Background: an optimization exercise with open tools, aiming at small area and a short achievable clock period. Do not read the settings as production practice. Where RTL was checked, it was by simulation tests only, not by an equivalence proof against the original. Some runs may be left out. An edit can pass the tests and still lose a function that they never use. Function not checked in run 3: the RTL went through the layout flow alone. Power and IR drop assume default switching activity.

### run.sh
#!/bin/bash
# synth_recipe.tcl (not shown) runs the flow's synth.tcl, then flattens the netlist and writes it again
# the make line also repeats each setting of config.mk as NAME=value (left out here)
make -C /OpenROAD-flow-scripts/flow DESIGN_CONFIG=/design/flow/config.mk WORK_HOME=/design/flow/orfs CLKGATE_MAP_FILE= SYNTH_SCRIPT=/design/flow/synth_recipe.tcl finish
### config.mk
export PLATFORM = sky130hd
export DESIGN_NAME = riscv_singlecycle
export DESIGN_NICKNAME = riscv_singlecycle
export VERILOG_FILES = /design/flow/design.v
export SDC_FILE = /design/flow/constraint.sdc
export NUM_CORES = 4
export LEC_CHECK = 0
export CAP_MARGIN = 20
export CORE_MARGIN = 2
export CORE_UTILIZATION = 40
export SLEW_MARGIN = 20
### constraint.sdc
create_clock -name core_clock -period 40.0 [get_ports {clk_i}]
set_input_delay 8.0000 -clock core_clock [delete_from_list [all_inputs] [get_ports {clk_i}]]
set_output_delay 8.0000 -clock core_clock [all_outputs]
set_load 0.01 [all_outputs]
### design.v
`timescale 1ns / 1ps
module full_adder
(
    input logic a,b,c,
    output logic cr, s
);
always_comb begin
    s= a^b^c;
    cr= (a&b)| c&(a^b);
end
endmodule
`timescale 1ns / 1ps
module MUX
(
    input logic a,b,s,
    output logic o
);
always_comb begin
    case(s)
        1'b0: o=a;
        1'b1: o=b;
    endcase
end
endmodule
`timescale 1ns / 1ps
module adder_module
(
    input logic [31:0] A_i,
    input logic [31:0] B_i,
    input logic Sel_i, 
    output logic [31:0] Sum_o,
    output logic C_o,
    output logic Overflow
);
logic [31:0] C_I;
logic [31:0] C_O;
integer i;
genvar j;
logic [31:0] n1;
logic [31:0] n2;
logic [31:0] B;
logic [32:0] full;
generate 
    for (j=0; j<=31; j=j+1) begin
        full_adder uut (.a(A_i[j]), .b(B[j]), .c(C_I[j]), .cr(n1[j]), .s(n2[j]));
    end
endgenerate
always_comb begin
    if(Sel_i == 0)
    C_I[0]= 0;
    else 
    C_I[0]=1;
    for(i=0;i<=31;i=i+1) begin
        B[i] = B_i[i] ^ Sel_i;
    end
    C_O = n1;
    for(i=0;i<=30;i=i+1) begin
        C_I[i+1] = C_O[i];
    end
    Sum_o = n2;
    C_o = C_O[31];
    Overflow = C_O[31] ^ C_O[30];
    full= {C_o, Sum_o};
end
endmodule
`timescale 1ns / 1ps
module core_adder
(
    input logic [31:0] a_i,b_i,
    output logic [31:0] sum 
);
genvar j;
logic [31:0] C_I;
logic [31:0] C_O;
integer i;
logic [31:0] n1;
logic [31:0] n2;
logic [31:0] B;
generate 
    for (j=0; j<=31; j=j+1)  begin
        full_adder uut (.a(a_i[j]), .b(b_i[j]), .c(C_I[j]), .cr(n1[j]), .s(n2[j]));
    end
endgenerate
always_comb begin
    C_I[0]=0;
    C_O = n1;
    for(i=0;i<=30;i=i+1) begin
        C_I[i+1] = C_O[i];
    end
    sum = n2;
end
endmodule
`timescale 1ns / 1ps
module logic_unit
(
    input logic [31:0] A,B, 
    input logic [1:0] logic_op, 
    output logic [31:0] o
);
integer i;
logic [31:0] o1,o2,o3;
always_comb begin
    for(i=0; i<32; i=i+1) begin
        o1[i] = A[i] ^ B[i];
        o2[i] = A[i] | B[i];
        o3[i] = A[i] & B[i];  
    end
    case(logic_op)
        2'b00: o=o3;
        2'b01: o=o2;
        2'b10: o=o1;
        default  : o=0;
    endcase
end
endmodule
`timescale 1ns / 1ps
module Comparison_Unit
(
    input logic [31:0] A,B,
    input logic [1:0] cmp_op,
    output logic [31:0] o 
);
logic [31:0] f0;
logic f1 ,f3,f4;
logic sign;
integer i,j;
logic t;
always_comb begin
    t=0;
    f1=0;
    f3=0;
    f4=0;
    for(i=0; i<=31; i=i+1) begin
        f0[i] = A[i] ^B[i];
    end
    if((A[31]==1 && B[31] ==1) || (A[31]==0 && B[31]==0))
    sign =1;  
    else
    sign =0; 
    if(sign==0) begin
        if(A[31])
        f3=0;  
        else
        f3=1; 
    end
    if(sign==1) begin
        if(A[31])
        f4=1;  
        else 
        f4=0; 
    end
    for(j=0;j<=31;j=j+1) begin
        if(f0[31-j]==1 && t==0) begin  
           if(A[31-j]) begin
               f1=1;  
               t=1;
           end
           else begin  
               f1=0;
               t=1;
           end 
        end
    end
    case (cmp_op)
        2'b11: o = !(|(f0));  
        2'b01: o =((!sign)&&(!f3) || (sign)&&(!f1)&&(!f4) || (sign)&&f4&&(!f1))  && (|(f0)) ;  
        2'b10: o = !f1 && (|(f0));  
        default: o = 0;
    endcase
end
endmodule
`timescale 1ns / 1ps
module Barrel_shift
(
    input logic [31:0] A,B,
    input logic [1:0] shifter_op,
    output logic [31:0] o
);
genvar i;
logic [31:0] A_16,B_16, A_8,B_8, A_4,B_4, A_2,B_2, A_1,B_1;
logic [31:0] n1,n2,n3,n4,n5;
logic sign_bit;
logic [15:0] sign_mem;
integer j;
logic [31:0] B0;
always_comb begin
    B0= { {27{1'b0}} , B[4:0]  };
    sign_bit=0; sign_mem=0; j=0;
    A_16=0; B_16=0; A_8=0; B_8=0; A_4=0; B_4=0; A_2=0; B_2=0; A_1=0; B_1=0;
    if(shifter_op == 2'b00) begin  
       A_16=  {16'b0,A[31:16]};
       B_16=  {16'b0,B0[31:16]};
       A_8=  {8'b0,n1[31:8]};
       B_8=  {8'b0,n1[31:8]};
       A_4=  {4'b0,n2[31:4]};
       B_4=  {4'b0,n2[31:4]};
       A_2=  {2'b0,n3[31:2]};
       B_2=  {2'b0,n3[31:2]};
       A_1=  {1'b0,n4[31:1]};
       B_1=  {1'b0,n4[31:1]};
    end
    if(shifter_op == 2'b10) begin  
        A_16=  {A[15:0],16'b0};
        B_16=  {B0[15:0],16'b0};
        A_8=  {n1[23:0],8'b0};
        B_8=  {n1[23:0],8'b0};
        A_4=  {n2[27:0],4'b0};
        B_4=  {n2[27:0],4'b0};
        A_2=  {n3[29:0],2'b0};
        B_2=  {n3[29:0],2'b0};
        A_1=  {n4[30:0],1'b0};
        B_1=  {n4[30:0],1'b0};
    end
    if(shifter_op == 2'b01) begin  
       sign_bit=A[31];
       for (j=0;j<16;j=j+1)
       sign_mem[j] = sign_bit;
       A_16=  {sign_mem,A[31:16]};
       B_16=  {sign_mem,B0[31:16]};
       A_8=  {sign_mem[7:0],n1[31:8]};
       B_8=  {sign_mem[7:0],n1[31:8]};
       A_4=  {sign_mem[3:0],n2[31:4]};
       B_4=  {sign_mem[3:0],n2[31:4]};
       A_2=  {sign_mem[1:0],n3[31:2]};
       B_2=  {sign_mem[1:0],n3[31:2]};
       A_1=  {sign_mem[0],n4[31:1]};
       B_1=  {sign_mem[0],n4[31:1]};
    end
    o=n5;
end
generate 
    for(i=0; i<32; i=i+1) begin
        MUX bit_16 (.a(A[31-i]), .b(A_16[31-i]),.s(B0[4]) , .o(n1[31-i]) );
        MUX bit_8 (.a(n1[31-i]), .b(A_8[31-i]), .s(B0[3]) , .o(n2[31-i]) );
        MUX bit_4 (.a(n2[31-i]), .b(A_4[31-i]), .s(B0[2]) , .o(n3[31-i]) );
        MUX bit_2 (.a(n3[31-i]), .b(A_2[31-i]), .s(B0[1]) , .o(n4[31-i]) );
        MUX bit_1 (.a(n4[31-i]), .b(A_1[31-i]), .s(B0[0]) , .o(n5[31-i]) );
    end
endgenerate
endmodule
`timescale 1ns / 1ps
module Count_Unit
(
    input logic [31:0] A,  
    input logic  [1:0] op,  
    output logic [31:0] out
);
logic [31:0] counter; 
logic stop;
always_comb begin
counter = 0; 
stop = 0;
    case(op)
        2'b00 : for (int i = 31; i>=0; i=i-1) begin
                    if(A[i] == 0 && !stop) counter = counter + 1;    
                    else stop = 1;
                end
        2'b01 : for (int i = 0; i<=31; i=i+1) begin                  
                    if(A[i] == 0 && !stop) counter = counter + 1;           
                    else stop = 1;
                end
        2'b10 : for (int i = 0; i<=31; i=i+1)                        
                if(A[i] == 1) counter = counter + 1;  
        default: counter = 0;
    endcase
    out = counter;
end
endmodule
`timescale 1ns / 1ps
module ALU
(
    input logic [31:0] A,B,
    input logic [3:0] op,
    output logic [31:0] F,
    output logic C,Ov, Zero 
);
logic [31:0] o1,o2,o3,o4,o5;
logic n2,n3;
logic [32:0] full;
adder_module u0 (.A_i(A), .B_i(B), .Sel_i(op[0]), .Sum_o(o1), .C_o(n2), .Overflow(n3));
logic_unit u1 (.A(A), .B(B), .logic_op({op[3],op[0]}), .o(o2));
Comparison_Unit u2 (.A(A), .B(B) , .cmp_op({op[3],op[0]}), .o(o3));
Barrel_shift u3 (.A(A), .B(B), .shifter_op({op[3],op[0]}), .o(o4));
Count_Unit u4 ( .A(A), .op(B[1:0]), .out(o5));
always_comb begin
    C=n2;
    Ov=n3;
    case(op[2:1]) 
        2'b00 : F=o1;
        2'b01 : F=o2;
        2'b10 : F=o3;
        2'b11 : if(op != 4'b1111) F=o4;
                else F=o5;  
    endcase
    Zero  = F[0];
    full ={C,F};
end
endmodule
`timescale 1ns / 1ps
module Extend
(
    input logic [31:7] Instr, 
    input logic [2:0] ImmSrc, 
    output logic [31:0] ImmExt
);
always_comb  begin
    case(ImmSrc)
        3'b000: ImmExt = {{20{Instr[31]}}, Instr[31:20]};   
        3'b001: ImmExt = {{20{Instr[31]}}, Instr[31:25], Instr[11:7]};  
        3'b010: ImmExt = {{20{Instr[31]}}, Instr[7], Instr[30:25], Instr[11:8], 1'b0};  
        3'b011: ImmExt = {{12{Instr[31]}}, Instr[19:12], Instr[20], Instr[30:21], 1'b0};  
        3'b100: ImmExt = {Instr[31:12], {12{1'b0}} };  
        default: ImmExt = 32'h0;
    endcase
end
endmodule
`timescale 1ns / 1ps
module PC
(
    input logic [31:0] PCNext,
    input logic  CLK, 
    input logic reset,
    output logic [31:0] PC
);
always_ff @(posedge CLK or negedge reset)
begin
    if(!reset) 
    PC<=32'h8000_0000;   
    else
    PC<=PCNext;
end    
endmodule
`timescale 1ns / 1ps
module Register_File
(
    input logic [4:0] A1,A2,A3,
    input logic clk, WE3,reset,
    input logic [31:0] WD3, 
    output logic [31:0] RD1,RD2
);
logic [31:1][31:0] file;  
always_ff @(posedge clk or negedge reset ) begin
    if(!reset) begin
        file <= '0;    
    end
    else
    if(WE3 && (A3 != 5'b00000))  file[A3] <= WD3;
end
always_comb  begin
    RD1= (A1 == 5'b00000) ? 32'd0 : file[A1];
    RD2= (A2 == 5'b00000) ? 32'd0 : file[A2];
end
endmodule
`timescale 1ns / 1ps
module Datapath
(
    input logic PCSrc,MemWrite, ALUSrc ,RegWrite, clk, rstn_i,
    input logic [3:0] ALUControl,
    input logic [1:0] ResultSrc, TargetSrc,
    input logic [2:0] ImmSrc,
    input logic [31:0] imem_rdata_i,
    input logic [31:0] dmem_rdata_i,
    output logic [31:0] Instr,
    output logic [31:0] pc_o,
    output logic [4:0] reg_addr_o,
    output logic [31:0] reg_data_o,
    output logic [31:0] mem_addr_o,
    output logic [31:0] mem_wdata_o,
    output logic [3:0]  mem_we_o,
    output logic Zero
);
logic [31:0] pc, instr, Result, SrcA, rd2, immext, PCTarget, four, PCPlus4, PCNext, SrcB, ALUResult, ReadData, Target;             
logic[31:0] srcb, pcnext, result,target;
logic [19:15] a1;
logic [24:20] a2;
logic [11:7] a3;
logic z;
assign four =32'h4;
assign a1 = instr[19:15];
assign a2 = instr[24:20];
assign a3 = instr[11:7];
assign pc_o = pc;
assign reg_addr_o = a3;
assign reg_data_o = Result;
assign mem_addr_o = ALUResult;
assign mem_wdata_o = rd2;
assign instr = imem_rdata_i;   
Register_File d1(.A1(a1) , .A2(a2), .A3(a3), .clk(clk), .WE3(RegWrite), .WD3(Result), .RD1(SrcA), .RD2(rd2), .reset(rstn_i));  
Extend d2 (.Instr(instr[31:7]), .ImmSrc(ImmSrc), .ImmExt(immext));      
PC d3 (.PCNext(PCNext), .CLK(clk), .PC(pc), .reset(rstn_i)); 
ALU d4 (.A(SrcA), .B(SrcB), .F(ALUResult), .Zero(z),.op(ALUControl)); 
always_comb begin
    case(instr[14:12])
        3'b000: ReadData = { {24{dmem_rdata_i[7]}} ,  dmem_rdata_i[7:0] };     
        3'b001: ReadData = { {16{dmem_rdata_i[15]}} , dmem_rdata_i[15:0] };    
        3'b010: ReadData = dmem_rdata_i;                                       
        3'b100: ReadData = { {24{1'b0}} , dmem_rdata_i[7:0] };                 
        3'b101: ReadData = { {16{1'b0}} , dmem_rdata_i[15:0] };                
        default: ReadData = 32'h0;
    endcase
    case(instr[14:12])
        3'b000: mem_we_o = {3'b000, MemWrite};    
        3'b001: mem_we_o = {2'b00, {2{MemWrite}}};  
        3'b010: mem_we_o = {4{MemWrite}};         
        default: mem_we_o = 4'b0000;
    endcase
end
core_adder adder0 (.a_i(Target), .b_i(immext), .sum(PCTarget));
core_adder adder1 (.a_i(pc), .b_i(four), .sum(PCPlus4));        
assign SrcB = srcb;        
assign PCNext = pcnext;
assign Result = result;        
assign Target = target;
always_comb begin 
    Instr = instr;      
    Zero = z;
    case(PCSrc) 
        1'b0 : pcnext = PCPlus4;
        1'b1 : pcnext = PCTarget; 
    endcase
    case(ALUSrc)
        1'b0 : srcb = rd2;
        1'b1 : srcb = immext;
    endcase             
    case(ResultSrc)
        2'b00: result = ALUResult;           
        2'b01: result = ReadData;
        2'b10: result = PCPlus4;    
        2'b11: result = PCTarget;                  
    endcase         
    case(TargetSrc)
        2'b00: target = 32'h0;
        2'b01: target = pc;
        2'b10: target =SrcA;
        default: target = 32'h0;
    endcase
end
endmodule
`timescale 1ns / 1ps
module Main_Decoder
(
    input logic [6:0] op ,
    output logic Branch,Jump,MemWrite,ALUSrc,RegWrite,
    output logic [1:0] ResultSrc,ALUOp,TargetSrc,
    output logic [2:0] ImmSrc
);
logic [13:0] controls;
always_comb begin
    case(op)
        7'b0000011: controls = 14'b1_000_1_0_01_0_00_0_01;  
        7'b0100011: controls = 14'b0_001_1_1_00_0_00_0_01;  
        7'b0110011: controls = 14'b1_000_0_0_00_0_10_0_01;  
        7'b1100011: controls = 14'b0_010_0_0_00_1_01_0_01;  
        7'b0010011: controls = 14'b1_000_1_0_00_0_10_0_01;  
        7'b0010111: controls = 14'b1_100_0_0_11_0_00_0_01;  
        7'b0110111: controls = 14'b1_100_0_0_11_0_00_0_00;  
        7'b1101111: controls = 14'b1_011_0_0_10_0_00_1_01;  
        7'b1100111: controls = 14'b1_000_1_0_10_0_00_1_10;  
        default:    controls = 14'b0_000_0_0_00_0_00_0_00;  
    endcase
    {RegWrite, ImmSrc, ALUSrc, MemWrite,
    ResultSrc, Branch, ALUOp, Jump , TargetSrc} = controls;
end
endmodule
`timescale 1ns / 1ps
module ALU_dec
(
    input logic opb5,
    input logic [2:0] funct3,
    input logic funct7b5,
    input logic [1:0] ALUOp,
    output logic [3:0] ALUControl
);
logic RtypeSub;
assign RtypeSub = funct7b5 & opb5;  
always_comb begin
    case(ALUOp)
        2'b00: ALUControl = 4'b0000;  
        2'b01: case(funct3)  
                   3'b000: ALUControl = 4'b1101;   
                   3'b001: ALUControl = 4'b1101;
                   3'b100: ALUControl = 4'b0101;   
                   3'b101: ALUControl = 4'b0101; 
                   3'b110: ALUControl = 4'b1100;   
                   3'b111: ALUControl = 4'b1100;
                   default: ALUControl = 4'b0000;
               endcase
        default: case(funct3)  
                     3'b000: if (RtypeSub) ALUControl = 4'b0001;  
                             else ALUControl = 4'b0000;  
                     3'b001: if (!funct7b5) ALUControl = 4'b1110;  
                             else ALUControl = 4'b1111;  
                     3'b010: ALUControl = 4'b0101;  
                     3'b011: ALUControl = 4'b1100;  
                     3'b100: ALUControl = 4'b1010;  
                     3'b110: ALUControl = 4'b0011;  
                     3'b111: ALUControl = 4'b0010;  
                     3'b101: if (funct7b5) ALUControl = 4'b0111;  
                             else ALUControl = 4'b0110;
                     default: ALUControl = 4'b0000;  
                 endcase
    endcase
end
endmodule
`timescale 1ns / 1ps
module Control_Unit
(
    input  logic [6:0] op,
    input  logic [14:12] funct3,
    input  logic funct7, Zero,
    output logic PCSrc, MemWrite, ALUSrc, RegWrite,
    output logic [1:0] ResultSrc, TargetSrc,
    output logic [2:0] ImmSrc,
    output logic [3:0] ALUControl
);
logic Branch0, Jump0,  MemWrite0, ALUSrc0, RegWrite0;
logic [1:0] ResultSrc0, ALUOp0,TargetSrc0;
logic [2:0] ImmSrc0;
logic [3:0] ALUControl0;
logic flag;
Main_Decoder m_dec (.op(op), .Branch(Branch0), .Jump(Jump0), .MemWrite(MemWrite0),
 .ALUSrc(ALUSrc0), .RegWrite(RegWrite0)
, .ResultSrc(ResultSrc0), .ImmSrc(ImmSrc0), .ALUOp(ALUOp0), .TargetSrc(TargetSrc0) );
ALU_dec alu_dec (.opb5(op[5]), .funct3(funct3), .funct7b5(funct7), .ALUOp(ALUOp0),
 .ALUControl(ALUControl0));
always_comb begin
    case (funct3[12])
        1'b0: flag = Zero;
        1'b1: flag = ~Zero;
    endcase
    PCSrc= (flag & Branch0) | Jump0;
    MemWrite= MemWrite0;
    ALUSrc= ALUSrc0;
    RegWrite= RegWrite0;
    ResultSrc= ResultSrc0; 
    ImmSrc= ImmSrc0;
    TargetSrc = TargetSrc0;
    ALUControl = ALUControl0;
end
endmodule
`timescale 1ns / 1ps
module riscv_singlecycle
(
    input  logic        clk_i,          
    input  logic        rstn_i,         
    output logic [31:0] imem_addr_o,    
    input  logic [31:0] imem_rdata_i,   
    output logic [31:0] dmem_addr_o,    
    output logic [31:0] dmem_wdata_o,   
    output logic [3:0]  dmem_we_o,      
    input  logic [31:0] dmem_rdata_i,   
    output logic        rd_we_o,        
    output logic [4:0]  rd_addr_o,      
    output logic [31:0] rd_data_o       
);
logic PCSrc1,MemWrite1, ALUSrc1 ,RegWrite1;
logic [3:0] ALUControl1;
logic [2:0] ImmSrc1;
logic [1:0] ResultSrc1, TargetSrc1;
logic zero1;
logic [31:0] Instr1;
Datapath datapath (.PCSrc(PCSrc1), .MemWrite(MemWrite1), .ALUSrc(ALUSrc1), .RegWrite(RegWrite1),
 .clk(clk_i), .TargetSrc(TargetSrc1), .ALUControl(ALUControl1)
, .ImmSrc(ImmSrc1), .ResultSrc(ResultSrc1), .Zero(zero1), .Instr(Instr1),
.imem_rdata_i(imem_rdata_i), .dmem_rdata_i(dmem_rdata_i), .rstn_i(rstn_i), .pc_o(imem_addr_o),
.reg_addr_o(rd_addr_o), .reg_data_o(rd_data_o), .mem_addr_o(dmem_addr_o),
.mem_wdata_o(dmem_wdata_o), .mem_we_o(dmem_we_o) );
Control_Unit ctrl (.op(Instr1[6:0]) , .funct3(Instr1[14:12]), .funct7(Instr1[30]), .Zero(zero1), .PCSrc(PCSrc1),
.MemWrite(MemWrite1), .ALUSrc(ALUSrc1), .RegWrite(RegWrite1), .ResultSrc(ResultSrc1),
 .ImmSrc(ImmSrc1), .ALUControl(ALUControl1),
 .TargetSrc(TargetSrc1) );
assign rd_we_o = RegWrite1;
endmodule
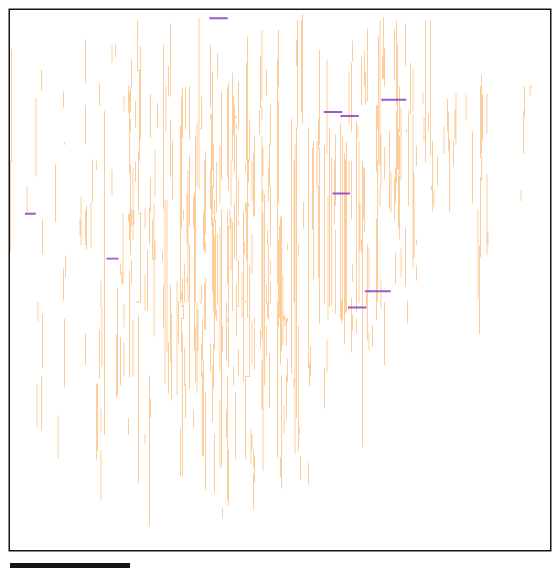
run_1/layers.png
Scale bar: 100 um. Only two layers are drawn.
- orange: M4 (wire length 21.2 mm)
- purple: M5 (wire length 124 um)
final routed wire length divided by cell count: 29.5 um
overall via count from detail_route: 72.5k
gr usage total: 32.2%

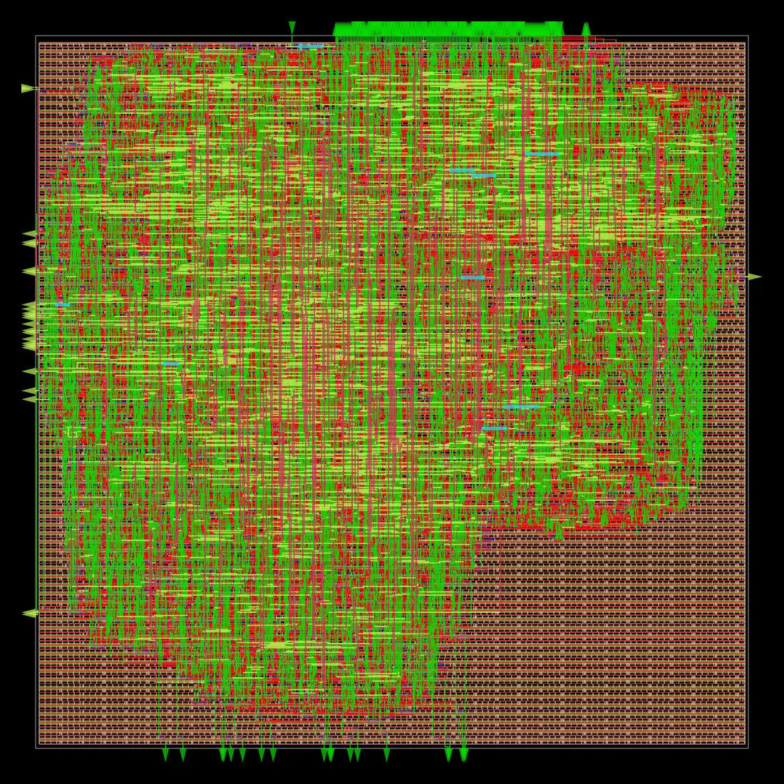
run_1/routed.png
Routed Wire Length: 335,000 um
Top Layer Used: met5
wire length on met2: 150,000 um
Met3 Routed Length: 34,700 um
met1 layer wirelength in the final routing: 129,000 um

==> results.txt, run 1 <==
In this run, distinct cell masters in the synthesized netlist total 131. The maximum fanout count along the critical path came out at 12. The worst hold path passes through 2 cells. The gate family responsible for the most delay along the worst path is adder cells.

The cell type with the largest total area after synthesis is sky130_fd_sc_hd__dfrtp_1. The startpoint identified for the worst register-to-register timing path is datapath.d1.file[129]. Summed over all layers, the global routing overflow is 0. The reported leakage power is 0.0366 uW. The relative area of clock buffers and inverters in the final design came out at 4.13%. The layout has 529 buffers outside the clock class.

The number of synthesized register bits is 1,024. After Yosys synthesis, full adders, half adders and majority gates account for 4.88% of the synthesized area. Of all power groups, the one with the highest power is combinational cells. The layer flagged by global routing as most heavily used is met2. Yosys mapped a number of flops with a built-in enable equal to 0. The most numerous cell type found on the critical path is sky130_fd_sc_hd__ha_1.

In this run the worst hold path is classified as register to register. In the final design database the tool counted 8,933 nets. The cell sitting at the root of the clock tree is a sky130_fd_sc_hd__clkbuf_16.

The share of the final layout cell area in multi-input gates came out at 57.0%. The endpoint of the most critical setup path is dmem_addr_o[6]. The buffers inserted during post-CTS setup optimization came out at 0. The count of routing violations after the opening detailed-route iteration is 8,527. STA puts the critical path data arrival time at 30,930 ps. The number of stages on the worst setup path came out at 109. In this run the most critical hold path is launched from datapath.d1.file[20]. The actual transition at the worst max-transition pin is 1290 ps.

Combinational cells account for 45.3% of the total power. The largest stage delay on the critical path came out at 750 ps. The clock group total power is 1060 uW. The register fraction of the total cell area is 28.8%.

Counting tap cells, the placed design contains a total of 11.1k instances. After Yosys synthesis, and, or, nand and nor cells account for 15.9% of the synthesized area. The power per unit of standard cell area came out at 45.3 nW/um^2. The largest individual stage delay along the critical path comes from the cell sky130_fd_sc_hd__nor4b_2. In this run the tightest slew margin relative to its limit is 13.3%.

The path with the worst hold slack has its endpoint at datapath.d1.file[20]. The global-route wire length before repair came out at 487,000 um. The top cell types in the final layout, fill and taps aside, are 1,514 x sky130_fd_sc_hd__nand2_1, 1,135 x sky130_fd_sc_hd__o21ai_0, 1,023 x sky130_fd_sc_hd__dfrtp_1, 501 x sky130_fd_sc_hd__nor2_1, 479 x sky130_fd_sc_hd__mux4_2.

The level count of the clock H-tree came out at 3. The cell area after synthesis is 79,800 um^2. The count of antenna-violating nets left after detailed routing is 0. For this run, combinational gates with multiple inputs come to 6,689. After clock tree synthesis, the flow added hold-fix buffers numbering 0. Summing the areas of all compound-gate instances in the mapped netlist gives 18.6% of the synthesized area. The largest registers in the layout are datapath.d1.file (992), datapath.d3.PC (32). The number of antenna diodes in the final layout is 12.

The mux cell area share after synthesis is 18.1%. Among all flip-flop cells after synthesis, the most frequent one is sky130_fd_sc_hd__dfrtp_1. Counting the buffers created by CTS gives 111.

After synthesis, the cell types taking the most area are sky130_fd_sc_hd__dfrtp_1 32%, sky130_fd_sc_hd__mux4_2 14%, sky130_fd_sc_hd__nand2_1 7.3%. The chip width came out at 451 um. The design has 1,024 sequential cells. The multi-input combinational cell area came out at 50,700 um^2. Summing all flip-flop and latch instances after layout gives 25,600 um^2. Routability-driven placement finished with a final weighted congestion of 0.992.

The sequential logic power is 1150 uW. The power share of the sequential group came out at 28.5%. The kind of end point of the critical path is a primary output. The critical path start-end classification is primary input to primary output.

Counting the inverters off the clock network in the layout gives 244. The Yosys step of the flow raised 16 warnings. Based on the critical path, the design can be clocked at up to 25.7 MHz.

The most common library cell in the layout ignoring fill and taps is sky130_fd_sc_hd__nand2_1. The count of endpoints failing hold in the final timing report is 0. STA classifies the critical path startpoint as a primary input.

The met2 track demand over resource is 50.0%. The count of pins on the block boundary came out at 204. The detailed placement HPWL is 231,000 um.

The internal cell power is 2390 uW. The critical register-to-register path endpoint is datapath.d1.file[168]. The quantity of gates resized following cts is 2. The flip-flop count of the largest register after layout is 992. The met1 track utilization from global routing came out at 41.4%. The cell group occupying the most layout area is multi-input gates. The worst path meets setup with 1070 ps of slack. The DRC violation count after routing is 0. The critical path buffer and inverter count is 13. The initial cell density of the core came out at 40.3%. Measured on the final layout, buffering overhead outside the clock network stands at 5.34%. In the synthesized netlist, the number of instances is 8,714. The clock net sink count came out at 1,024. The pre-CTS setup slack is -238 ps. The share of the Yosys chip area taken by registers is 32.1%.

The combinational power came out at 1830 uW. The clock slew at the register clock pins of the worst setup and hold paths is 60 ps. By area, the combinational part of the netlist is dominated by compound AO/OA/AOI/OAI gates. The run finished with no timing, DRC or antenna violations. The max capacitance violation total came out at 0. The number of standard cells in the final layout excluding fillers is 11.3k. The area enclosed by the die boundary came out at 203,000 um^2. VDD sags by at most 41.4 uV.

The first detailed-routing pass took 9 iterations. The standard cell core area came out at 198,000 um^2. The synthesized area per cell came out at 9.15 um^2.

The area growth from synthesis to final layout came out at 11.6%. The data required time of the worst path is 32,000 ps. The minimum period implied by the final worst setup slack came out at 38,930 ps. The count of buffers inserted at the top-level ports is 203.

In the finished design, the share of the clock period the worst path needs comes to 97.3%. In this run the worst setup path begins at imem_rdata_i[16]. The register-to-register setup slack came out at 17,740 ps. The clock skew is 59.3 ps. Entering global routing, the biggest net connects 170 pins. Clock latency on the worst-skew pair, taken at its later pin, is 760 ps. The clock network burns 26.2% of the power. The fraction of final layout cells with drive strength greater than 1 came out at 16.6%. The via count normalized by instance count came out at 6.39. The register with the most flip-flops in the final layout is datapath.d1.file.
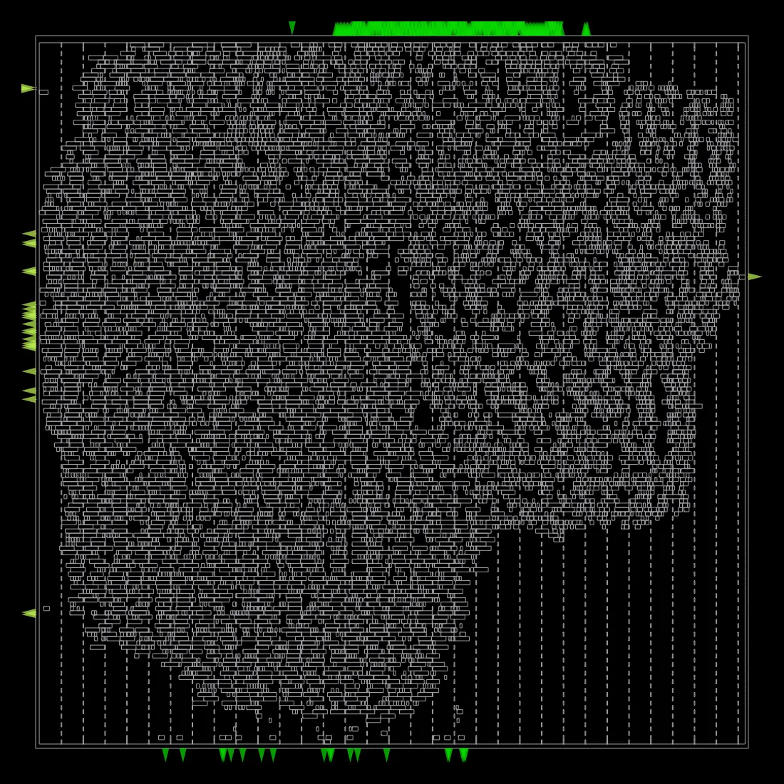
run_1/placed.png
number of placement rows: 163
number of well taps: 2,640

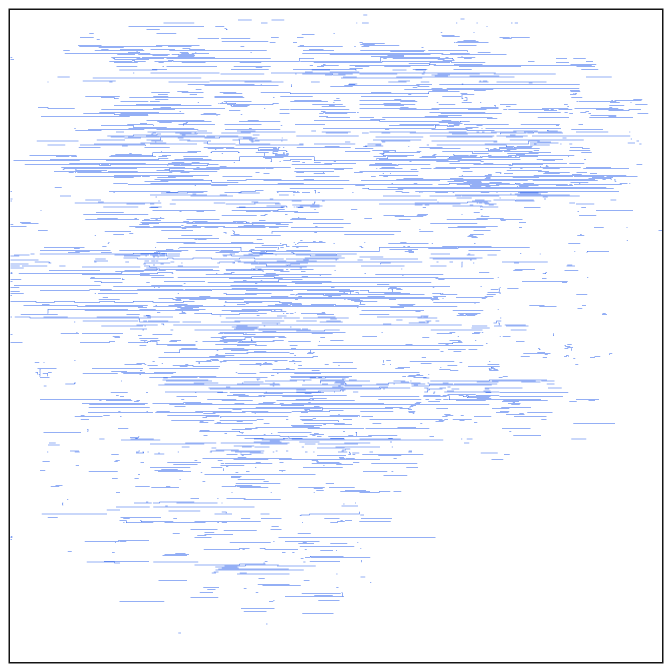
run_1/m3.png
- main direction: horizontal
- share of all routed wire: 10%
- wire length on this layer: 34.7 mm
- longest straight run: 232 um

==> run 1: Yosys cell counts (all sizes together) (69+ instances only) <==
cell and instances:
nand3 177, dfrtp 1023, a211oi 77, and3 69, clkbuf 508, nor2 513, a21oi 324, mux4 494
a31oi 80, ha 208, nand2 1549, nor3 170, o21ai 1220, buf 248, mux2i 163, o22ai 70
inv 238, xor2 109, xnor2 216, mux2 141
==> run 1: worst min-delay path: stages (launching register included) <==
cell                      delay [ps]
sky130_fd_sc_hd__dfrtp_1         350
sky130_fd_sc_hd__nand2_1          50
sky130_fd_sc_hd__o21ai_0          60
==> run 1: per-stage QoR <==
| stage | total power, uW | TNS, ps | util, % | area (um^2) | hold WS [ps] |
|---|---|---|---|---|---|
| 2_1_floorplan | 2330 | 0 | - | 79800 | 458 |
| 3_3_place_gp | 2890 | -73.8 | 42.8 | 84600 | 474 |
| 3_5_place_dp | 2920 | -617 | 42.8 | 84600 | 486 |
| 4_1_cts | 3980 | 0 | 44.6 | 88300 | 499 |
| 5_1_grt | 4220 | -49.9 | 45.0 | 89000 | 517 |
| 6_report | 4030 | 0 | 45.0 | 89000 | 495 |
--- run 2 (changed files replaced; the others as in run 1) ---
==> design.v <==
module aoi222
(
    input  logic a1, b1, a2, b2, a3, b3,
    output logic y
);
assign y = ~((a1 & b1) | (a2 & b2) | (a3 & b3));
endmodule
module nand2g
(
    input  logic a, b,
    output logic y
);
assign y = ~(a & b);
endmodule
module nand4g
(
    input  logic a, b, c, d,
    output logic y
);
assign y = ~(a & b & c & d);
endmodule
module nand3g
(
    input  logic a, b, c,
    output logic y
);
assign y = ~(a & b & c);
endmodule
module or3g
(
    input  logic a, b, c,
    output logic y
);
assign y = a | b | c;
endmodule
module aoi22
(
    input  logic a1, b1, a2, b2,
    output logic y
);
assign y = ~((a1 & b1) | (a2 & b2));
endmodule
module oai21
(
    input  logic a1, a2, b1,
    output logic y
);
assign y = ~((a1 | a2) & b1);
endmodule
module xor2g
(
    input  logic a, b,
    output logic y
);
assign y = a ^ b;
endmodule
module adder_module
(
    input  logic [31:0] pc,
    input  logic [12:1] off,
    output logic [31:0] target
);
logic [13:1] c;
logic [18:0] hi, hi_inc, hi_dec;
logic [19:0] ai, ad;
always_comb begin
    target[0] = pc[0];
    c[1] = 1'b0;
    for (int i = 1; i < 13; i++) begin
        target[i] = pc[i] ^ off[i] ^ c[i];
        c[i+1]    = (pc[i] & off[i]) | (c[i] & (pc[i] ^ off[i]));
    end
    hi = pc[31:13];
    ai[0] = 1'b1;
    ad[0] = 1'b1;
    for (int i = 0; i < 19; i++) begin
        hi_inc[i] = hi[i] ^ ai[i];
        hi_dec[i] = hi[i] ^ ad[i];
        ai[i+1] = ai[i] & hi[i];
        ad[i+1] = ad[i] & ~hi[i];
    end
    case ({c[13], off[12]})
        2'b10:   target[31:13] = hi_inc;
        2'b01:   target[31:13] = hi_dec;
        default: target[31:13] = hi;
    endcase
end
endmodule
module Barrel_shift
(
    input  logic [31:0] X,
    input  logic [4:0]  shamt,
    input  logic        fill,
    output logic [31:0] o
);
logic [31:0] s0, s1, s2, s3, s4;
always_comb begin
    s0 = shamt[0] ? {fill, X[31:1]}          : X;
    s1 = shamt[1] ? {{2{fill}}, s0[31:2]}    : s0;
    s2 = shamt[2] ? {{4{fill}}, s1[31:4]}    : s1;
    s3 = shamt[3] ? {{8{fill}}, s2[31:8]}    : s2;
    s4 = shamt[4] ? {{16{fill}}, s3[31:16]}  : s3;
    o  = s4;
end
endmodule
module Count_Unit
(
    input  logic [31:0] X,
    input  logic [31:0] A,
    input  logic        pop,
    output logic [5:0]  out
);
logic [15:0]      v1;  logic [15:0][0:0] p1;
logic [7:0]       v2;  logic [7:0][1:0]  p2;
logic [3:0]       v3;  logic [3:0][2:0]  p3;
logic [1:0]       v4;  logic [1:0][3:0]  p4;
logic             v5;  logic [4:0]       p5;
logic [5:0]       tz;
logic [7:0][2:0]  c1;
logic [3:0][3:0]  c2;
logic [1:0][4:0]  c3;
logic [5:0]       c4;
genvar k;
generate
    for (k = 0; k < 8; k++) begin : q4
        pop4 p (.x(A[4*k+3:4*k]), .c(c1[k]));
    end
    for (k = 0; k < 4; k++) begin : a3
        cla_add #(.N(3)) s (.a(c1[2*k]), .b(c1[2*k+1]), .s(c2[k]));
    end
    for (k = 0; k < 2; k++) begin : a4
        cla_add #(.N(4)) s (.a(c2[2*k]), .b(c2[2*k+1]), .s(c3[k]));
    end
endgenerate
cla_add #(.N(5)) a5 (.a(c3[0]), .b(c3[1]), .s(c4));
always_comb begin
    for (int i = 0; i < 16; i++) begin
        v1[i] = X[2*i] | X[2*i+1];
        p1[i] = ~X[2*i];
    end
    for (int i = 0; i < 8; i++) begin
        v2[i] = v1[2*i] | v1[2*i+1];
        p2[i] = v1[2*i] ? {1'b0, p1[2*i]} : {1'b1, p1[2*i+1]};
    end
    for (int i = 0; i < 4; i++) begin
        v3[i] = v2[2*i] | v2[2*i+1];
        p3[i] = v2[2*i] ? {1'b0, p2[2*i]} : {1'b1, p2[2*i+1]};
    end
    for (int i = 0; i < 2; i++) begin
        v4[i] = v3[2*i] | v3[2*i+1];
        p4[i] = v3[2*i] ? {1'b0, p3[2*i]} : {1'b1, p3[2*i+1]};
    end
    v5 = v4[0] | v4[1];
    p5 = v4[0] ? {1'b0, p4[0]} : {1'b1, p4[1]};
    tz = {~v5, p5 & {5{v5}}};
    out = pop ? c4 : tz;
end
endmodule
module pop4
(
    input  logic [3:0] x,
    output logic [2:0] c
);
logic x1, x2, n1, n2, nx;
xor2g e1 (.a(x[0]), .b(x[1]), .y(x1));
xor2g e2 (.a(x[2]), .b(x[3]), .y(x2));
xor2g e3 (.a(x1), .b(x2), .y(c[0]));
assign n1 = x[0] & x[1];
assign n2 = x[2] & x[3];
xor2g e4 (.a(n1), .b(n2), .y(nx));
assign c[1] = nx | (x1 & x2);
assign c[2] = n1 & n2;
endmodule
module cla_add
#(
    parameter N = 4
)
(
    input  logic [N-1:0] a, b,
    output logic [N:0]   s
);
logic [N-1:0] p, g;
logic [N:0]   c;
genvar i;
generate
    for (i = 0; i < N; i++) begin : bit_g
        xor2g hp (.a(a[i]), .b(b[i]), .y(p[i]));
        xor2g hs (.a(p[i]), .b(c[i]), .y(s[i]));
    end
endgenerate
assign g = a & b;
always_comb begin
    c[0] = 1'b0;
    for (int j = 0; j < N; j++) c[j+1] = g[j] | (p[j] & c[j]);
end
assign s[N] = c[N];
endmodule
module ALU
(
    input  logic [31:0] A, B,
    input  logic        sub,       
    input  logic        rev,       
    input  logic        arith,     
    input  logic        pop,       
    input  logic        s_sum, s_sl, s_sr, s_cnt, s_slt, s_sltu, s_xor, s_or, s_and,
    output logic [31:0] Sum,
    output logic        Ltu, Lt, Eq,
    output logic [31:0] F
);
logic [33:0] s;
logic [31:0] x, ar, sh;
logic [5:0]  cnt;
assign s   = {1'b0, A, 1'b1} + {1'b0, B ^ {32{sub}}, sub};
assign Sum = s[32:1];
assign Ltu = ~s[33];
assign Lt  = (A[31] ^ B[31]) ? A[31] : Ltu;
assign x   = A ^ B;
assign Eq  = ~|x;
always_comb for (int i = 0; i < 32; i++) ar[i] = rev ? A[31-i] : A[i];
Barrel_shift shifter (.X(ar), .shamt(B[4:0]), .fill(arith & A[31]), .o(sh));
Count_Unit   counter (.X(ar), .A(A), .pop(pop), .out(cnt));
always_comb begin
    for (int i = 0; i < 32; i++)
        F[i] = (s_sum & Sum[i]) | (s_sl & sh[31-i]) | (s_sr & sh[i]) |
               (s_xor & x[i]) | (s_or & (A[i] | B[i])) | (s_and & A[i] & B[i]);
    F[0]   = F[0] | (s_slt & Lt) | (s_sltu & Ltu);
    F[5:0] = F[5:0] | ({6{s_cnt}} & cnt);
end
endmodule
module Extend
(
    input  logic [31:0] Instr,
    output logic [31:0] ImmExt
);
logic b6, b5, b4, b3, b2;
assign {b6, b5, b4, b3, b2} = Instr[6:2];
always_comb begin
    if (b4 & b2 & ~b6)                            
        ImmExt = {Instr[31:12], 12'b0};
    else if (b3)                                  
        ImmExt = {{12{Instr[31]}}, Instr[19:12], Instr[20], Instr[30:21], 1'b0};
    else if (b5 & ~b4 & ~b6)                      
        ImmExt = {{20{Instr[31]}}, Instr[31:25], Instr[11:7]};
    else                                          
        ImmExt = {{20{Instr[31]}}, Instr[31:20]};
end
endmodule
module PC
(
    input  logic        CLK,
    input  logic        reset,
    input  logic [31:0] PCNext,
    output logic [31:0] PC
);
always_ff @(posedge CLK or negedge reset) begin
    if (!reset) PC <= 32'h8000_0000;
    else        PC <= PCNext;
end
endmodule
module Register_File
(
    input  logic        clk,
    input  logic        reset,
    input  logic [4:0]  A1, A2, A3,
    input  logic        WE3,
    input  logic [31:0] WD3,
    input  logic        use1,      
    input  logic        pcsel,     
    input  logic [31:0] PC,
    output logic [31:0] RD1, RD2
);
logic [31:1][31:0] file;
logic [31:1]       valid;
logic [31:1]       wsel, sel1, sel2;
logic [3:0] lo1, lo2, low;
logic [7:0] hi1, hi2, hiw;
always_comb begin
    for (int j = 0; j < 4; j++) begin
        lo1[j] = (A1[1:0] == 2'(j));
        lo2[j] = (A2[1:0] == 2'(j));
        low[j] = (A3[1:0] == 2'(j));
    end
    for (int k = 0; k < 8; k++) begin
        hi1[k] = use1 && (A1[4:2] == 3'(k));
        hi2[k] = (A2[4:2] == 3'(k));
        hiw[k] = WE3 && (A3[4:2] == 3'(k));
    end
    for (int i = 1; i < 32; i++) begin
        wsel[i] = hiw[i/4] && low[i%4];
        sel1[i] = valid[i] && hi1[i/4] && lo1[i%4];
        sel2[i] = valid[i] && hi2[i/4] && lo2[i%4];
    end
end
always_ff @(posedge clk or negedge reset) begin
    if (!reset) valid <= '0;
    else        valid <= valid | wsel;
end
logic [31:1][31:0] nxt, hold_n;
logic [31:1]       wsel_n;
logic [31:0]       wd_n;
assign wsel_n = ~wsel;
assign wd_n   = ~WD3;
genvar r, b;
generate
    for (r = 1; r < 32; r++) begin : wr
        for (b = 0; b < 32; b++) begin : wb
            nand2g h (.a(wsel_n[r]), .b(file[r][b]), .y(hold_n[r][b]));
            oai21  m (.a1(wsel_n[r]), .a2(wd_n[b]), .b1(hold_n[r][b]), .y(nxt[r][b]));
        end
    end
endgenerate
always_ff @(posedge clk) file <= nxt;
RF_read #(.EXTRA(1)) rp1 (.sel(sel1), .file(file), .xsel(pcsel), .x(PC), .rd(RD1));
RF_read #(.EXTRA(0)) rp2 (.sel(sel2), .file(file), .xsel(1'b0), .x(32'b0), .rd(RD2));
endmodule
module RF_read
#(
    parameter EXTRA = 0
)
(
    input  logic [31:1]       sel,
    input  logic [31:1][31:0] file,
    input  logic              xsel,
    input  logic [31:0]       x,
    output logic [31:0]       rd
);
genvar b, g;
generate
    for (b = 0; b < 32; b++) begin : bit_g
        logic [10:0] t;      
        logic [2:0]  u;
        for (g = 0; g < 10; g++) begin : grp
            aoi222 c (.a1(sel[3*g+1]), .b1(file[3*g+1][b]),
                      .a2(sel[3*g+2]), .b2(file[3*g+2][b]),
                      .a3(sel[3*g+3]), .b3(file[3*g+3][b]), .y(t[g]));
        end
        if (EXTRA) begin : gx
            aoi22 c31 (.a1(sel[31]), .b1(file[31][b]), .a2(xsel), .b2(x[b]), .y(t[10]));
        end else begin : g1
            nand2g c31 (.a(sel[31]), .b(file[31][b]), .y(t[10]));
        end
        nand4g n0 (.a(t[0]), .b(t[1]), .c(t[2]), .d(t[3]), .y(u[0]));
        nand4g n1 (.a(t[4]), .b(t[5]), .c(t[6]), .d(t[7]), .y(u[1]));
        nand3g n2 (.a(t[8]), .b(t[9]), .c(t[10]), .y(u[2]));
        or3g   o  (.a(u[0]), .b(u[1]), .c(u[2]), .y(rd[b]));
    end
endgenerate
endmodule
module riscv_singlecycle
(
    input  logic        clk_i,          
    input  logic        rstn_i,         
    output logic [31:0] imem_addr_o,    
    input  logic [31:0] imem_rdata_i,   
    output logic [31:0] dmem_addr_o,    
    output logic [31:0] dmem_wdata_o,   
    output logic [3:0]  dmem_we_o,      
    input  logic [31:0] dmem_rdata_i,   
    output logic        rd_we_o,        
    output logic [4:0]  rd_addr_o,      
    output logic [31:0] rd_data_o       
);
logic [31:0] instr, pc, pc_next, pc4, btgt, imm, rs1, rs2, srcb, sum, alu_f, ldata, result;
logic [2:0]  f3;
logic b6, b5, b4, b3, b2, i30;
logic is_alu, is_op, is_branch, is_jump, is_jal, is_store, is_load, is_upper, is_auipc;
logic reg_write, use_rs2, sub, ltu, lt, eq, taken, f3is0, f3is1;
assign instr = imem_rdata_i;
assign f3  = instr[14:12];
assign i30 = instr[30];
assign {b6, b5, b4, b3, b2} = instr[6:2];
assign is_alu    = ~b6 &  b4 & ~b2;             
assign is_op     = ~b6 &  b5 & b4 & ~b2;        
assign is_branch =  b6 & ~b2;
assign is_jump   =  b6 &  b2;                   
assign is_jal    =  b3;
assign is_store  = ~b6 &  b5 & ~b4;
assign is_load   = ~b6 & ~b5 & ~b4;
assign is_upper  = ~b6 &  b4 & b2;              
assign is_auipc  = is_upper & ~b5;
assign reg_write = ~(is_store | is_branch);
assign use_rs2   = is_op | is_branch;
assign f3is0     = (f3 == 3'b000);
assign f3is1     = (f3 == 3'b001);
assign sub = is_branch | (is_alu & ((f3[1] & ~f3[2]) | (f3is0 & i30 & b5)));
Extend imm_gen (.Instr(instr), .ImmExt(imm));
PC pc_reg (.CLK(clk_i), .reset(rstn_i), .PCNext(pc_next), .PC(pc));
Register_File rf (.clk(clk_i), .reset(rstn_i), .A1(instr[19:15]), .A2(instr[24:20]), .A3(instr[11:7]),
    .WE3(reg_write), .WD3(result), .use1(~(is_upper | is_jal)), .pcsel(is_auipc | is_jal), .PC(pc),
    .RD1(rs1), .RD2(rs2));
assign srcb = use_rs2 ? rs2 : imm;
ALU alu (.A(rs1), .B(srcb), .sub(sub),
    .rev(~f3[2] & ~(i30 & instr[20])), .arith(i30), .pop(instr[21]),
    .s_sum(is_upper | (is_alu & f3is0)),
    .s_sl(is_alu & f3is1 & ~i30), .s_sr(is_alu & (f3 == 3'b101)), .s_cnt(is_alu & f3is1 & i30),
    .s_slt(is_alu & (f3 == 3'b010)), .s_sltu(is_alu & (f3 == 3'b011)),
    .s_xor(is_alu & (f3 == 3'b100)), .s_or(is_alu & (f3 == 3'b110)), .s_and(is_alu & (f3 == 3'b111)),
    .Sum(sum), .Ltu(ltu), .Lt(lt), .Eq(eq), .F(alu_f));
adder_module btgt_add (.pc(pc), .off({instr[31], instr[7], instr[30:25], instr[11:8]}), .target(btgt));
assign pc4 = {pc[31:2] + 30'd1, pc[1:0]};
always_comb begin
    ldata[7:0]   = dmem_rdata_i[7:0];
    ldata[15:8]  = (f3[1:0] == 2'b00) ? {8{~f3[2] & dmem_rdata_i[7]}} : dmem_rdata_i[15:8];
    ldata[31:16] = f3[1] ? dmem_rdata_i[31:16] :
                   {16{~f3[2] & (f3[0] ? dmem_rdata_i[15] : dmem_rdata_i[7])}};
end
always_comb begin
    case (f3[2:1])
        2'b00:   taken = eq ^ f3[0];
        2'b10:   taken = lt ^ f3[0];
        default: taken = ltu ^ f3[0];
    endcase
end
assign result = alu_f | ({32{is_load}} & ldata) | ({32{is_jump}} & pc4);
always_comb begin
    if (is_jump)                  pc_next = sum;      
    else if (is_branch & taken)   pc_next = btgt;
    else                          pc_next = pc4;
end
assign imem_addr_o  = pc;
assign dmem_addr_o  = sum;
assign dmem_wdata_o = rs2;
assign dmem_we_o    = {{2{is_store & f3[1]}}, is_store & (f3[1] | f3[0]), is_store};
assign rd_we_o      = reg_write;
assign rd_addr_o    = instr[11:7];
assign rd_data_o    = result;
endmodule
==> config.mk <==
export PLATFORM = sky130hd
export DESIGN_NAME = riscv_singlecycle
export DESIGN_NICKNAME = riscv_singlecycle
export VERILOG_FILES = /design/flow/design.v
export SDC_FILE = /design/flow/constraint.sdc
export NUM_CORES = 4
export LEC_CHECK = 0
export CAP_MARGIN = 20
export CORE_MARGIN = 2
export CORE_UTILIZATION = 45
export SLEW_MARGIN = 20
export SYNTH_HIERARCHICAL = 1
export SYNTH_MINIMUM_KEEP_SIZE = 0
==> results.txt, run 2 <==
The run finished with no timing, DRC or antenna violations. The critical register-to-register path endpoint is pc_reg.PC[22]. The number of hold-repair buffers added at the cts stage came out at 0 (unchanged). The initial cell density of the core came to 45.4% (+5.1 points).

The count of pins on the block boundary is 204 (unchanged). The fraction of final layout cells with drive strength greater than 1 came to 9.52% (-7.1 points). The count of routing violations after the opening detailed-route iteration is 10.3k (+21%). The number of standard cells in the final layout excluding fillers came to 7,912 (-30%). The origin of the worst setup path is imem_rdata_i[2]. The post-route standard cell area excluding fillers came out at 60,400 um^2 (-32%). The cell row count is 124 (-24%). STA classifies the critical path startpoint as a primary input.

For this design, the slowest cell found on the critical path is sky130_fd_sc_hd__and3_2. The detail-routed net length per standard cell came out at 32.1 um (+8.5%). The largest registers in the layout are rf.file (992), pc_reg.PC (32), rf.valid (31). The pre-CTS setup slack is 14,570 ps (+14,810 ps). The register with the most flip-flops in the final layout is rf.file. The maximum fanout count along the critical path is 32 (+20).

The total chip power is 4390 uW (+8.7%). In the layout the commonest cells are 1,218 x sky130_fd_sc_hd__nand2_1, 1,004 x sky130_fd_sc_hd__o21ai_1, 992 x sky130_fd_sc_hd__dfxtp_1, 645 x sky130_fd_sc_hd__a222oi_1, 200 x sky130_fd_sc_hd__clkdlybuf4s50_1. The post-route worst setup slack is 14,030 ps (+12,960 ps). In this design, the largest share of critical-path delay is due to simple AND/OR/NAND/NOR gates. The power per unit of standard cell area came to 72.6 nW/um^2 (+60%). The global-route wire length before repair is 354,000 um (-27%).

The count of buffers inserted at the top-level ports is 201 (-0.99%). The clock slew at the register clock pins of the worst setup and hold paths is 50 ps (about the same). The most common cell type on the critical path is sky130_fd_sc_hd__xor2_1.

The count of pins over their slew limit was 0. The post-synthesis cell count is 5,952 (-32%). The actual transition at the worst max-transition pin came out at 1240 ps (-45.5 ps). The post-synthesis net count is 6,099. TritonCTS built the clock tree. The vertical extent of the die came out at 344 um.

The via count normalized by instance count is 6.91 (+8.0%). The count of antenna-violating nets left after detailed routing is 0 (unchanged). The warning count from the yosys run came to 17 (+1). The count of endpoints failing hold in the final timing report is 0 (unchanged).

In this run the clock root is driven by a sky130_fd_sc_hd__clkbuf_16. The via count of the first global-routing pass came out at 49.1k. The accumulated negative setup slack came out at 0 ps (unchanged). From synthesis to final layout, the design area changed by 16.2%. The clock network latency to the later pin of the worst-skew pair is 750 ps (about the same). The minimum period implied by the final worst setup slack came out at 25,970 ps (-12,960 ps).

The number of cells on the worst reg-to-reg path is 21. The standard cell core area came out at 115,000 um^2 (-42%). The chip width came out at 344 um (-24%). The reported leakage power came out at 0.0228 uW (-38%). The worst setup path is captured at a primary output.

The number of stages on the worst setup path was 27 (-75%). The clock skew is 51.1 ps (-8.20 ps). Setup repair after global routing left no endpoint under its margin. The maximum resistive drop on vdd is 79.9 uV (+93%). The iteration count of the initial detailed-routing pass was 13 (+4). The largest stage delay on the critical path is 1070 ps (+320 ps). The largest net degree at the start of global routing came to 65 (-62%). The critical path start-end classification is primary input to primary output. The post-route clock period utilization is 64.9% (-32 points). The routability congestion estimate came out at 1.03 (+3.8%). The initial antenna violation count came out at 36. The arrival time of data at the critical path endpoint came out at 17,970 ps (-12,960 ps). The number of clock buffers inserted by TritonCTS came out at 111 (unchanged). Leaving out fill and tap cells, the most frequent cell in the layout is sky130_fd_sc_hd__nand2_1. The synthesized area per cell came to 8.74 um^2 (-4.5%). The detailed placement HPWL is 164,000 um (-29%). The tightest hold margin came out at 462 ps (-33.6 ps). In this run the critical register-to-register path is launched from rf.valid[22].

The DRC violation count after routing is 0 (unchanged). The path class of the tightest hold or removal check is register to register. The area enclosed by the die boundary came to 118,000 um^2 (-42%). Counting along the longest clock path gives a buffer depth of 3. The total number of vias is 54.6k (-25%).

The highest metal layer carrying signal wires in the routed design is met5. The quantity of gates resized following cts came out at 0 (-2). The register-to-register setup slack came out at 31,500 ps (+13,760 ps). The flip-flop count of the largest register after layout was 992 (unchanged). The global route total overflow came out at 0 (unchanged). The final standard cell utilization of the core is 52.8% (+7.8 points). Setup violations remaining at the end of the flow were counted as 0. Following the worst setup path forward leads to its endpoint at rd_data_o[4]. The total placed instance area came out at 56,700 um^2 (-33%). The final net count came to 6,443 (-28%). The buffers inserted during post-CTS setup optimization is 0 (unchanged).

The level count of the clock H-tree is 3 (unchanged). The clock net sink count is 1,055 (+3.0%). The cell area after synthesis is 52,000 um^2 (-35%). The worst relative slew slack is 17.1% (+3.8 points). The upper clock frequency limit is 38.5 MHz (+50%). The critical path buffer and inverter count came out at 3 (-10). The number of cells after detailed placement came to 7,694 (-31%).

The max capacitance violation total is 0 (unchanged). The data required time of the worst path is 32,000 ps (about the same).
-- run 2: worst min-delay path by stage --
stage | cells past startpoint | endpoint | startpoint | slack [ps]
final | 2 | rf.file[422] | rf.file[422] | 460
after global routing | 2 | rf.file[127] | rf.file[127] | 480
after CTS | 2 | rf.file[147] | rf.file[147] | 460
after detailed placement | 1 | rf.valid[11] | rf.valid[11] | 450
after global placement | 1 | rf.valid[19] | rf.valid[19] | 440
after floorplan | 1 | rf.valid[10] | rf.valid[10] | 430
-- run 2: layout make-up --
| type | instances | area (um^2) |
|---|---|---|
| Tap cell | 1512 | 1890 |
| Fill cell | 11100 | 54100 |
| Timing Repair Buffer | 371 | 3290 |
| Clock buffer | 173 | 3390 |
| Inverter | 128 | 480 |
| Sequential cell | 1055 | 21400 |
| Clock inverter | 31 | 287 |
| Multi-Input combinational cell | 4629 | 29600 |
| Antenna cell | 13 | 32.5 |
-- run 2: layer usage --
metal  GRT usage, %  vias up
met1           52.1    25700
met5              0        -
met4           28.7       18
met2           61.3     3641
li1               -    24300
met3           10.5      902
-- run 2: power breakdown --
group | switching (uW) | internal (uW)
registers | 291 | 1360
clock network | 452 | 585
logic | 1080 | 621
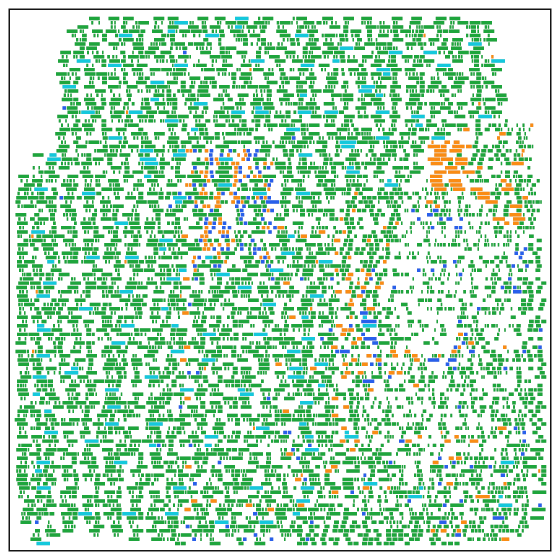
run_2/sizing.png
- orange: x2 (cells 258; share 4.0%)
- cyan: x6 and larger (cells 157; share 2.5%; most used clkbuf_16)
- green: x1 and smaller (cells 5,779; share 90%; most used nand2_1)
- blue: x3 and x4 (cells 193; share 3.0%; most used buf_4)

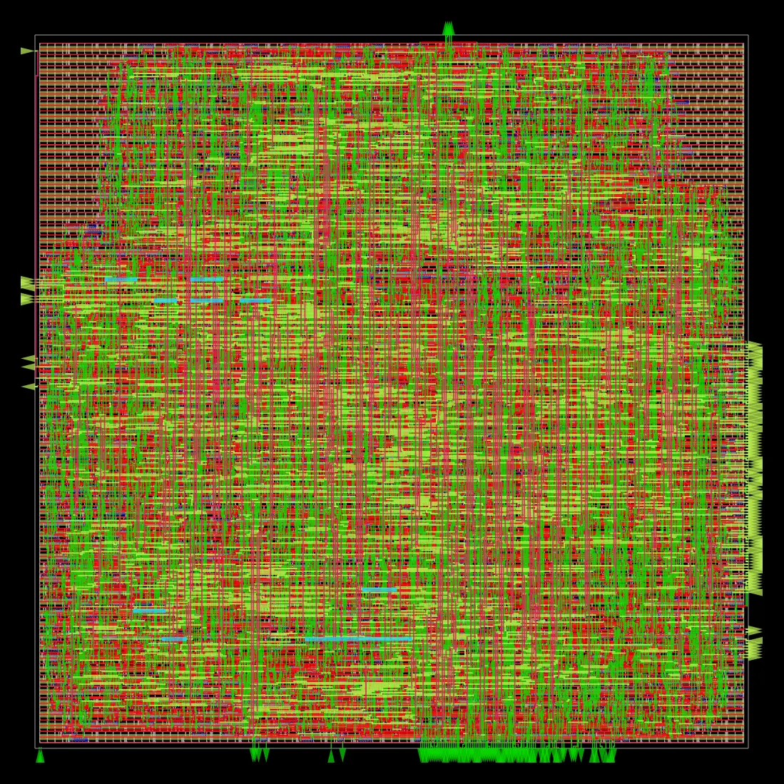
run_2/routed.png
Routed Wire Length: 254,000 um
Met3 Routed Length: 31,000 um
wire length on met2: 107,000 um
gr usage total: 41.2%
met1 layer wirelength in the final routing: 95,300 um

## Run 3: what changed since run 2
--- a/design.v
+++ b/design.v
@@ -57,34 +57,10 @@
 module adder_module
 (
     input  logic [31:0] pc,
-    input  logic [12:1] off,
+    input  logic [31:0] off,
     output logic [31:0] target
 );
-logic [13:1] c;
-logic [18:0] hi, hi_inc, hi_dec;
-logic [19:0] ai, ad;
-always_comb begin
-    target[0] = pc[0];
-    c[1] = 1'b0;
-    for (int i = 1; i < 13; i++) begin
-        target[i] = pc[i] ^ off[i] ^ c[i];
-        c[i+1]    = (pc[i] & off[i]) | (c[i] & (pc[i] ^ off[i]));
-    end
-    hi = pc[31:13];
-    ai[0] = 1'b1;
-    ad[0] = 1'b1;
-    for (int i = 0; i < 19; i++) begin
-        hi_inc[i] = hi[i] ^ ai[i];
-        hi_dec[i] = hi[i] ^ ad[i];
-        ai[i+1] = ai[i] & hi[i];
-        ad[i+1] = ad[i] & ~hi[i];
-    end
-    case ({c[13], off[12]})
-        2'b10:   target[31:13] = hi_inc;
-        2'b01:   target[31:13] = hi_dec;
-        default: target[31:13] = hi;
-    endcase
-end
+assign target = pc + off;
 endmodule
 module Barrel_shift
 (
@@ -203,6 +179,7 @@
     input  logic        arith,     
     input  logic        pop,       
     input  logic        s_sum, s_sl, s_sr, s_cnt, s_slt, s_sltu, s_xor, s_or, s_and,
+    input  logic [31:0] E,         
     output logic [31:0] Sum,
     output logic        Ltu, Lt, Eq,
     output logic [31:0] F
@@ -222,7 +199,7 @@
 always_comb begin
     for (int i = 0; i < 32; i++)
         F[i] = (s_sum & Sum[i]) | (s_sl & sh[31-i]) | (s_sr & sh[i]) |
-               (s_xor & x[i]) | (s_or & (A[i] | B[i])) | (s_and & A[i] & B[i]);
+               (s_xor & x[i]) | (s_or & (A[i] | B[i])) | (s_and & A[i] & B[i]) | E[i];
     F[0]   = F[0] | (s_slt & Lt) | (s_sltu & Ltu);
     F[5:0] = F[5:0] | ({6{s_cnt}} & cnt);
 end
@@ -230,19 +207,22 @@
 module Extend
 (
     input  logic [31:0] Instr,
-    output logic [31:0] ImmExt
+    output logic [31:0] ImmExt,
+    output logic [31:0] PcImm
 );
 logic b6, b5, b4, b3, b2;
 assign {b6, b5, b4, b3, b2} = Instr[6:2];
 always_comb begin
-    if (b4 & b2 & ~b6)                            
-        ImmExt = {Instr[31:12], 12'b0};
-    else if (b3)                                  
-        ImmExt = {{12{Instr[31]}}, Instr[19:12], Instr[20], Instr[30:21], 1'b0};
-    else if (b5 & ~b4 & ~b6)                      
+    if (b5 & ~b4 & ~b6)                           
         ImmExt = {{20{Instr[31]}}, Instr[31:25], Instr[11:7]};
     else                                          
         ImmExt = {{20{Instr[31]}}, Instr[31:20]};
+    if (~b6)                                      
+        PcImm = {Instr[31:12], 12'b0};
+    else if (b3)                                  
+        PcImm = {{12{Instr[31]}}, Instr[19:12], Instr[20], Instr[30:21], 1'b0};
+    else                                          
+        PcImm = {{20{Instr[31]}}, Instr[7], Instr[30:25], Instr[11:8], 1'b0};
 end
 endmodule
 module PC
@@ -264,9 +244,6 @@
     input  logic [4:0]  A1, A2, A3,
     input  logic        WE3,
     input  logic [31:0] WD3,
-    input  logic        use1,      
-    input  logic        pcsel,     
-    input  logic [31:0] PC,
     output logic [31:0] RD1, RD2
 );
 logic [31:1][31:0] file;
@@ -281,7 +258,7 @@
         low[j] = (A3[1:0] == 2'(j));
     end
     for (int k = 0; k < 8; k++) begin
-        hi1[k] = use1 && (A1[4:2] == 3'(k));
+        hi1[k] = (A1[4:2] == 3'(k));
         hi2[k] = (A2[4:2] == 3'(k));
         hiw[k] = WE3 && (A3[4:2] == 3'(k));
     end
@@ -310,7 +287,7 @@
     end
 endgenerate
 always_ff @(posedge clk) file <= nxt;
-RF_read #(.EXTRA(1)) rp1 (.sel(sel1), .file(file), .xsel(pcsel), .x(PC), .rd(RD1));
+RF_read #(.EXTRA(0)) rp1 (.sel(sel1), .file(file), .xsel(1'b0), .x(32'b0), .rd(RD1));
 RF_read #(.EXTRA(0)) rp2 (.sel(sel2), .file(file), .xsel(1'b0), .x(32'b0), .rd(RD2));
 endmodule
 module RF_read
@@ -360,7 +337,7 @@
     output logic [4:0]  rd_addr_o,      
     output logic [31:0] rd_data_o       
 );
-logic [31:0] instr, pc, pc_next, pc4, btgt, imm, rs1, rs2, srcb, sum, alu_f, ldata, result;
+logic [31:0] instr, pc, pc_next, pc4, ptgt, pimm, early, imm, rs1, rs2, srcb, sum, alu_f, ldata, result;
 logic [2:0]  f3;
 logic b6, b5, b4, b3, b2, i30;
 logic is_alu, is_op, is_branch, is_jump, is_jal, is_store, is_load, is_upper, is_auipc;
@@ -383,20 +360,20 @@
 assign f3is0     = (f3 == 3'b000);
 assign f3is1     = (f3 == 3'b001);
 assign sub = is_branch | (is_alu & ((f3[1] & ~f3[2]) | (f3is0 & i30 & b5)));
-Extend imm_gen (.Instr(instr), .ImmExt(imm));
+Extend imm_gen (.Instr(instr), .ImmExt(imm), .PcImm(pimm));
 PC pc_reg (.CLK(clk_i), .reset(rstn_i), .PCNext(pc_next), .PC(pc));
 Register_File rf (.clk(clk_i), .reset(rstn_i), .A1(instr[19:15]), .A2(instr[24:20]), .A3(instr[11:7]),
-    .WE3(reg_write), .WD3(result), .use1(~(is_upper | is_jal)), .pcsel(is_auipc | is_jal), .PC(pc),
-    .RD1(rs1), .RD2(rs2));
+    .WE3(reg_write), .WD3(result), .RD1(rs1), .RD2(rs2));
 assign srcb = use_rs2 ? rs2 : imm;
 ALU alu (.A(rs1), .B(srcb), .sub(sub),
     .rev(~f3[2] & ~(i30 & instr[20])), .arith(i30), .pop(instr[21]),
-    .s_sum(is_upper | (is_alu & f3is0)),
+    .s_sum(is_alu & f3is0),
     .s_sl(is_alu & f3is1 & ~i30), .s_sr(is_alu & (f3 == 3'b101)), .s_cnt(is_alu & f3is1 & i30),
     .s_slt(is_alu & (f3 == 3'b010)), .s_sltu(is_alu & (f3 == 3'b011)),
     .s_xor(is_alu & (f3 == 3'b100)), .s_or(is_alu & (f3 == 3'b110)), .s_and(is_alu & (f3 == 3'b111)),
+    .E(early),
     .Sum(sum), .Ltu(ltu), .Lt(lt), .Eq(eq), .F(alu_f));
-adder_module btgt_add (.pc(pc), .off({instr[31], instr[7], instr[30:25], instr[11:8]}), .target(btgt));
+adder_module pc_add (.pc(pc), .off(pimm), .target(ptgt));
 assign pc4 = {pc[31:2] + 30'd1, pc[1:0]};
 always_comb begin
     ldata[7:0]   = dmem_rdata_i[7:0];
@@ -411,10 +388,12 @@
         default: taken = ltu ^ f3[0];
     endcase
 end
-assign result = alu_f | ({32{is_load}} & ldata) | ({32{is_jump}} & pc4);
+assign early  = ({32{is_load}} & ldata) | ({32{is_jump}} & pc4) |
+                ({32{is_upper}} & (is_auipc ? ptgt : pimm));
+assign result = alu_f;
 always_comb begin
-    if (is_jump)                  pc_next = sum;      
-    else if (is_branch & taken)   pc_next = btgt;
+    if (is_jump & ~is_jal)                 pc_next = sum;      
+    else if (is_jal | (is_branch & taken)) pc_next = ptgt;     
     else                          pc_next = pc4;
 end
 assign imem_addr_o  = pc;
==> flow/run.sh (new file) <==
#!/bin/bash
# Layout flow: the standard ORFS flow (standard.sh, all steps) with
# these changes to how the layout is built:
#  - the port buffers are buf_2 cells rather than the default pick, a slow
#    delay cell (timing repair may size them up);
#  - timing repair (floorplan, CTS and global-route steps) aims at a setup
#    slack margin, so the critical paths get sized and buffered although the
#    40 ns clock is met by a wide margin;
#  - clock tree: larger sink clusters and no dummy loads, which needs far
#    fewer clock buffers (flip-flop clock slew stays under the limit).
# Each tool's full output is in orfs/logs/...; this script's in standard.log.
set -euo pipefail
MARGIN=$(cat flow/margin.txt)
bash standard.sh \
    "BUFFER_PORTS_ARGS=-buffer_cell sky130_fd_sc_hd__buf_2" \
    "SETUP_SLACK_MARGIN=${MARGIN}" \
    "CTS_ARGS=-sink_clustering_enable -repair_clock_nets -dont_use_dummy_load -sink_clustering_size 30 -sink_clustering_max_diameter 80" \
    finish > standard.log 2>&1
==> flow/margin.txt (new file) <==
18.5
==> standard.sh (new file) <==
#!/bin/bash
# synth_recipe.tcl (not shown) runs the flow's synth.tcl, then flattens the netlist and writes it again
# the make line also repeats each setting of config.mk as NAME=value (left out here)
make -C /OpenROAD-flow-scripts/flow DESIGN_CONFIG=/design/flow/config.mk WORK_HOME=/design/flow/orfs CLKGATE_MAP_FILE= SYNTH_SCRIPT=/design/flow/synth_recipe.tcl "${@:-finish}"
--- a/config.mk
+++ b/config.mk
@@ -7,7 +7,8 @@
 export LEC_CHECK = 0
 export CAP_MARGIN = 20
 export CORE_MARGIN = 2
-export CORE_UTILIZATION = 45
+export CORE_UTILIZATION = 40
+export PLACE_DENSITY = 0.5
 export SLEW_MARGIN = 20
 export SYNTH_HIERARCHICAL = 1
 export SYNTH_MINIMUM_KEEP_SIZE = 0
removed: run.sh
==> results.txt, run 3 <==
The run finished with no timing, DRC or antenna violations. The power spent charging and discharging nets is 1530 uW (-16%). The count of pins on the block boundary was 204 (unchanged). The number of hold-repair buffers added at the cts stage is 0 (unchanged). The final net count came to 6,711 (+4.2%). Setup repair after global routing could not meet its margin everywhere. The met3 track demand over resource in global routing is 8.98% (-1.6 points). The post-synthesis net count is 6,312 (+3.5%). The synthesized area per cell came to 8.62 um^2 (-1.3%). The number of cells after detailed placement came out at 8,084 (+5.1%). The post-route worst setup slack came out at 18,150 ps (+4130 ps). The global routing stage identified its most utilized layer as met2. STA classifies the critical path startpoint as a primary input. The multi-input combinational cell area is 31,700 um^2 (+6.9%).

The clock net sink count came out at 1,055 (unchanged). The register fraction of the total cell area came out at 34.8% (-0.70 points). The total number of tap cells came to 1,755 (+16%). The area enclosed by the die boundary was 135,000 um^2 (+14%).

The count of inserted antenna diode cells came out at 6 (-7). The level count of the clock H-tree is 2 (-1). The layout clock buffer count was 56 (-68%). The portion of the layout cell area used by non-clock buffers came out at 6.99% (+1.5 points). The clock skew came out at 113 ps (+62.3 ps). The minimum period implied by the final worst setup slack is 21,850 ps (-4130 ps). The max capacitance violation total is 0 (unchanged). The total placed instance area came out at 56,700 um^2 (about the same).

In the final layout, the registers with the most flip-flops are rf.file (992), pc_reg.PC (32), rf.valid (31). TritonCTS built the clock tree. The wire length on met1 came out at 108,000 um (+14%).

The tightest hold margin is 462 ps (-0.0350 ps). The relative area of clock buffers and inverters in the final design came out at 2.27% (-3.8 points). The flip-flop count of the largest register after layout came to 992 (unchanged). The standard cell core area came out at 131,000 um^2 (+15%). The clock network latency to the later pin of the worst-skew pair was 740 ps (about the same). The global-route wire length before repair came out at 377,000 um (+6.7%).

The cell type of the slowest stage on the worst timing path is sky130_fd_sc_hd__a222oi_1. The power per unit of standard cell area came out at 59.7 nW/um^2 (-18%). The total number of vias came out at 55.5k (+1.6%).

The count of antenna-violating nets left after detailed routing came out at 0 (unchanged). The total chip power came out at 3680 uW (-16%). The warning count from the yosys run came to 16 (-1). The largest net degree at the start of global routing came out at 65 (unchanged).

The root buffer cell is sky130_fd_sc_hd__clkbuf_16. The number of non-clock buffers is 509 (+37%). The number of clock buffers inserted by TritonCTS is 56 (-50%). The post-synthesis cell count came out at 6,146 (+3.3%). The routability congestion estimate came out at 1.04 (+0.82%).

The length of routed met2 wiring is 117,000 um (+9.5%). The worst setup path is of the primary input to primary output kind. The wire length reported by the detailed router was 277,000 um (+9.4%). The combined flip-flop and latch cell area is 21,400 um^2 (unchanged).

The final number of setup-violating endpoints is 0 (unchanged). The top layer reached by signal wires is met5. The sequential logic power is 1560 uW (-5%). The count of routing violations after the opening detailed-route iteration is 10.0k (-2.5%). The combinational power was 1510 uW (-11%). The maximum fanout count along the critical path came out at 9 (-72%).

The maximum resistive drop on vdd came out at 48.9 uV (-39%). The accumulated negative setup slack was 0 ps (unchanged). The number of standard cells in the final layout excluding fillers is 8,304 (+5.0%). Ranked by total area, the top cell class in this layout is multi-input gates. The clock group total power came out at 608 uW (-42%).

The kind of end point of the critical path is a primary output. The data required time of the worst path is 32,000 ps (about the same). The count of multi-input combinational gates is 4,761 (+2.9%). The power share of the sequential group came out at 42.3% (+4.6 points).
-- run 3: changes by cell type in the layout (fill, tap and decap cells not counted), sizes merged, moves of 20 or more --
cell and delta:
ha +29, a22oi -37, inv +27, a21oi +40, nand2 +21, o21ai -20
clkbuf -111, clkinv -23, clkdlybuf4s50 -200, nand3 +48, buf +327, mux2i +31
-- run 3: critical path, delay by kind of cell --
| kind | cells | cell delay [ps] |
|---|---|---|
| mux | 1 | 490 |
| buf+inv | 7 | 1030 |
| compound gates | 8 | 2650 |
| simple gates | 6 | 1650 |
-- run 3: path summary, 6_finish.rpt --
kind | start | endpoint | slack, ps | cells past startpoint
min reg2reg | rf.file[433] | rf.file[433] | 460 | 2
min | rf.file[433] | rf.file[433] | 460 | 2
min in group asynchronous | rstn_i | pc_reg.PC[25] | 7600 | 2
max reg2reg | rf.valid[10] | pc_reg.PC[28] | 32740 | 23
max | imem_rdata_i[19] | rd_data_o[28] | 18150 | 22
max in group asynchronous | rstn_i | rf.valid[18] | 31670 | 2
-- run 3: what timing repair did --
action,CTS,global route
gates resized for setup,299,141
cloned,14,8
pin swaps,208,133
setup endpoints to repair,59,33
setup buffers,96,39
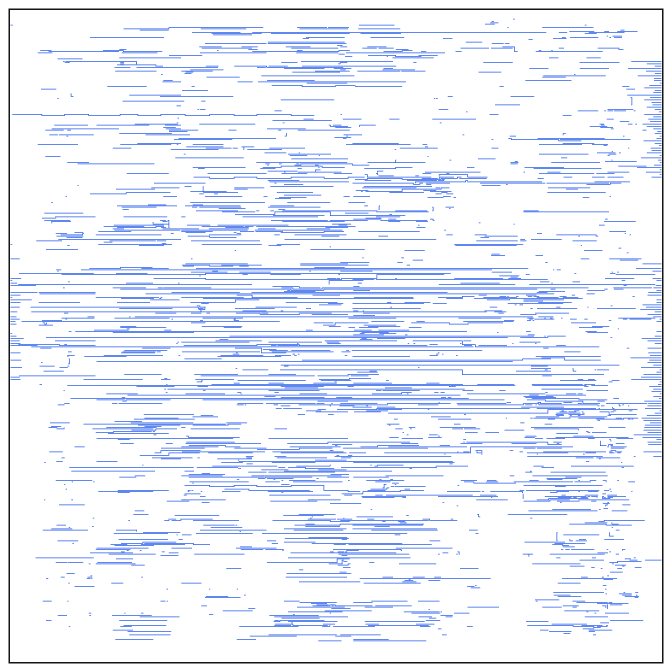
run_3/m3.png
- longest straight run: 260 um
- share of all routed wire: 11%

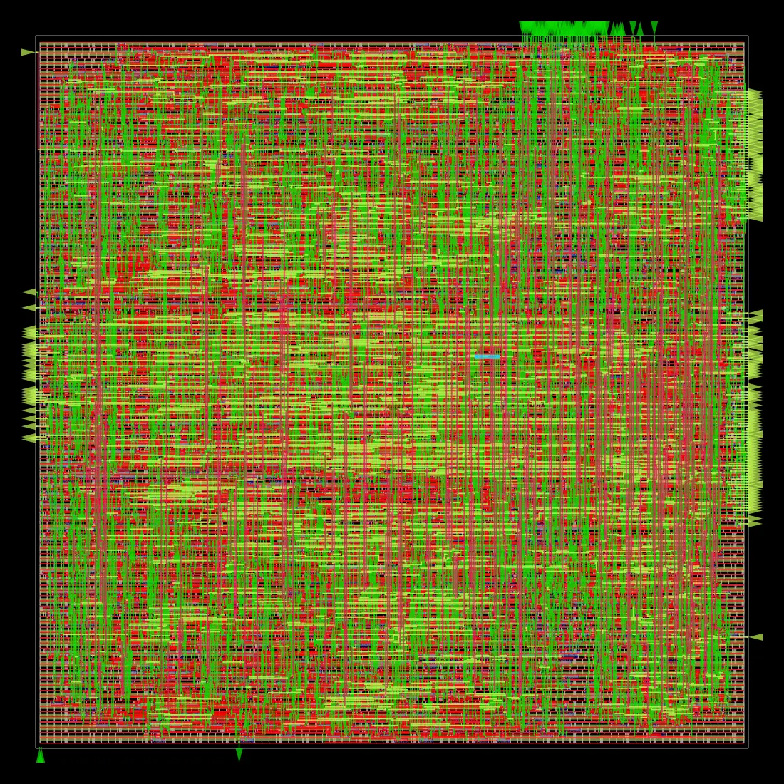
run_3/routed.png
Met3 Routed Length: 30,100 um
gr usage total: 38.5%
final routed wire length divided by cell count: 33.4 um

## Run 4: what changed since run 3
--- a/design.v
+++ b/design.v
@@ -54,6 +54,13 @@
 );
 assign y = a ^ b;
 endmodule
+module and2g
+(
+    input  logic a, b,
+    output logic y
+);
+assign y = a & b;
+endmodule
 module adder_module
 (
     input  logic [31:0] pc,
@@ -83,15 +90,14 @@
 (
     input  logic [31:0] X,
     input  logic [31:0] A,
-    input  logic        pop,
-    output logic [5:0]  out
+    output logic [5:0]  pop,       
+    output logic [5:0]  tz         
 );
 logic [15:0]      v1;  logic [15:0][0:0] p1;
 logic [7:0]       v2;  logic [7:0][1:0]  p2;
 logic [3:0]       v3;  logic [3:0][2:0]  p3;
 logic [1:0]       v4;  logic [1:0][3:0]  p4;
 logic             v5;  logic [4:0]       p5;
-logic [5:0]       tz;
 logic [7:0][2:0]  c1;
 logic [3:0][3:0]  c2;
 logic [1:0][4:0]  c3;
@@ -109,6 +115,7 @@
     end
 endgenerate
 cla_add #(.N(5)) a5 (.a(c3[0]), .b(c3[1]), .s(c4));
+assign pop = c4;
 always_comb begin
     for (int i = 0; i < 16; i++) begin
         v1[i] = X[2*i] | X[2*i+1];
@@ -129,7 +136,6 @@
     v5 = v4[0] | v4[1];
     p5 = v4[0] ? {1'b0, p4[0]} : {1'b1, p4[1]};
     tz = {~v5, p5 & {5{v5}}};
-    out = pop ? c4 : tz;
 end
 endmodule
 module pop4
@@ -161,7 +167,11 @@
 generate
     for (i = 0; i < N; i++) begin : bit_g
         xor2g hp (.a(a[i]), .b(b[i]), .y(p[i]));
-        xor2g hs (.a(p[i]), .b(c[i]), .y(s[i]));
+        if (i == 0) begin : l
+            assign s[i] = p[i];
+        end else begin : h
+            xor2g hs (.a(p[i]), .b(c[i]), .y(s[i]));
+        end
     end
 endgenerate
 assign g = a & b;
@@ -177,8 +187,7 @@
     input  logic        sub,       
     input  logic        rev,       
     input  logic        arith,     
-    input  logic        pop,       
-    input  logic        s_sum, s_sl, s_sr, s_cnt, s_slt, s_sltu, s_xor, s_or, s_and,
+    input  logic        s_sum, s_sl, s_sr, s_pop, s_tz, s_slt, s_sltu, s_xor, s_or, s_and,
     input  logic [31:0] E,         
     output logic [31:0] Sum,
     output logic        Ltu, Lt, Eq,
@@ -186,7 +195,9 @@
 );
 logic [33:0] s;
 logic [31:0] x, ar, sh;
-logic [5:0]  cnt;
+logic [5:0]  pc, tz;
+logic [31:0] En, t1, t2, t3;
+logic        t4, t5;
 assign s   = {1'b0, A, 1'b1} + {1'b0, B ^ {32{sub}}, sub};
 assign Sum = s[32:1];
 assign Ltu = ~s[33];
@@ -195,14 +206,30 @@
 assign Eq  = ~|x;
 always_comb for (int i = 0; i < 32; i++) ar[i] = rev ? A[31-i] : A[i];
 Barrel_shift shifter (.X(ar), .shamt(B[4:0]), .fill(arith & A[31]), .o(sh));
-Count_Unit   counter (.X(ar), .A(A), .pop(pop), .out(cnt));
-always_comb begin
-    for (int i = 0; i < 32; i++)
-        F[i] = (s_sum & Sum[i]) | (s_sl & sh[31-i]) | (s_sr & sh[i]) |
-               (s_xor & x[i]) | (s_or & (A[i] | B[i])) | (s_and & A[i] & B[i]) | E[i];
-    F[0]   = F[0] | (s_slt & Lt) | (s_sltu & Ltu);
-    F[5:0] = F[5:0] | ({6{s_cnt}} & cnt);
-end
+Count_Unit   counter (.X(ar), .A(A), .pop(pc), .tz(tz));
+assign En = ~E;
+genvar i;
+generate
+    for (i = 0; i < 32; i++) begin : f
+        logic o, n;
+        assign o = A[i] | B[i];
+        assign n = A[i] & B[i];
+        aoi222 g1 (.a1(s_sum), .b1(Sum[i]), .a2(s_sl), .b2(sh[31-i]), .a3(s_sr), .b3(sh[i]), .y(t1[i]));
+        aoi222 g2 (.a1(s_xor), .b1(x[i]), .a2(s_or), .b2(o), .a3(s_and), .b3(n), .y(t2[i]));
+        if (i == 0) begin : b0
+            aoi22 g3 (.a1(s_pop), .b1(pc[i]), .a2(s_tz), .b2(tz[i]), .y(t3[i]));
+            aoi22 g4 (.a1(s_slt), .b1(Lt), .a2(s_sltu), .b2(Ltu), .y(t4));
+            and2g g5 (.a(t4), .b(En[i]), .y(t5));
+            nand4g g (.a(t1[i]), .b(t2[i]), .c(t3[i]), .d(t5), .y(F[i]));
+        end else if (i < 6) begin : bc
+            aoi22 g3 (.a1(s_pop), .b1(pc[i]), .a2(s_tz), .b2(tz[i]), .y(t3[i]));
+            nand4g g (.a(t1[i]), .b(t2[i]), .c(t3[i]), .d(En[i]), .y(F[i]));
+        end else begin : bo
+            assign t3[i] = 1'b1;
+            nand3g g (.a(t1[i]), .b(t2[i]), .c(En[i]), .y(F[i]));
+        end
+    end
+endgenerate
 endmodule
 module Extend
 (
@@ -366,9 +393,9 @@
     .WE3(reg_write), .WD3(result), .RD1(rs1), .RD2(rs2));
 assign srcb = use_rs2 ? rs2 : imm;
 ALU alu (.A(rs1), .B(srcb), .sub(sub),
-    .rev(~f3[2] & ~(i30 & instr[20])), .arith(i30), .pop(instr[21]),
+    .rev(~f3[2] & ~(i30 & instr[20])), .arith(i30),
     .s_sum(is_alu & f3is0),
-    .s_sl(is_alu & f3is1 & ~i30), .s_sr(is_alu & (f3 == 3'b101)), .s_cnt(is_alu & f3is1 & i30),
+    .s_sl(is_alu & f3is1 & ~i30), .s_sr(is_alu & (f3 == 3'b101)), .s_pop(is_alu & f3is1 & i30 & instr[21]), .s_tz(is_alu & f3is1 & i30 & ~instr[21]),
     .s_slt(is_alu & (f3 == 3'b010)), .s_sltu(is_alu & (f3 == 3'b011)),
     .s_xor(is_alu & (f3 == 3'b100)), .s_or(is_alu & (f3 == 3'b110)), .s_and(is_alu & (f3 == 3'b111)),
     .E(early),
==> results.txt, run 4 <==
In the final design, more cell area goes to multi-input gates than to any other class. The cell type of the slowest stage on the worst timing path is sky130_fd_sc_hd__a222oi_1. The layout clock buffer count is 58 (+3.6%). The register-to-register setup slack is 33,000 ps (+260 ps). The path with the worst hold slack has its endpoint at rf.valid[31]. In this run the most critical hold path is launched from rf.valid[31]. The minimum period implied by the final worst setup slack is 21,830 ps (-16.2 ps). The relative area of clock buffers and inverters in the final design is 2.30% (+0.023 points). The iteration count of the initial detailed-routing pass is 12. The count of multi-input combinational gates is 4,656 (-2.2%). The global-route wire length before repair came out at 377,000 um (about the same).

The endpoint of the most critical setup path is rd_data_o[20]. TritonCTS built the clock tree. The final standard cell utilization of the core came out at 47.9%. The level count of the clock H-tree was 2 (unchanged).

The worst register-to-register path begins at rf.valid[19]. The data required time of the worst path came out at 32,000 ps (about the same). The power share of the sequential group was 42.2% (about the same). The standard cell core area is 132,000 um^2 (+0.25%). The count of routing violations after the opening detailed-route iteration is 11.2k (+11%). The number of stages on the worst setup path is 22 (unchanged). The count of pins on the block boundary is 204 (unchanged). The count of inserted antenna diode cells came out at 6 (unchanged). The number of cells on the worst hold path is 1 (-1).

The flip-flop count of the largest register after layout came out at 992 (unchanged). The flow ran to the end and the layout has no timing, DRC or antenna violations. The post-synthesis net count is 6,275 (-0.59%). The count of antenna-violating nets left after detailed routing is 0 (unchanged). The maximum resistive drop on vdd was 54.4 uV (+11%).

Timing would allow up to 45.8 MHz. The number of cells on the worst reg-to-reg path came out at 22 (-4.3%). The power per unit of standard cell area was 58.9 nW/um^2 (-1.2%). In this run the critical register-to-register path is captured at pc_reg.PC[20]. The post-synthesis cell count came out at 6,080 (-1.1%). The overall routing resource usage was 38.5% (about the same). The most critical setup path has its startpoint at imem_rdata_i[24]. The multi-input combinational cell area was 31,900 um^2 (+0.59%). The kind of start point of the critical path is a primary input. The combinational power is 1530 uW (about the same). The kind of end point of the critical path is a primary output. The via count of the first global-routing pass came out at 49.1k. On the critical path the largest part of the delay comes from compound AO/OA/AOI/OAI gates. The max capacitance violation total is 0 (unchanged). Of the total standard cell area in the layout, the multi-input combinational portion is 50.4%. The critical path buffer and inverter count came out at 5 (-2). The sequential logic power came to 1570 uW (about the same).

The final net count was 6,748 (+0.55%). The total number of tap cells came out at 1,755 (unchanged). The number of standard cells in the final layout excluding fillers is 8,312 (+0.096%). The portion of the layout cell area used by non-clock buffers is 8.59% (+1.6 points). The clock network latency to the later pin of the worst-skew pair is 740 ps (about the same). Setup repair after global routing could not meet its margin everywhere.

The tree is rooted in a sky130_fd_sc_hd__clkbuf_16. The total placed instance area is 56,900 um^2 (+0.43%). The number of clock buffers inserted by TritonCTS was 58 (+3.6%). The largest net degree at the start of global routing is 65 (unchanged). The power spent charging and discharging nets is 1560 uW (+2.2%).

The routability congestion estimate is 1.00 (-3.6%). The critical path is of the primary input to primary output type. The detailed placement HPWL is 167,000 um. The clock net sink count came out at 1,055 (unchanged). The largest registers in the layout are rf.file (992), pc_reg.PC (32), rf.valid (31). For this run, the slowest stage of the critical path takes 740 ps. The area enclosed by the die boundary came out at 136,000 um^2 (+0.39%).

The number of cells after detailed placement is 8,038 (-0.57%). The detail-routed net length per standard cell is 33.6 um (+0.69%). The final number of setup-violating endpoints came out at 0 (unchanged). The total of fill cells in the finished design is 13.1k. The warning count from the yosys run is 16 (unchanged). The clock skew came out at 128 ps (+14.9 ps). The clock group total power is 619 uW (+2%). The combined flip-flop and latch cell area is 21,400 um^2 (unchanged).

The combinational share of power is 41.1%. The register fraction of the total cell area came out at 33.9% (-0.85 points). The total chip power came out at 3720 uW (+1.3%). The tightest hold margin is 465 ps (+3.58 ps). The accumulated negative setup slack is 0 ps (unchanged). The synthesized area per cell came to 8.75 um^2 (+1.5%).

The number of hold-repair buffers added at the cts stage is 0 (unchanged). The maximum fanout count along the critical path came out at 16 (+7). In the routed layout, each cell is associated on average with a via count of 6.72.
## run 4: changes by cell type in the layout (fill, tap and decap cells not counted), moves of 16 or more
cell                       change
sky130_fd_sc_hd__nand3_1      -79
sky130_fd_sc_hd__inv_1        +55
sky130_fd_sc_hd__nand2_1      -48
sky130_fd_sc_hd__a222oi_1     +44
sky130_fd_sc_hd__a21oi_1      -33
sky130_fd_sc_hd__buf_4        +32
sky130_fd_sc_hd__buf_12       +24
sky130_fd_sc_hd__ha_1         +20
sky130_fd_sc_hd__buf_6        -19
sky130_fd_sc_hd__o221ai_1     +18
sky130_fd_sc_hd__xor2_2       -18
sky130_fd_sc_hd__and3_2       -16
sky130_fd_sc_hd__nand3_2      +16
## run 4: timing repair
item,in CTS,in global routing
cloned,27,12
setup buffers,104,67
endpoints found under the setup margin,60,26
pin swaps,212,190
resized for setup,357,152
## run 4: metal layers
layer | share of wire [%] | vias to the layer above | global-route usage, %
met5 | 0.0089 | - | 0
met4 | 7.4 | 6 | 24.3
met3 | 11 | 618 | 6.62
met1 | 39 | 26900 | 51.1
li1 | - | 25000 | -
met2 | 42 | 3339 | 58.0
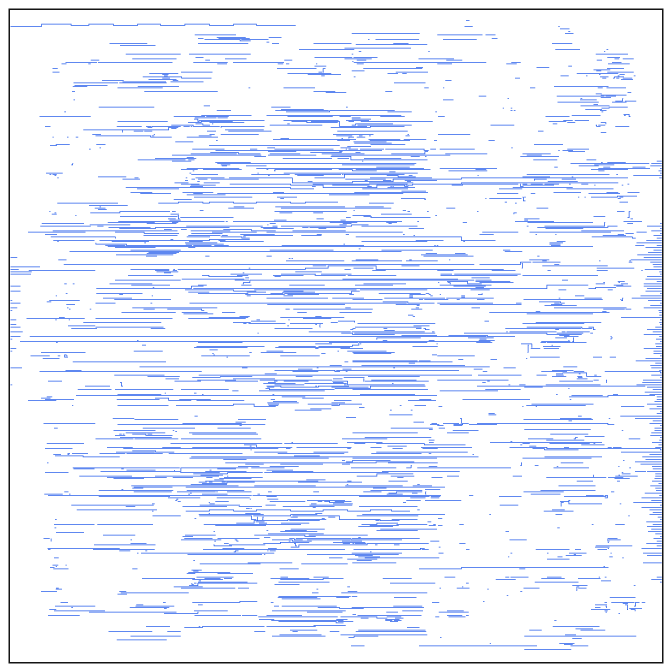
run_4/m3.png
overall via count from detail_route: 55.8k
Routed Wire Length: 280,000 um
met3 Resource Use GR: 6.62%

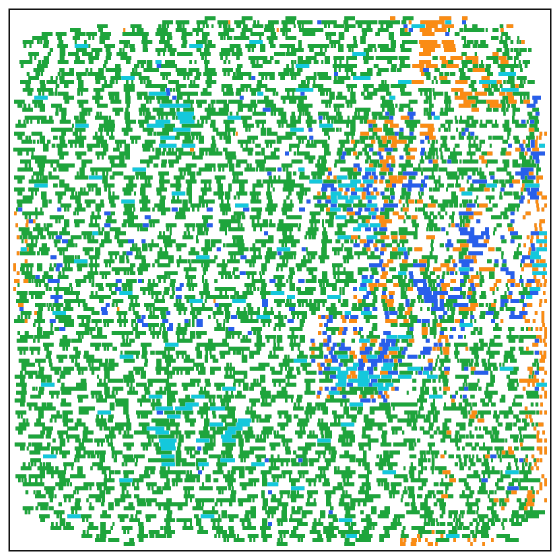
run_4/sizing.png
- cyan: x6 and larger (cells 178; share 2.7%; most used clkbuf_16)
- green: x1 and smaller (cells 5,454; share 83%; most used nand2_1)
- blue: x3 and x4 (cells 418; share 6.4%; most used buf_4)
- orange: x2 (cells 501; share 7.6%; most used buf_2)
Layout area overhead: 18.8%
finished layout cell area: 63,200 um^2
min setup slack post-route: 18,170 ps
Buffers, non-clock: 567

## Run 5: what changed since run 4
--- a/design.v
+++ b/design.v
@@ -67,7 +67,26 @@
     input  logic [31:0] off,
     output logic [31:0] target
 );
-assign target = pc + off;
+logic [31:0] p, g, gg, pp;
+assign p = pc ^ off;
+assign g = pc & off;
+always_comb begin
+    gg = g;
+    pp = p;
+    for (int l = 0; l < 5; l++)
+        for (int i = 0; i < 32; i++)
+            if (((i + 1) % (2 << l)) == 0) begin
+                gg[i] = gg[i] | (pp[i] & gg[i - (1 << l)]);
+                pp[i] = pp[i] & pp[i - (1 << l)];
+            end
+    for (int l = 3; l >= 0; l--)
+        for (int i = 0; i < 32; i++)
+            if (((i + 1) % (2 << l)) == (1 << l) && i >= (2 << l)) begin
+                gg[i] = gg[i] | (pp[i] & gg[i - (1 << l)]);
+                pp[i] = pp[i] & pp[i - (1 << l)];
+            end
+end
+assign target = p ^ {gg[30:0], 1'b0};
 endmodule
 module Barrel_shift
 (
@@ -190,43 +209,61 @@
     input  logic        s_sum, s_sl, s_sr, s_pop, s_tz, s_slt, s_sltu, s_xor, s_or, s_and,
     input  logic [31:0] E,         
     output logic [31:0] Sum,
-    output logic        Ltu, Lt, Eq,
+    output logic        Ltu, Lt, Eq,     
     output logic [31:0] F
 );
-logic [33:0] s;
-logic [31:0] x, ar, sh;
+logic [31:0] bx, p, g, c, x, o, n, ar, sh;
+logic [31:0] gs, ps;      
 logic [5:0]  pc, tz;
-logic [31:0] En, t1, t2, t3;
-logic        t4, t5;
-assign s   = {1'b0, A, 1'b1} + {1'b0, B ^ {32{sub}}, sub};
-assign Sum = s[32:1];
-assign Ltu = ~s[33];
+logic [31:0] En;
+assign bx = B ^ {32{sub}};
+assign p  = A ^ bx;
+assign g  = A & bx;
+always_comb begin
+    logic [31:0] gg, pp;
+    gg = g;
+    pp = p;
+    gg[0] = g[0] | (p[0] & sub);
+    for (int l = 0; l < 5; l++)
+        for (int i = 0; i < 32; i++)
+            if (((i >> l) & 1) == 1) begin
+                gg[i] = gg[i] | (pp[i] & gg[((i >> l) << l) - 1]);
+                pp[i] = pp[i] & pp[((i >> l) << l) - 1];
+            end
+    gs = gg;
+    ps = pp;
+end
+assign c   = {gs[30:0], sub};
+assign Sum = p ^ c;
+assign Ltu = ~gs[31];
 assign Lt  = (A[31] ^ B[31]) ? A[31] : Ltu;
-assign x   = A ^ B;
-assign Eq  = ~|x;
+assign x   = p;                  
+assign o   = p | g;              
+assign n   = g;                  
+assign Eq  = &p;                 
 always_comb for (int i = 0; i < 32; i++) ar[i] = rev ? A[31-i] : A[i];
 Barrel_shift shifter (.X(ar), .shamt(B[4:0]), .fill(arith & A[31]), .o(sh));
 Count_Unit   counter (.X(ar), .A(A), .pop(pc), .tz(tz));
+logic [31:0] u1, u2, u3, u4, tl;
 assign En = ~E;
 genvar i;
 generate
     for (i = 0; i < 32; i++) begin : f
-        logic o, n;
-        assign o = A[i] | B[i];
-        assign n = A[i] & B[i];
-        aoi222 g1 (.a1(s_sum), .b1(Sum[i]), .a2(s_sl), .b2(sh[31-i]), .a3(s_sr), .b3(sh[i]), .y(t1[i]));
-        aoi222 g2 (.a1(s_xor), .b1(x[i]), .a2(s_or), .b2(o), .a3(s_and), .b3(n), .y(t2[i]));
+        assign tl[i] = ~((s_xor & x[i]) | (s_or & o[i]) | (s_and & n[i]));
+        assign u4[i] = tl[i] & En[i];
+        aoi22 g1 (.a1(s_sum), .b1(Sum[i]), .a2(s_sl), .b2(sh[31-i]), .y(u1[i]));
         if (i == 0) begin : b0
-            aoi22 g3 (.a1(s_pop), .b1(pc[i]), .a2(s_tz), .b2(tz[i]), .y(t3[i]));
-            aoi22 g4 (.a1(s_slt), .b1(Lt), .a2(s_sltu), .b2(Ltu), .y(t4));
-            and2g g5 (.a(t4), .b(En[i]), .y(t5));
-            nand4g g (.a(t1[i]), .b(t2[i]), .c(t3[i]), .d(t5), .y(F[i]));
+            aoi22  g2 (.a1(s_sr), .b1(sh[i]), .a2(s_pop), .b2(pc[i]), .y(u2[i]));
+            aoi222 g3 (.a1(s_tz), .b1(tz[i]), .a2(s_slt), .b2(Lt), .a3(s_sltu), .b3(Ltu), .y(u3[i]));
+            nand4g g  (.a(u1[i]), .b(u2[i]), .c(u3[i]), .d(u4[i]), .y(F[i]));
         end else if (i < 6) begin : bc
-            aoi22 g3 (.a1(s_pop), .b1(pc[i]), .a2(s_tz), .b2(tz[i]), .y(t3[i]));
-            nand4g g (.a(t1[i]), .b(t2[i]), .c(t3[i]), .d(En[i]), .y(F[i]));
+            aoi22  g2 (.a1(s_sr), .b1(sh[i]), .a2(s_pop), .b2(pc[i]), .y(u2[i]));
+            nand2g g3 (.a(s_tz), .b(tz[i]), .y(u3[i]));
+            nand4g g  (.a(u1[i]), .b(u2[i]), .c(u3[i]), .d(u4[i]), .y(F[i]));
         end else begin : bo
-            assign t3[i] = 1'b1;
-            nand3g g (.a(t1[i]), .b(t2[i]), .c(En[i]), .y(F[i]));
+            nand2g g2 (.a(s_sr), .b(sh[i]), .y(u2[i]));
+            assign u3[i] = 1'b1;
+            nand3g g  (.a(u1[i]), .b(u2[i]), .c(u4[i]), .y(F[i]));
         end
     end
 endgenerate
--- a/flow/run.sh
+++ b/flow/run.sh
@@ -14,5 +14,5 @@
 bash standard.sh \
     "BUFFER_PORTS_ARGS=-buffer_cell sky130_fd_sc_hd__buf_2" \
     "SETUP_SLACK_MARGIN=${MARGIN}" \
-    "CTS_ARGS=-sink_clustering_enable -repair_clock_nets -dont_use_dummy_load -sink_clustering_size 30 -sink_clustering_max_diameter 80" \
+    "CTS_ARGS=-sink_clustering_enable -repair_clock_nets -dont_use_dummy_load -sink_clustering_size 30 -sink_clustering_max_diameter 70" \
     finish > standard.log 2>&1
--- a/config.mk
+++ b/config.mk
@@ -5,10 +5,10 @@
 export SDC_FILE = /design/flow/constraint.sdc
 export NUM_CORES = 4
 export LEC_CHECK = 0
-export CAP_MARGIN = 20
+export CAP_MARGIN = 0
 export CORE_MARGIN = 2
 export CORE_UTILIZATION = 40
 export PLACE_DENSITY = 0.5
-export SLEW_MARGIN = 20
+export SLEW_MARGIN = 0
 export SYNTH_HIERARCHICAL = 1
 export SYNTH_MINIMUM_KEEP_SIZE = 0
==> results.txt, run 5 <==
In this run the top signal layer used is met4. The launching point of the worst reg2reg path is rf.valid[22]. The number of cells after detailed placement was 7,835 (-2.5%). The clock group total power came to 750 uW (+21%). The number of clock buffers inserted by TritonCTS is 83 (+43%).

The largest stage delay on the critical path came to 540 ps (-200 ps). The post-synthesis net count is 6,062 (-3.4%). The routability congestion estimate came to 0.995 (-0.64%). The number of stages on the worst setup path came out at 22 (unchanged). The count of pins on the block boundary is 204 (unchanged).

The via count of the first global-routing pass came out at 47.5k (-3.2%). The sequential logic power was 1570 uW (about the same). The met3 track demand over resource in global routing came out at 8.12% (+1.5 points). The combinational power is 1360 uW (-11%).

The area enclosed by the die boundary came out at 133,000 um^2 (-2.3%). The met1 track utilization from global routing was 47.8% (-3.3 points). The critical register-to-register path endpoint is pc_reg.PC[22]. The combinational share of power was 37.1% (-4.0 points). The buffers inserted during post-CTS setup optimization came out at 39 (-63%). Tracing the worst setup path back leads to its startpoint at imem_rdata_i[24]. The number of standard cells in the final layout excluding fillers is 8,008 (-3.7%).

By startpoint and endpoint, the worst setup path is classified as primary input to primary output. The wire length reported by the detailed router was 259,000 um (-7.4%). TritonCTS built the clock tree. The quantity of gates resized following cts came out at 210 (-41%). The minimum period implied by the final worst setup slack came out at 21,570 ps (-257 ps). The power spent charging and discharging nets is 1500 uW (-4.2%). The register-to-register setup slack was 32,870 ps (-130 ps). The clock network latency to the later pin of the worst-skew pair is 720 ps (-20 ps). In the final layout, the registers with the most flip-flops are rf.file (992), pc_reg.PC (32), rf.valid (31). The power share of the sequential group came out at 42.6% (+0.4 points). The global-route wire length before repair was 355,000 um (-5.9%).

The flow ran to the end and the layout has no timing, DRC or antenna violations. The standard cell core area was 129,000 um^2 (-2.0%). The global route total overflow is 0. The clock skew is 75.9 ps (-52.4 ps). The final number of setup-violating endpoints was 0 (unchanged). The number of cells on the worst reg-to-reg path came out at 22 (unchanged). The clock net sink count is 1,055 (unchanged). The actual transition at the worst max-transition pin came out at 1400 ps.

The max capacitance violation total came out at 0 (unchanged). The power per unit of standard cell area is 61.3 nW/um^2 (+4.0%). The kind of start point of the critical path is a primary input.

The upper clock frequency limit came out at 46.4 MHz (+1.2%). The met2 track demand over resource is 55.7% (-2.2 points). The maximum fanout count along the critical path came out at 32 (+16). The count of pins over their slew limit is 0. The busiest metal layer after global routing is met2. The synthesized area per cell is 8.84 um^2 (+0.99%). The post-synthesis cell count is 5,881 (-3.3%).

The number of hold-repair buffers added at the cts stage came out at 0 (unchanged). The length of routed met2 wiring came out at 109,000 um (-7.8%). The flip-flop count of the largest register after layout came out at 992 (unchanged). The endpoint of the most critical setup path is rd_data_o[27].

The cell type of the slowest stage on the worst timing path is sky130_fd_sc_hd__or3_4. The accumulated negative setup slack came out at 0 ps (unchanged). The largest net degree at the start of global routing is 65 (unchanged). The area growth from synthesis to layout is 15.7%. The overall routing resource usage is 37.2% (-1.3 points). The total number of vias came out at 53.0k (-5.1%). The kind of cell with the highest combined delay along the critical path is compound AO/OA/AOI/OAI gates. The count of endpoints failing hold in the final timing report is 0. The count of antenna-violating nets left after detailed routing came out at 0 (unchanged). The met3 routed wirelength came out at 27,900 um (-6.6%). The warning count from the yosys run is 17 (+1). The critical path buffer and inverter count came out at 6 (+1).

The final net count came out at 6,441 (-4.5%). The detail-routed net length per standard cell was 32.3 um (-3.8%). The detailed placement HPWL is 160,000 um (-4.6%). The total of fill cells in the finished design came out at 13.0k (-0.69%). The root buffer cell is sky130_fd_sc_hd__clkbuf_16. Summed over all cells, the static leakage comes to 0.0229 uW. The via count normalized by instance count came out at 6.62 (-1.5%). The level count of the clock H-tree is 3 (+1). The data required time of the worst path is 32,000 ps (about the same).
-- run 5: worst min path at each step --
stage,startpoint,endpoint,slack (ps),cells after the start
2_1_floorplan,rf.valid[10],rf.valid[10],430,1
3_3_place_gp,rf.valid[8],rf.valid[8],440,1
3_5_place_dp,rf.valid[2],rf.valid[2],450,1
4_1_cts,rf.file[735],rf.file[735],460,2
5_1_grt,rf.file[805],rf.file[805],480,2
6_report,rf.file[909],rf.file[909],460,2
-- run 5: stage by stage --
stage	hold WS, ps	setup WS, ps	utilization [%]	total power, uW	area (um^2)
CTS	461	18450	45.8	3620	59100
floorplan	433	19350	-	2310	52000
finish	462	18430	46.5	3680	60100
global route	477	18340	46.5	3860	60100
global placement	443	16350	43.2	2780	55700
detailed placement	449	16300	43.2	2810	55700
-- run 5: cell type report --
cell class | instances | area [um^2] | area share (%)
Clock buffer | 83 | 2080 | 3.45
Inverter | 166 | 623 | 1.04
Tap cell | 1742 | 2180 | 3.63
Timing Repair Buffer | 444 | 3320 | 5.53
Antenna cell | 8 | 20.0 | 0.0333
Sequential cell | 1055 | 21400 | 35.7
Multi-Input combinational cell | 4510 | 30500 | 50.7
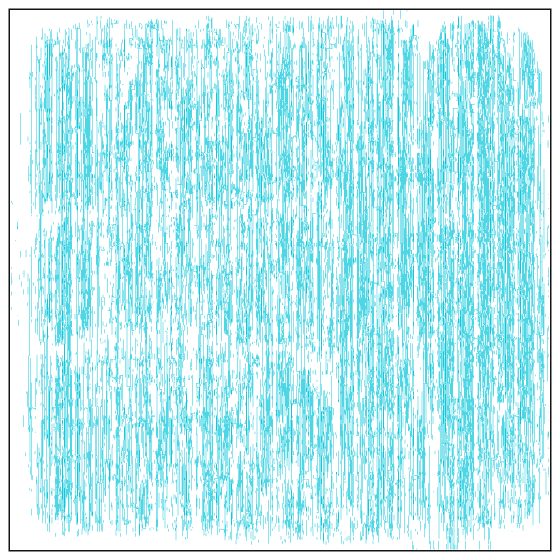
run_5/m2.png
- nets with wire on the layer: 5,069
- longest straight run: 128 um

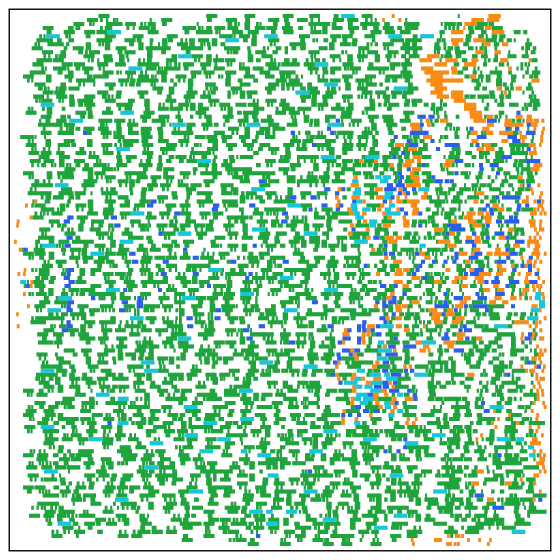
run_5/sizing.png
- cyan: x6 and larger (cells 148; share 2.4%; most used clkbuf_16)
- green: x1 and smaller (cells 5,302; share 85%; most used nand2_1)
- blue: x3 and x4 (cells 303; share 4.8%; most used buf_4)
- orange: x2 (cells 505; share 8.1%; most used buf_2)

## Run 6: what changed since run 5
--- a/config.mk
+++ b/config.mk
@@ -7,8 +7,8 @@
 export LEC_CHECK = 0
 export CAP_MARGIN = 0
 export CORE_MARGIN = 2
-export CORE_UTILIZATION = 40
-export PLACE_DENSITY = 0.5
+export CORE_UTILIZATION = 50
+export PLACE_DENSITY = 0.75
 export SLEW_MARGIN = 0
 export SYNTH_HIERARCHICAL = 1
 export SYNTH_MINIMUM_KEEP_SIZE = 0
==> results.txt, run 6 <==
The run finished with no timing, DRC or antenna violations. The total placed instance area is 55,100 um^2 (-1.2%). The number of hold-repair buffers added at the cts stage came out at 0 (unchanged). The reported leakage power is 0.0226 uW (-1.2%).

The portion of the layout cell area used by non-clock buffers was 5.76% (+0.23 points). Of the available clock period, the critical path in the final layout requires 54.3%. The warning count from the yosys run came out at 17 (unchanged). The largest net degree at the start of global routing came out at 65 (unchanged). The maximum resistive drop on vdd is 40.5 uV.

The total number of vias came out at 55.1k (+4.1%). The tightest min-delay check is of the register to register type. The via count normalized by instance count came out at 7.23 (+9.3%). The detailed placement HPWL came out at 147,000 um (-8.1%). The initial cell density of the core came out at 50.3%. The synthesized netlist occupies a cell area of 52,000 um^2. The number of non-clock buffers came out at 437 (-1.6%). The data required time of the worst path is 32,000 ps (about the same). The via count of the first global-routing pass was 48.8k (+2.8%).

The met2 track demand over resource is 60.4% (+4.7 points). The total of fill cells in the finished design is 9,409 (-27%). The pre-CTS setup slack is 16,580 ps (+278 ps). The count of antenna-violating nets left after detailed routing came out at 0 (unchanged). The count of pins on the block boundary was 204 (unchanged). The number of cells after detailed placement came out at 7,448 (-4.9%). The upper clock frequency limit came out at 46.0 MHz (-0.74%). The total number of tap cells came out at 1,380 (-21%).

In this design, the critical path's most frequently occurring cell is sky130_fd_sc_hd__xor2_2. The wire length reported by the detailed router is 243,000 um (-6.1%). The critical path buffer and inverter count was 3 (-3). The number of clock buffers inserted by TritonCTS came out at 55 (-34%). The accumulated negative setup slack is 0 ps (unchanged).

STA classifies the critical path endpoint as a primary output. The met1 track utilization from global routing was 51.3% (+3.5 points). Cells with a size suffix above 1 make up 14.3% of the layout. The DRC violation count after routing is 0. The biggest slice of the area belongs to multi-input gates. The power per unit of standard cell area is 59.4 nW/um^2 (-3.1%). The post-route worst setup slack is 18,270 ps (-161 ps). The register fraction of the total cell area came out at 36.3% (+0.64 points). The flip-flop and latch count is 1,055 (unchanged). The clock net sink count is 1,055 (unchanged). The cell type of the slowest stage on the worst timing path is sky130_fd_sc_hd__or3_4. The global-route wire length before repair came to 329,000 um (-7.3%). The synthesized area per cell is 8.84 um^2 (unchanged). Leaving out fill and tap cells, the most frequent cell in the layout is sky130_fd_sc_hd__nand2_1.

Counting along the longest clock path gives a buffer depth of 3. The chip width is 326 um. The count of inserted antenna diode cells is 8 (unchanged). The multi-input combinational cell area is 30,500 um^2 (about the same).

The flip-flop count of the largest register after layout came to 992 (unchanged). The share of the final layout cell area in multi-input gates came out at 51.6% (+0.93 points). The root buffer cell chosen for the clock tree is sky130_fd_sc_hd__clkbuf_16. The post-synthesis cell count is 5,881 (unchanged).

The area enclosed by the die boundary is 107,000 um^2 (-20%). The minimum period implied by the final worst setup slack is 21,730 ps (+161 ps). The clock skew is 157 ps (+81.5 ps). Buffers placed on the I/O ports in this run total 201. The final net count is 6,416 (-0.39%). The cell row count is 118. The count of multi-input combinational gates came to 4,520 (+0.22%). The arrival time of data at the critical path endpoint is 13,730 ps. STA classifies the critical path startpoint as a primary input.

The final standard cell utilization of the core is 57.1% (+11 points). The level count of the clock H-tree came to 2 (-1). Clock-pin slew was measured on the worst setup and hold paths at 70 ps. The post-route standard cell area excluding fillers came out at 59,100 um^2 (-1.8%). The combined flip-flop and latch cell area came out at 21,400 um^2 (unchanged). The initial antenna violation count came out at 14. The library cells used most frequently in the layout, excluding fill and tap cells, are 1,222 x sky130_fd_sc_hd__nand2_1, 1,003 x sky130_fd_sc_hd__o21ai_1, 992 x sky130_fd_sc_hd__dfxtp_1, 643 x sky130_fd_sc_hd__a222oi_1, 191 x sky130_fd_sc_hd__buf_2. The count of endpoints failing hold in the final timing report came out at 0 (unchanged). The layout clock buffer count came out at 55 (-34%). The total chip power came out at 3510 uW (-4.8%). The number of standard cells in the final layout excluding fillers is 7,621 (-4.8%). The routability congestion estimate came to 1.03 (+3.8%). The relative area of clock buffers and inverters in the final design came to 2.33% (-1.1 points). The largest registers in the layout are rf.file (992), pc_reg.PC (32), rf.valid (31).

The count of pins over their slew limit was 0 (unchanged). The global route total overflow came out at 0 (unchanged). The gate family responsible for the most delay along the worst path is simple AND/OR/NAND/NOR gates. The met3 track demand over resource in global routing came out at 11.7% (+3.6 points).

Setup repair after global routing could not meet its margin everywhere. The global routing stage identified its most utilized layer as met2. The maximum fanout count along the critical path came out at 16 (-50%).

The final number of setup-violating endpoints is 0 (unchanged). The actual transition at the worst max-transition pin came to 1370 ps (-33.9 ps). The clock network latency to the later pin of the worst-skew pair came out at 760 ps (+40 ps).

The standard cell core area came out at 103,000 um^2 (-20%). The worst relative slew slack is 8.86%. The area growth from synthesis to final layout came out at 13.6%. The count of routing violations after the opening detailed-route iteration came out at 12.4k. The vertical extent of the die came out at 326 um.

The tightest hold margin is 466 ps (+3.56 ps). TritonCTS built the clock tree. The max capacitance violation total is 0 (unchanged). The largest stage delay on the critical path is 570 ps (+30 ps). The inverter count of the layout excluding clock inverters is 166 (unchanged). The critical path is of the primary input to primary output type.

The post-synthesis net count is 6,062 (unchanged).
==> run 6: metal layers <==
metal / wire length [um] / vias up
li1: - / 23800
met1: 83700 / 25400
met2: 98200 / 4742
met3: 37100 / 1151
met4: 24000 / 6
met5: 39 / -
==> run 6: final timing paths <==
check                                end  slack, ps             start  depth (start not counted)
max reg2reg                pc_reg.PC[22]      32540      rf.valid[11]                         24
min                         rf.file[523]        470      rf.file[523]                          2
max                         rd_data_o[4]      18270  imem_rdata_i[18]                         22
max in group asynchronous   rf.valid[28]      31630            rstn_i                          2
min in group asynchronous    rf.valid[7]       7600            rstn_i                          2
min reg2reg                 rf.file[523]        470      rf.file[523]                          2
==> run 6: where the power goes <==
group | switching (uW) | internal (uW) | leakage [uW] | total, uW
sequential | 238 | 1340 | 0.00888 | 1570
clock | 352 | 243 | 0.000678 | 595
combinational | 867 | 469 | 0.0131 | 1340
total | 1460 | 2050 | 0.0226 | 3510
==> run 6: what timing repair did <==
| action | 4_1_cts | 5_1_grt |
|---|---|---|
| setup buffers | 35 | 54 |
| gates resized for setup | 189 | 153 |
| gates cloned | 1 | 20 |
| pin swaps | 94 | 137 |
| setup endpoints to repair | 60 | 29 |
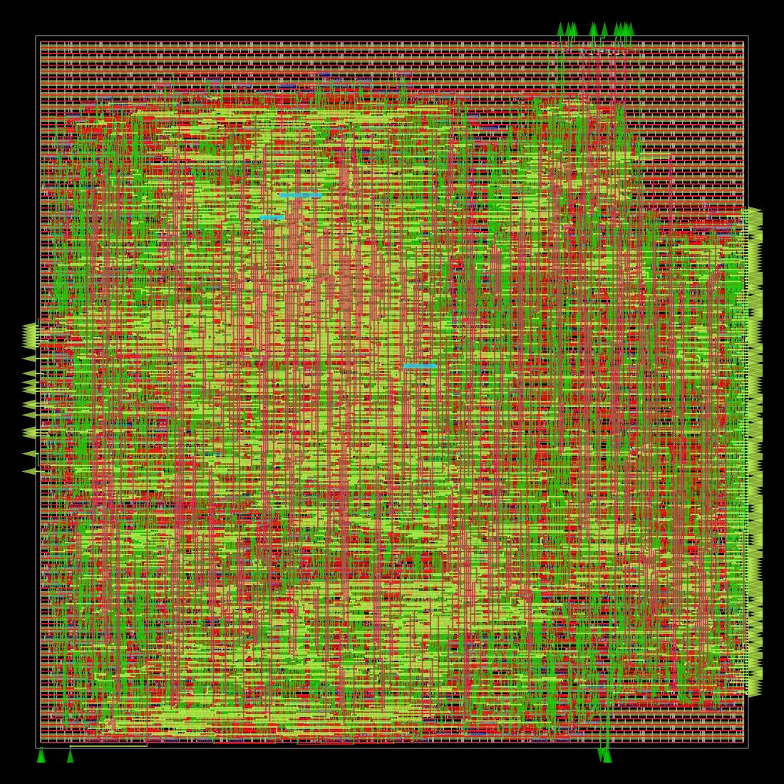
run_6/routed.png
wire length on met2: 98,200 um
gr usage total: 41.3%
final routed wire length divided by cell count: 31.9 um
Met3 Routed Length: 37,100 um

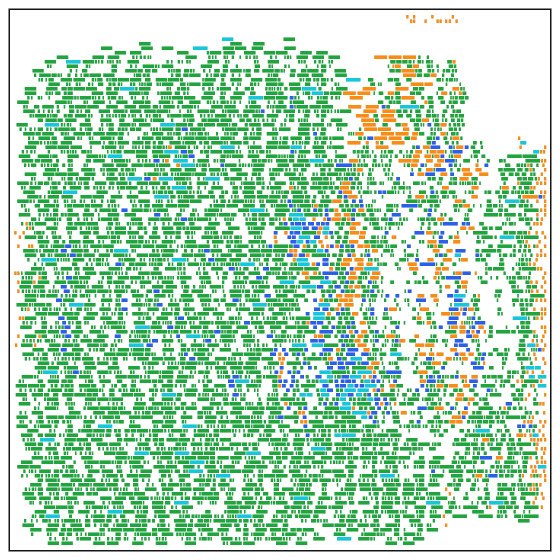
run_6/sizing.png
- green: x1 and smaller (cells 5,342; share 86%; most used nand2_1)
- cyan: x6 and larger (cells 120; share 1.9%; most used clkbuf_16)
- blue: x3 and x4 (cells 310; share 5.0%; most used buf_4)
- orange: x2 (cells 461; share 7.4%; most used buf_2)

## Run 7: what changed since run 6
==> flow/margin.txt (replaced) <==
18.3
--- a/config.mk
+++ b/config.mk
@@ -7,8 +7,8 @@
 export LEC_CHECK = 0
 export CAP_MARGIN = 0
 export CORE_MARGIN = 2
-export CORE_UTILIZATION = 50
-export PLACE_DENSITY = 0.75
+export CORE_UTILIZATION = 45
+export PLACE_DENSITY = 0.65
 export SLEW_MARGIN = 0
 export SYNTH_HIERARCHICAL = 1
 export SYNTH_MINIMUM_KEEP_SIZE = 0
==> results.txt, run 7 <==
The detailed placement HPWL is 150,000 um (+2.2%). The flow ran to the end and the layout has no timing, DRC or antenna violations. The initial antenna violation count is 20 (+6).

The cell area after synthesis came out at 52,000 um^2 (unchanged). Setup repair after global routing left no endpoint under its margin. The critical path buffer and inverter count came out at 4 (+1). The number of clock buffers inserted by TritonCTS is 66 (+20%). The clock slew at the register clock pins of the worst setup and hold paths was 60 ps (about the same). The via count normalized by instance count is 7.04 (-2.7%). The worst setup path is captured at a primary output. The number of standard cells in the final layout excluding fillers came to 7,692 (+0.93%). The number of hold-repair buffers added at the cts stage is 0 (unchanged). The level count of the clock H-tree is 3 (+1).

The post-synthesis cell count is 5,881 (unchanged). The count of routing violations after the opening detailed-route iteration is 11.1k (-10%). The final number of setup-violating endpoints is 0 (unchanged). The total placed instance area is 55,100 um^2 (+0.17%).

The total number of vias came out at 54.2k (-1.8%). The library cells used most frequently in the layout, excluding fill and tap cells, are 1,222 x sky130_fd_sc_hd__nand2_1, 1,000 x sky130_fd_sc_hd__o21ai_1, 992 x sky130_fd_sc_hd__dfxtp_1, 643 x sky130_fd_sc_hd__a222oi_1, 191 x sky130_fd_sc_hd__buf_2. The largest registers in the layout are rf.file (992), pc_reg.PC (32), rf.valid (31). The area enclosed by the die boundary is 118,000 um^2 (+11%).

The routability congestion estimate came to 1.04 (+0.35%). The count of pins over their slew limit came to 0 (unchanged). The maximum resistive drop on vdd came to 42.1 uV (+4.0%).

The DRC violation count after routing was 0 (unchanged). The accumulated negative setup slack is 0 ps (unchanged). The detail-routed net length per standard cell came out at 32.2 um (+1.1%). The upper clock frequency limit came out at 45.8 MHz (-0.38%). The worst setup path is launched from a primary input. The count of antenna-violating nets left after detailed routing was 0 (unchanged).

The flip-flop count of the largest register after layout is 992 (unchanged). The number of cells on the worst hold path is 2 (unchanged). Counting stages on the worst path, the most repeated cell is sky130_fd_sc_hd__o21ai_0. The synthesized area per cell came out at 8.84 um^2 (unchanged). The reported leakage power came out at 0.0222 uW (-1.8%). The final net count came out at 6,357 (-0.92%). The power per unit of standard cell area is 60.4 nW/um^2 (+1.7%). The vertical extent of the die came out at 344 um (+5.3%). The post-route standard cell area excluding fillers is 58,600 um^2 (-0.79%). On the critical path the largest part of the delay comes from simple AND/OR/NAND/NOR gates. The fraction of final layout cells with drive strength greater than 1 came out at 13.7% (-0.58 points).

The actual transition at the worst max-transition pin came out at 1320 ps (-49.1 ps). The number of stages on the worst setup path came out at 15 (-32%). The data required time of the worst path came to 32,000 ps (about the same). The count of endpoints failing hold in the final timing report came out at 0 (unchanged). The count of pins on the block boundary is 204 (unchanged).

The worst relative slew slack came to 12.0% (+3.2 points). The maximum fanout count along the critical path came out at 32 (+16). The wire length reported by the detailed router is 248,000 um (+2.0%). In this run the worst setup path begins at imem_rdata_i[15]. The via count of the first global-routing pass is 48.2k (-1.2%).

The clock net sink count came out at 1,055 (unchanged). The clock skew is 97.1 ps (-60.2 ps). The startpoint identified for the worst register-to-register timing path is rf.valid[4].
==> run 7: worst paths after layout <==
path	endpoint	slack, ps
min	rf.file[813]	460
min in group asynchronous	pc_reg.PC[27]	7590
max	rd_data_o[25]	18180
max in group asynchronous	rf.valid[14]	31620
min reg2reg	rf.file[813]	460
max reg2reg	pc_reg.PC[24]	32910
==> run 7: final cells by class <==
cell class / instances / area [um^2]
fill: 11100 / 55900
antenna: 6 / 15.0
tap: 1512 / 1890
inverter: 166 / 623
sequential: 1055 / 21400
clock buffer: 66 / 1650
multi-input combinational: 4526 / 30500
timing repair buffer: 361 / 2450
==> run 7: layer usage <==
layer  wire (um)  global-route usage, %  part of all wire [%]
met1       89700                   48.6                    36
met5         134                  0.321                 0.054
met4       21100                   27.9                   8.5
met3       36100                   12.0                    15
met2      101000                   56.4                    41
==> run 7: what timing repair did <==
action / in CTS / in global routing
pin swaps: 25 / 78
gates cloned: 2 / 18
endpoints found under the setup margin: 59 / 30
buffers inserted: 7 / 26
gates resized for setup: 167 / 117
==> run 7: power by group <==
| part | internal, uW | switching (uW) |
|---|---|---|
| clock network | 294 | 367 |
| logic | 450 | 848 |
| registers | 1340 | 240 |
| total | 2080 | 1460 |
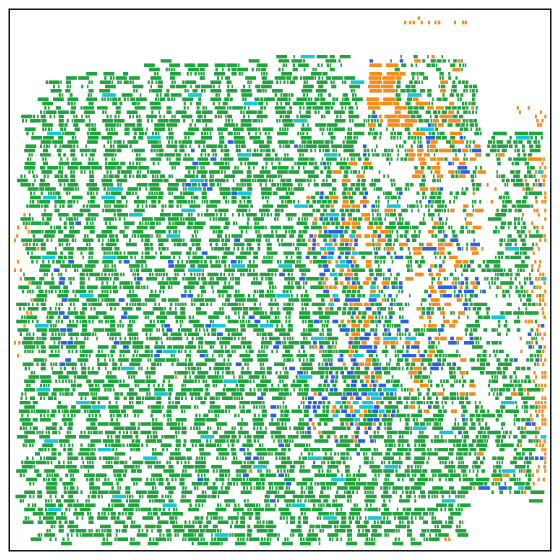
run_7/sizing.png
- green: x1 and smaller (cells 5,327; share 86%; most used nand2_1)
- blue: x3 and x4 (cells 273; share 4.4%; most used buf_4)
- cyan: x6 and larger (cells 98; share 1.6%; most used clkbuf_16)
- orange: x2 (cells 476; share 7.7%; most used buf_2)
Layout area overhead: 12.7%
Buffers, non-clock: 361
min setup slack post-route: 18,180 ps

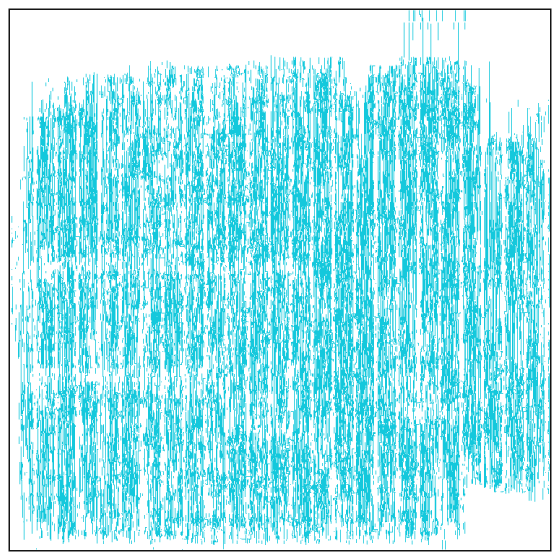
run_7/m2.png
- main direction: vertical
- nets with wire on the layer: 5,031
- wire length on this layer: 101 mm
- share of all routed wire: 41%
- longest straight run: 118 um


==> notes/layouts.md <==
Pictures saved along the way, in no particular order.

Wires after detailed routing.
panel A
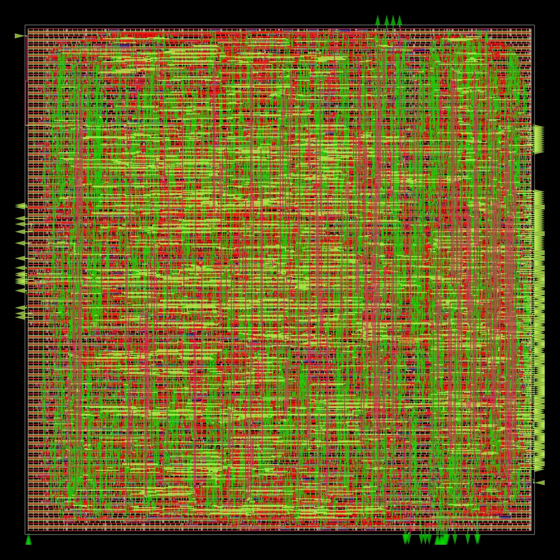
panel B
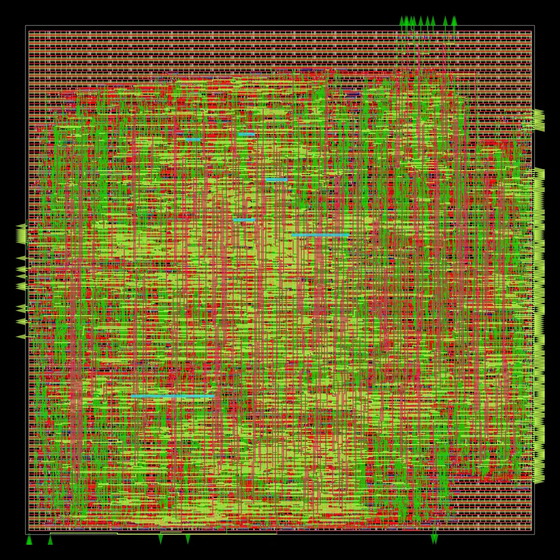
- run 5 = panel A
- run 7 = panel B


==> layout pictures side by side <==
Metal layers overlaid.
Scale bar: 100 um. Only two layers are drawn.
(a)
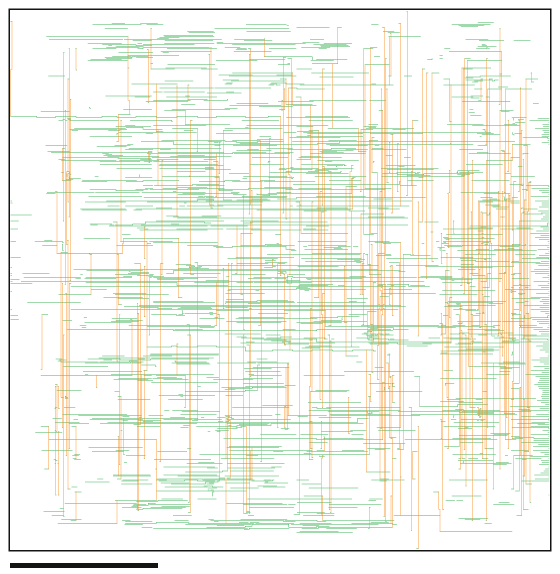
(b)
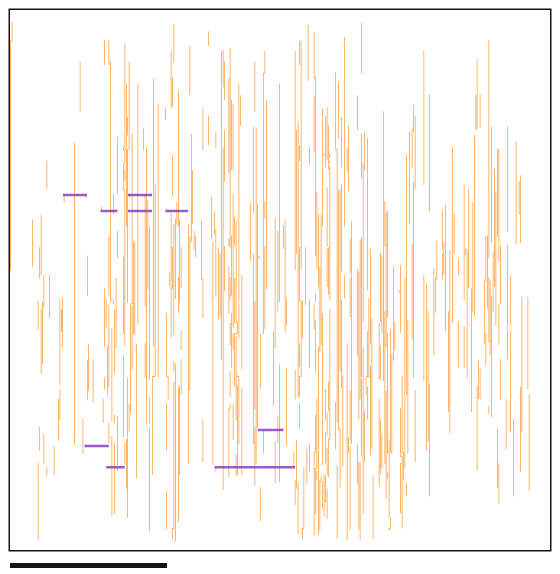
(c)
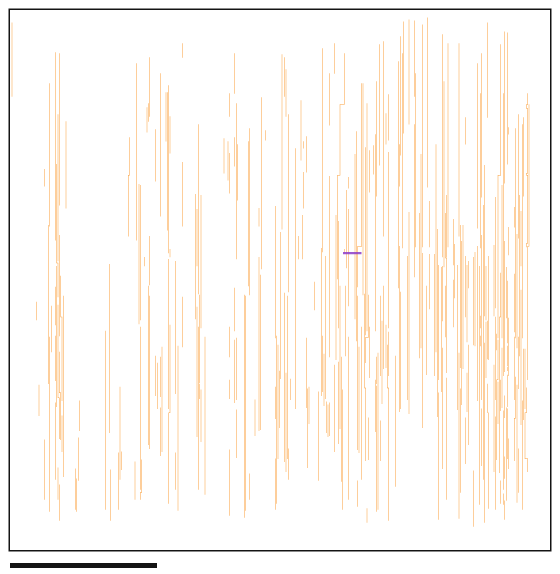
(d)
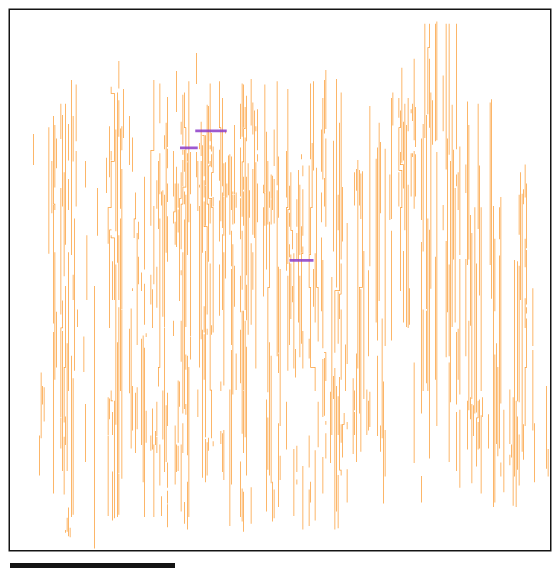
For run 3, see (c).
For run 6, see (d).
For run 2, see (b).
For run 5, see (a).

-- separate check: timing with driven ports --
The results above use ideal ports. As a check the final layouts listed here were re-extracted and re-timed, cells and wires unchanged.
Step 1: set_driving_cell puts a clkbuf_16 on clk_i and a buf_2 on each other input, an assumption about the parent block.
Step 2 adds t to the input delays and takes it off the output delays; t is the mean of the earliest and latest rising clock arrival at the registers after step 1. Input paths then give back, and output paths get back, about the clock's delay inside the block.
Slacks: no drivers / after step 1 / after step 2; pairs: no drivers / after step 1.
run	shift t [ns]	setup slack, ns	hold slack, ns	latest minus earliest clock arrival (ns)	worst slew at a driven data input, ns
run 1	0.811	1.071 / 1.027 / 1.027	0.495 / 0.495 / 0.495	0.059 / 0.059	0.09
run 2	0.794	14.026 / 13.995 / 13.995	0.462 / 0.462 / 0.462	0.051 / 0.051	0.15
run 3	0.768	18.154 / 18.027 / 18.027	0.462 / 0.462 / 0.462	0.114 / 0.113	0.17
run 4	0.752	18.170 / 17.992 / 17.992	0.465 / 0.465 / 0.465	0.128 / 0.129	0.23
run 5	0.761	18.427 / 18.387 / 18.387	0.462 / 0.462 / 0.462	0.076 / 0.076	0.07
run 6	0.759	18.266 / 18.201 / 18.201	0.466 / 0.466 / 0.466	0.157 / 0.158	0.09
run 7	0.719	18.184 / 18.149 / 18.149	0.465 / 0.465 / 0.465	0.097 / 0.097	0.06
After both steps setup and hold are still met in every run listed. For run 4, which loses most, drivers alone change the setup slack by -0.178 ns; drivers and shift together by -0.178 ns.
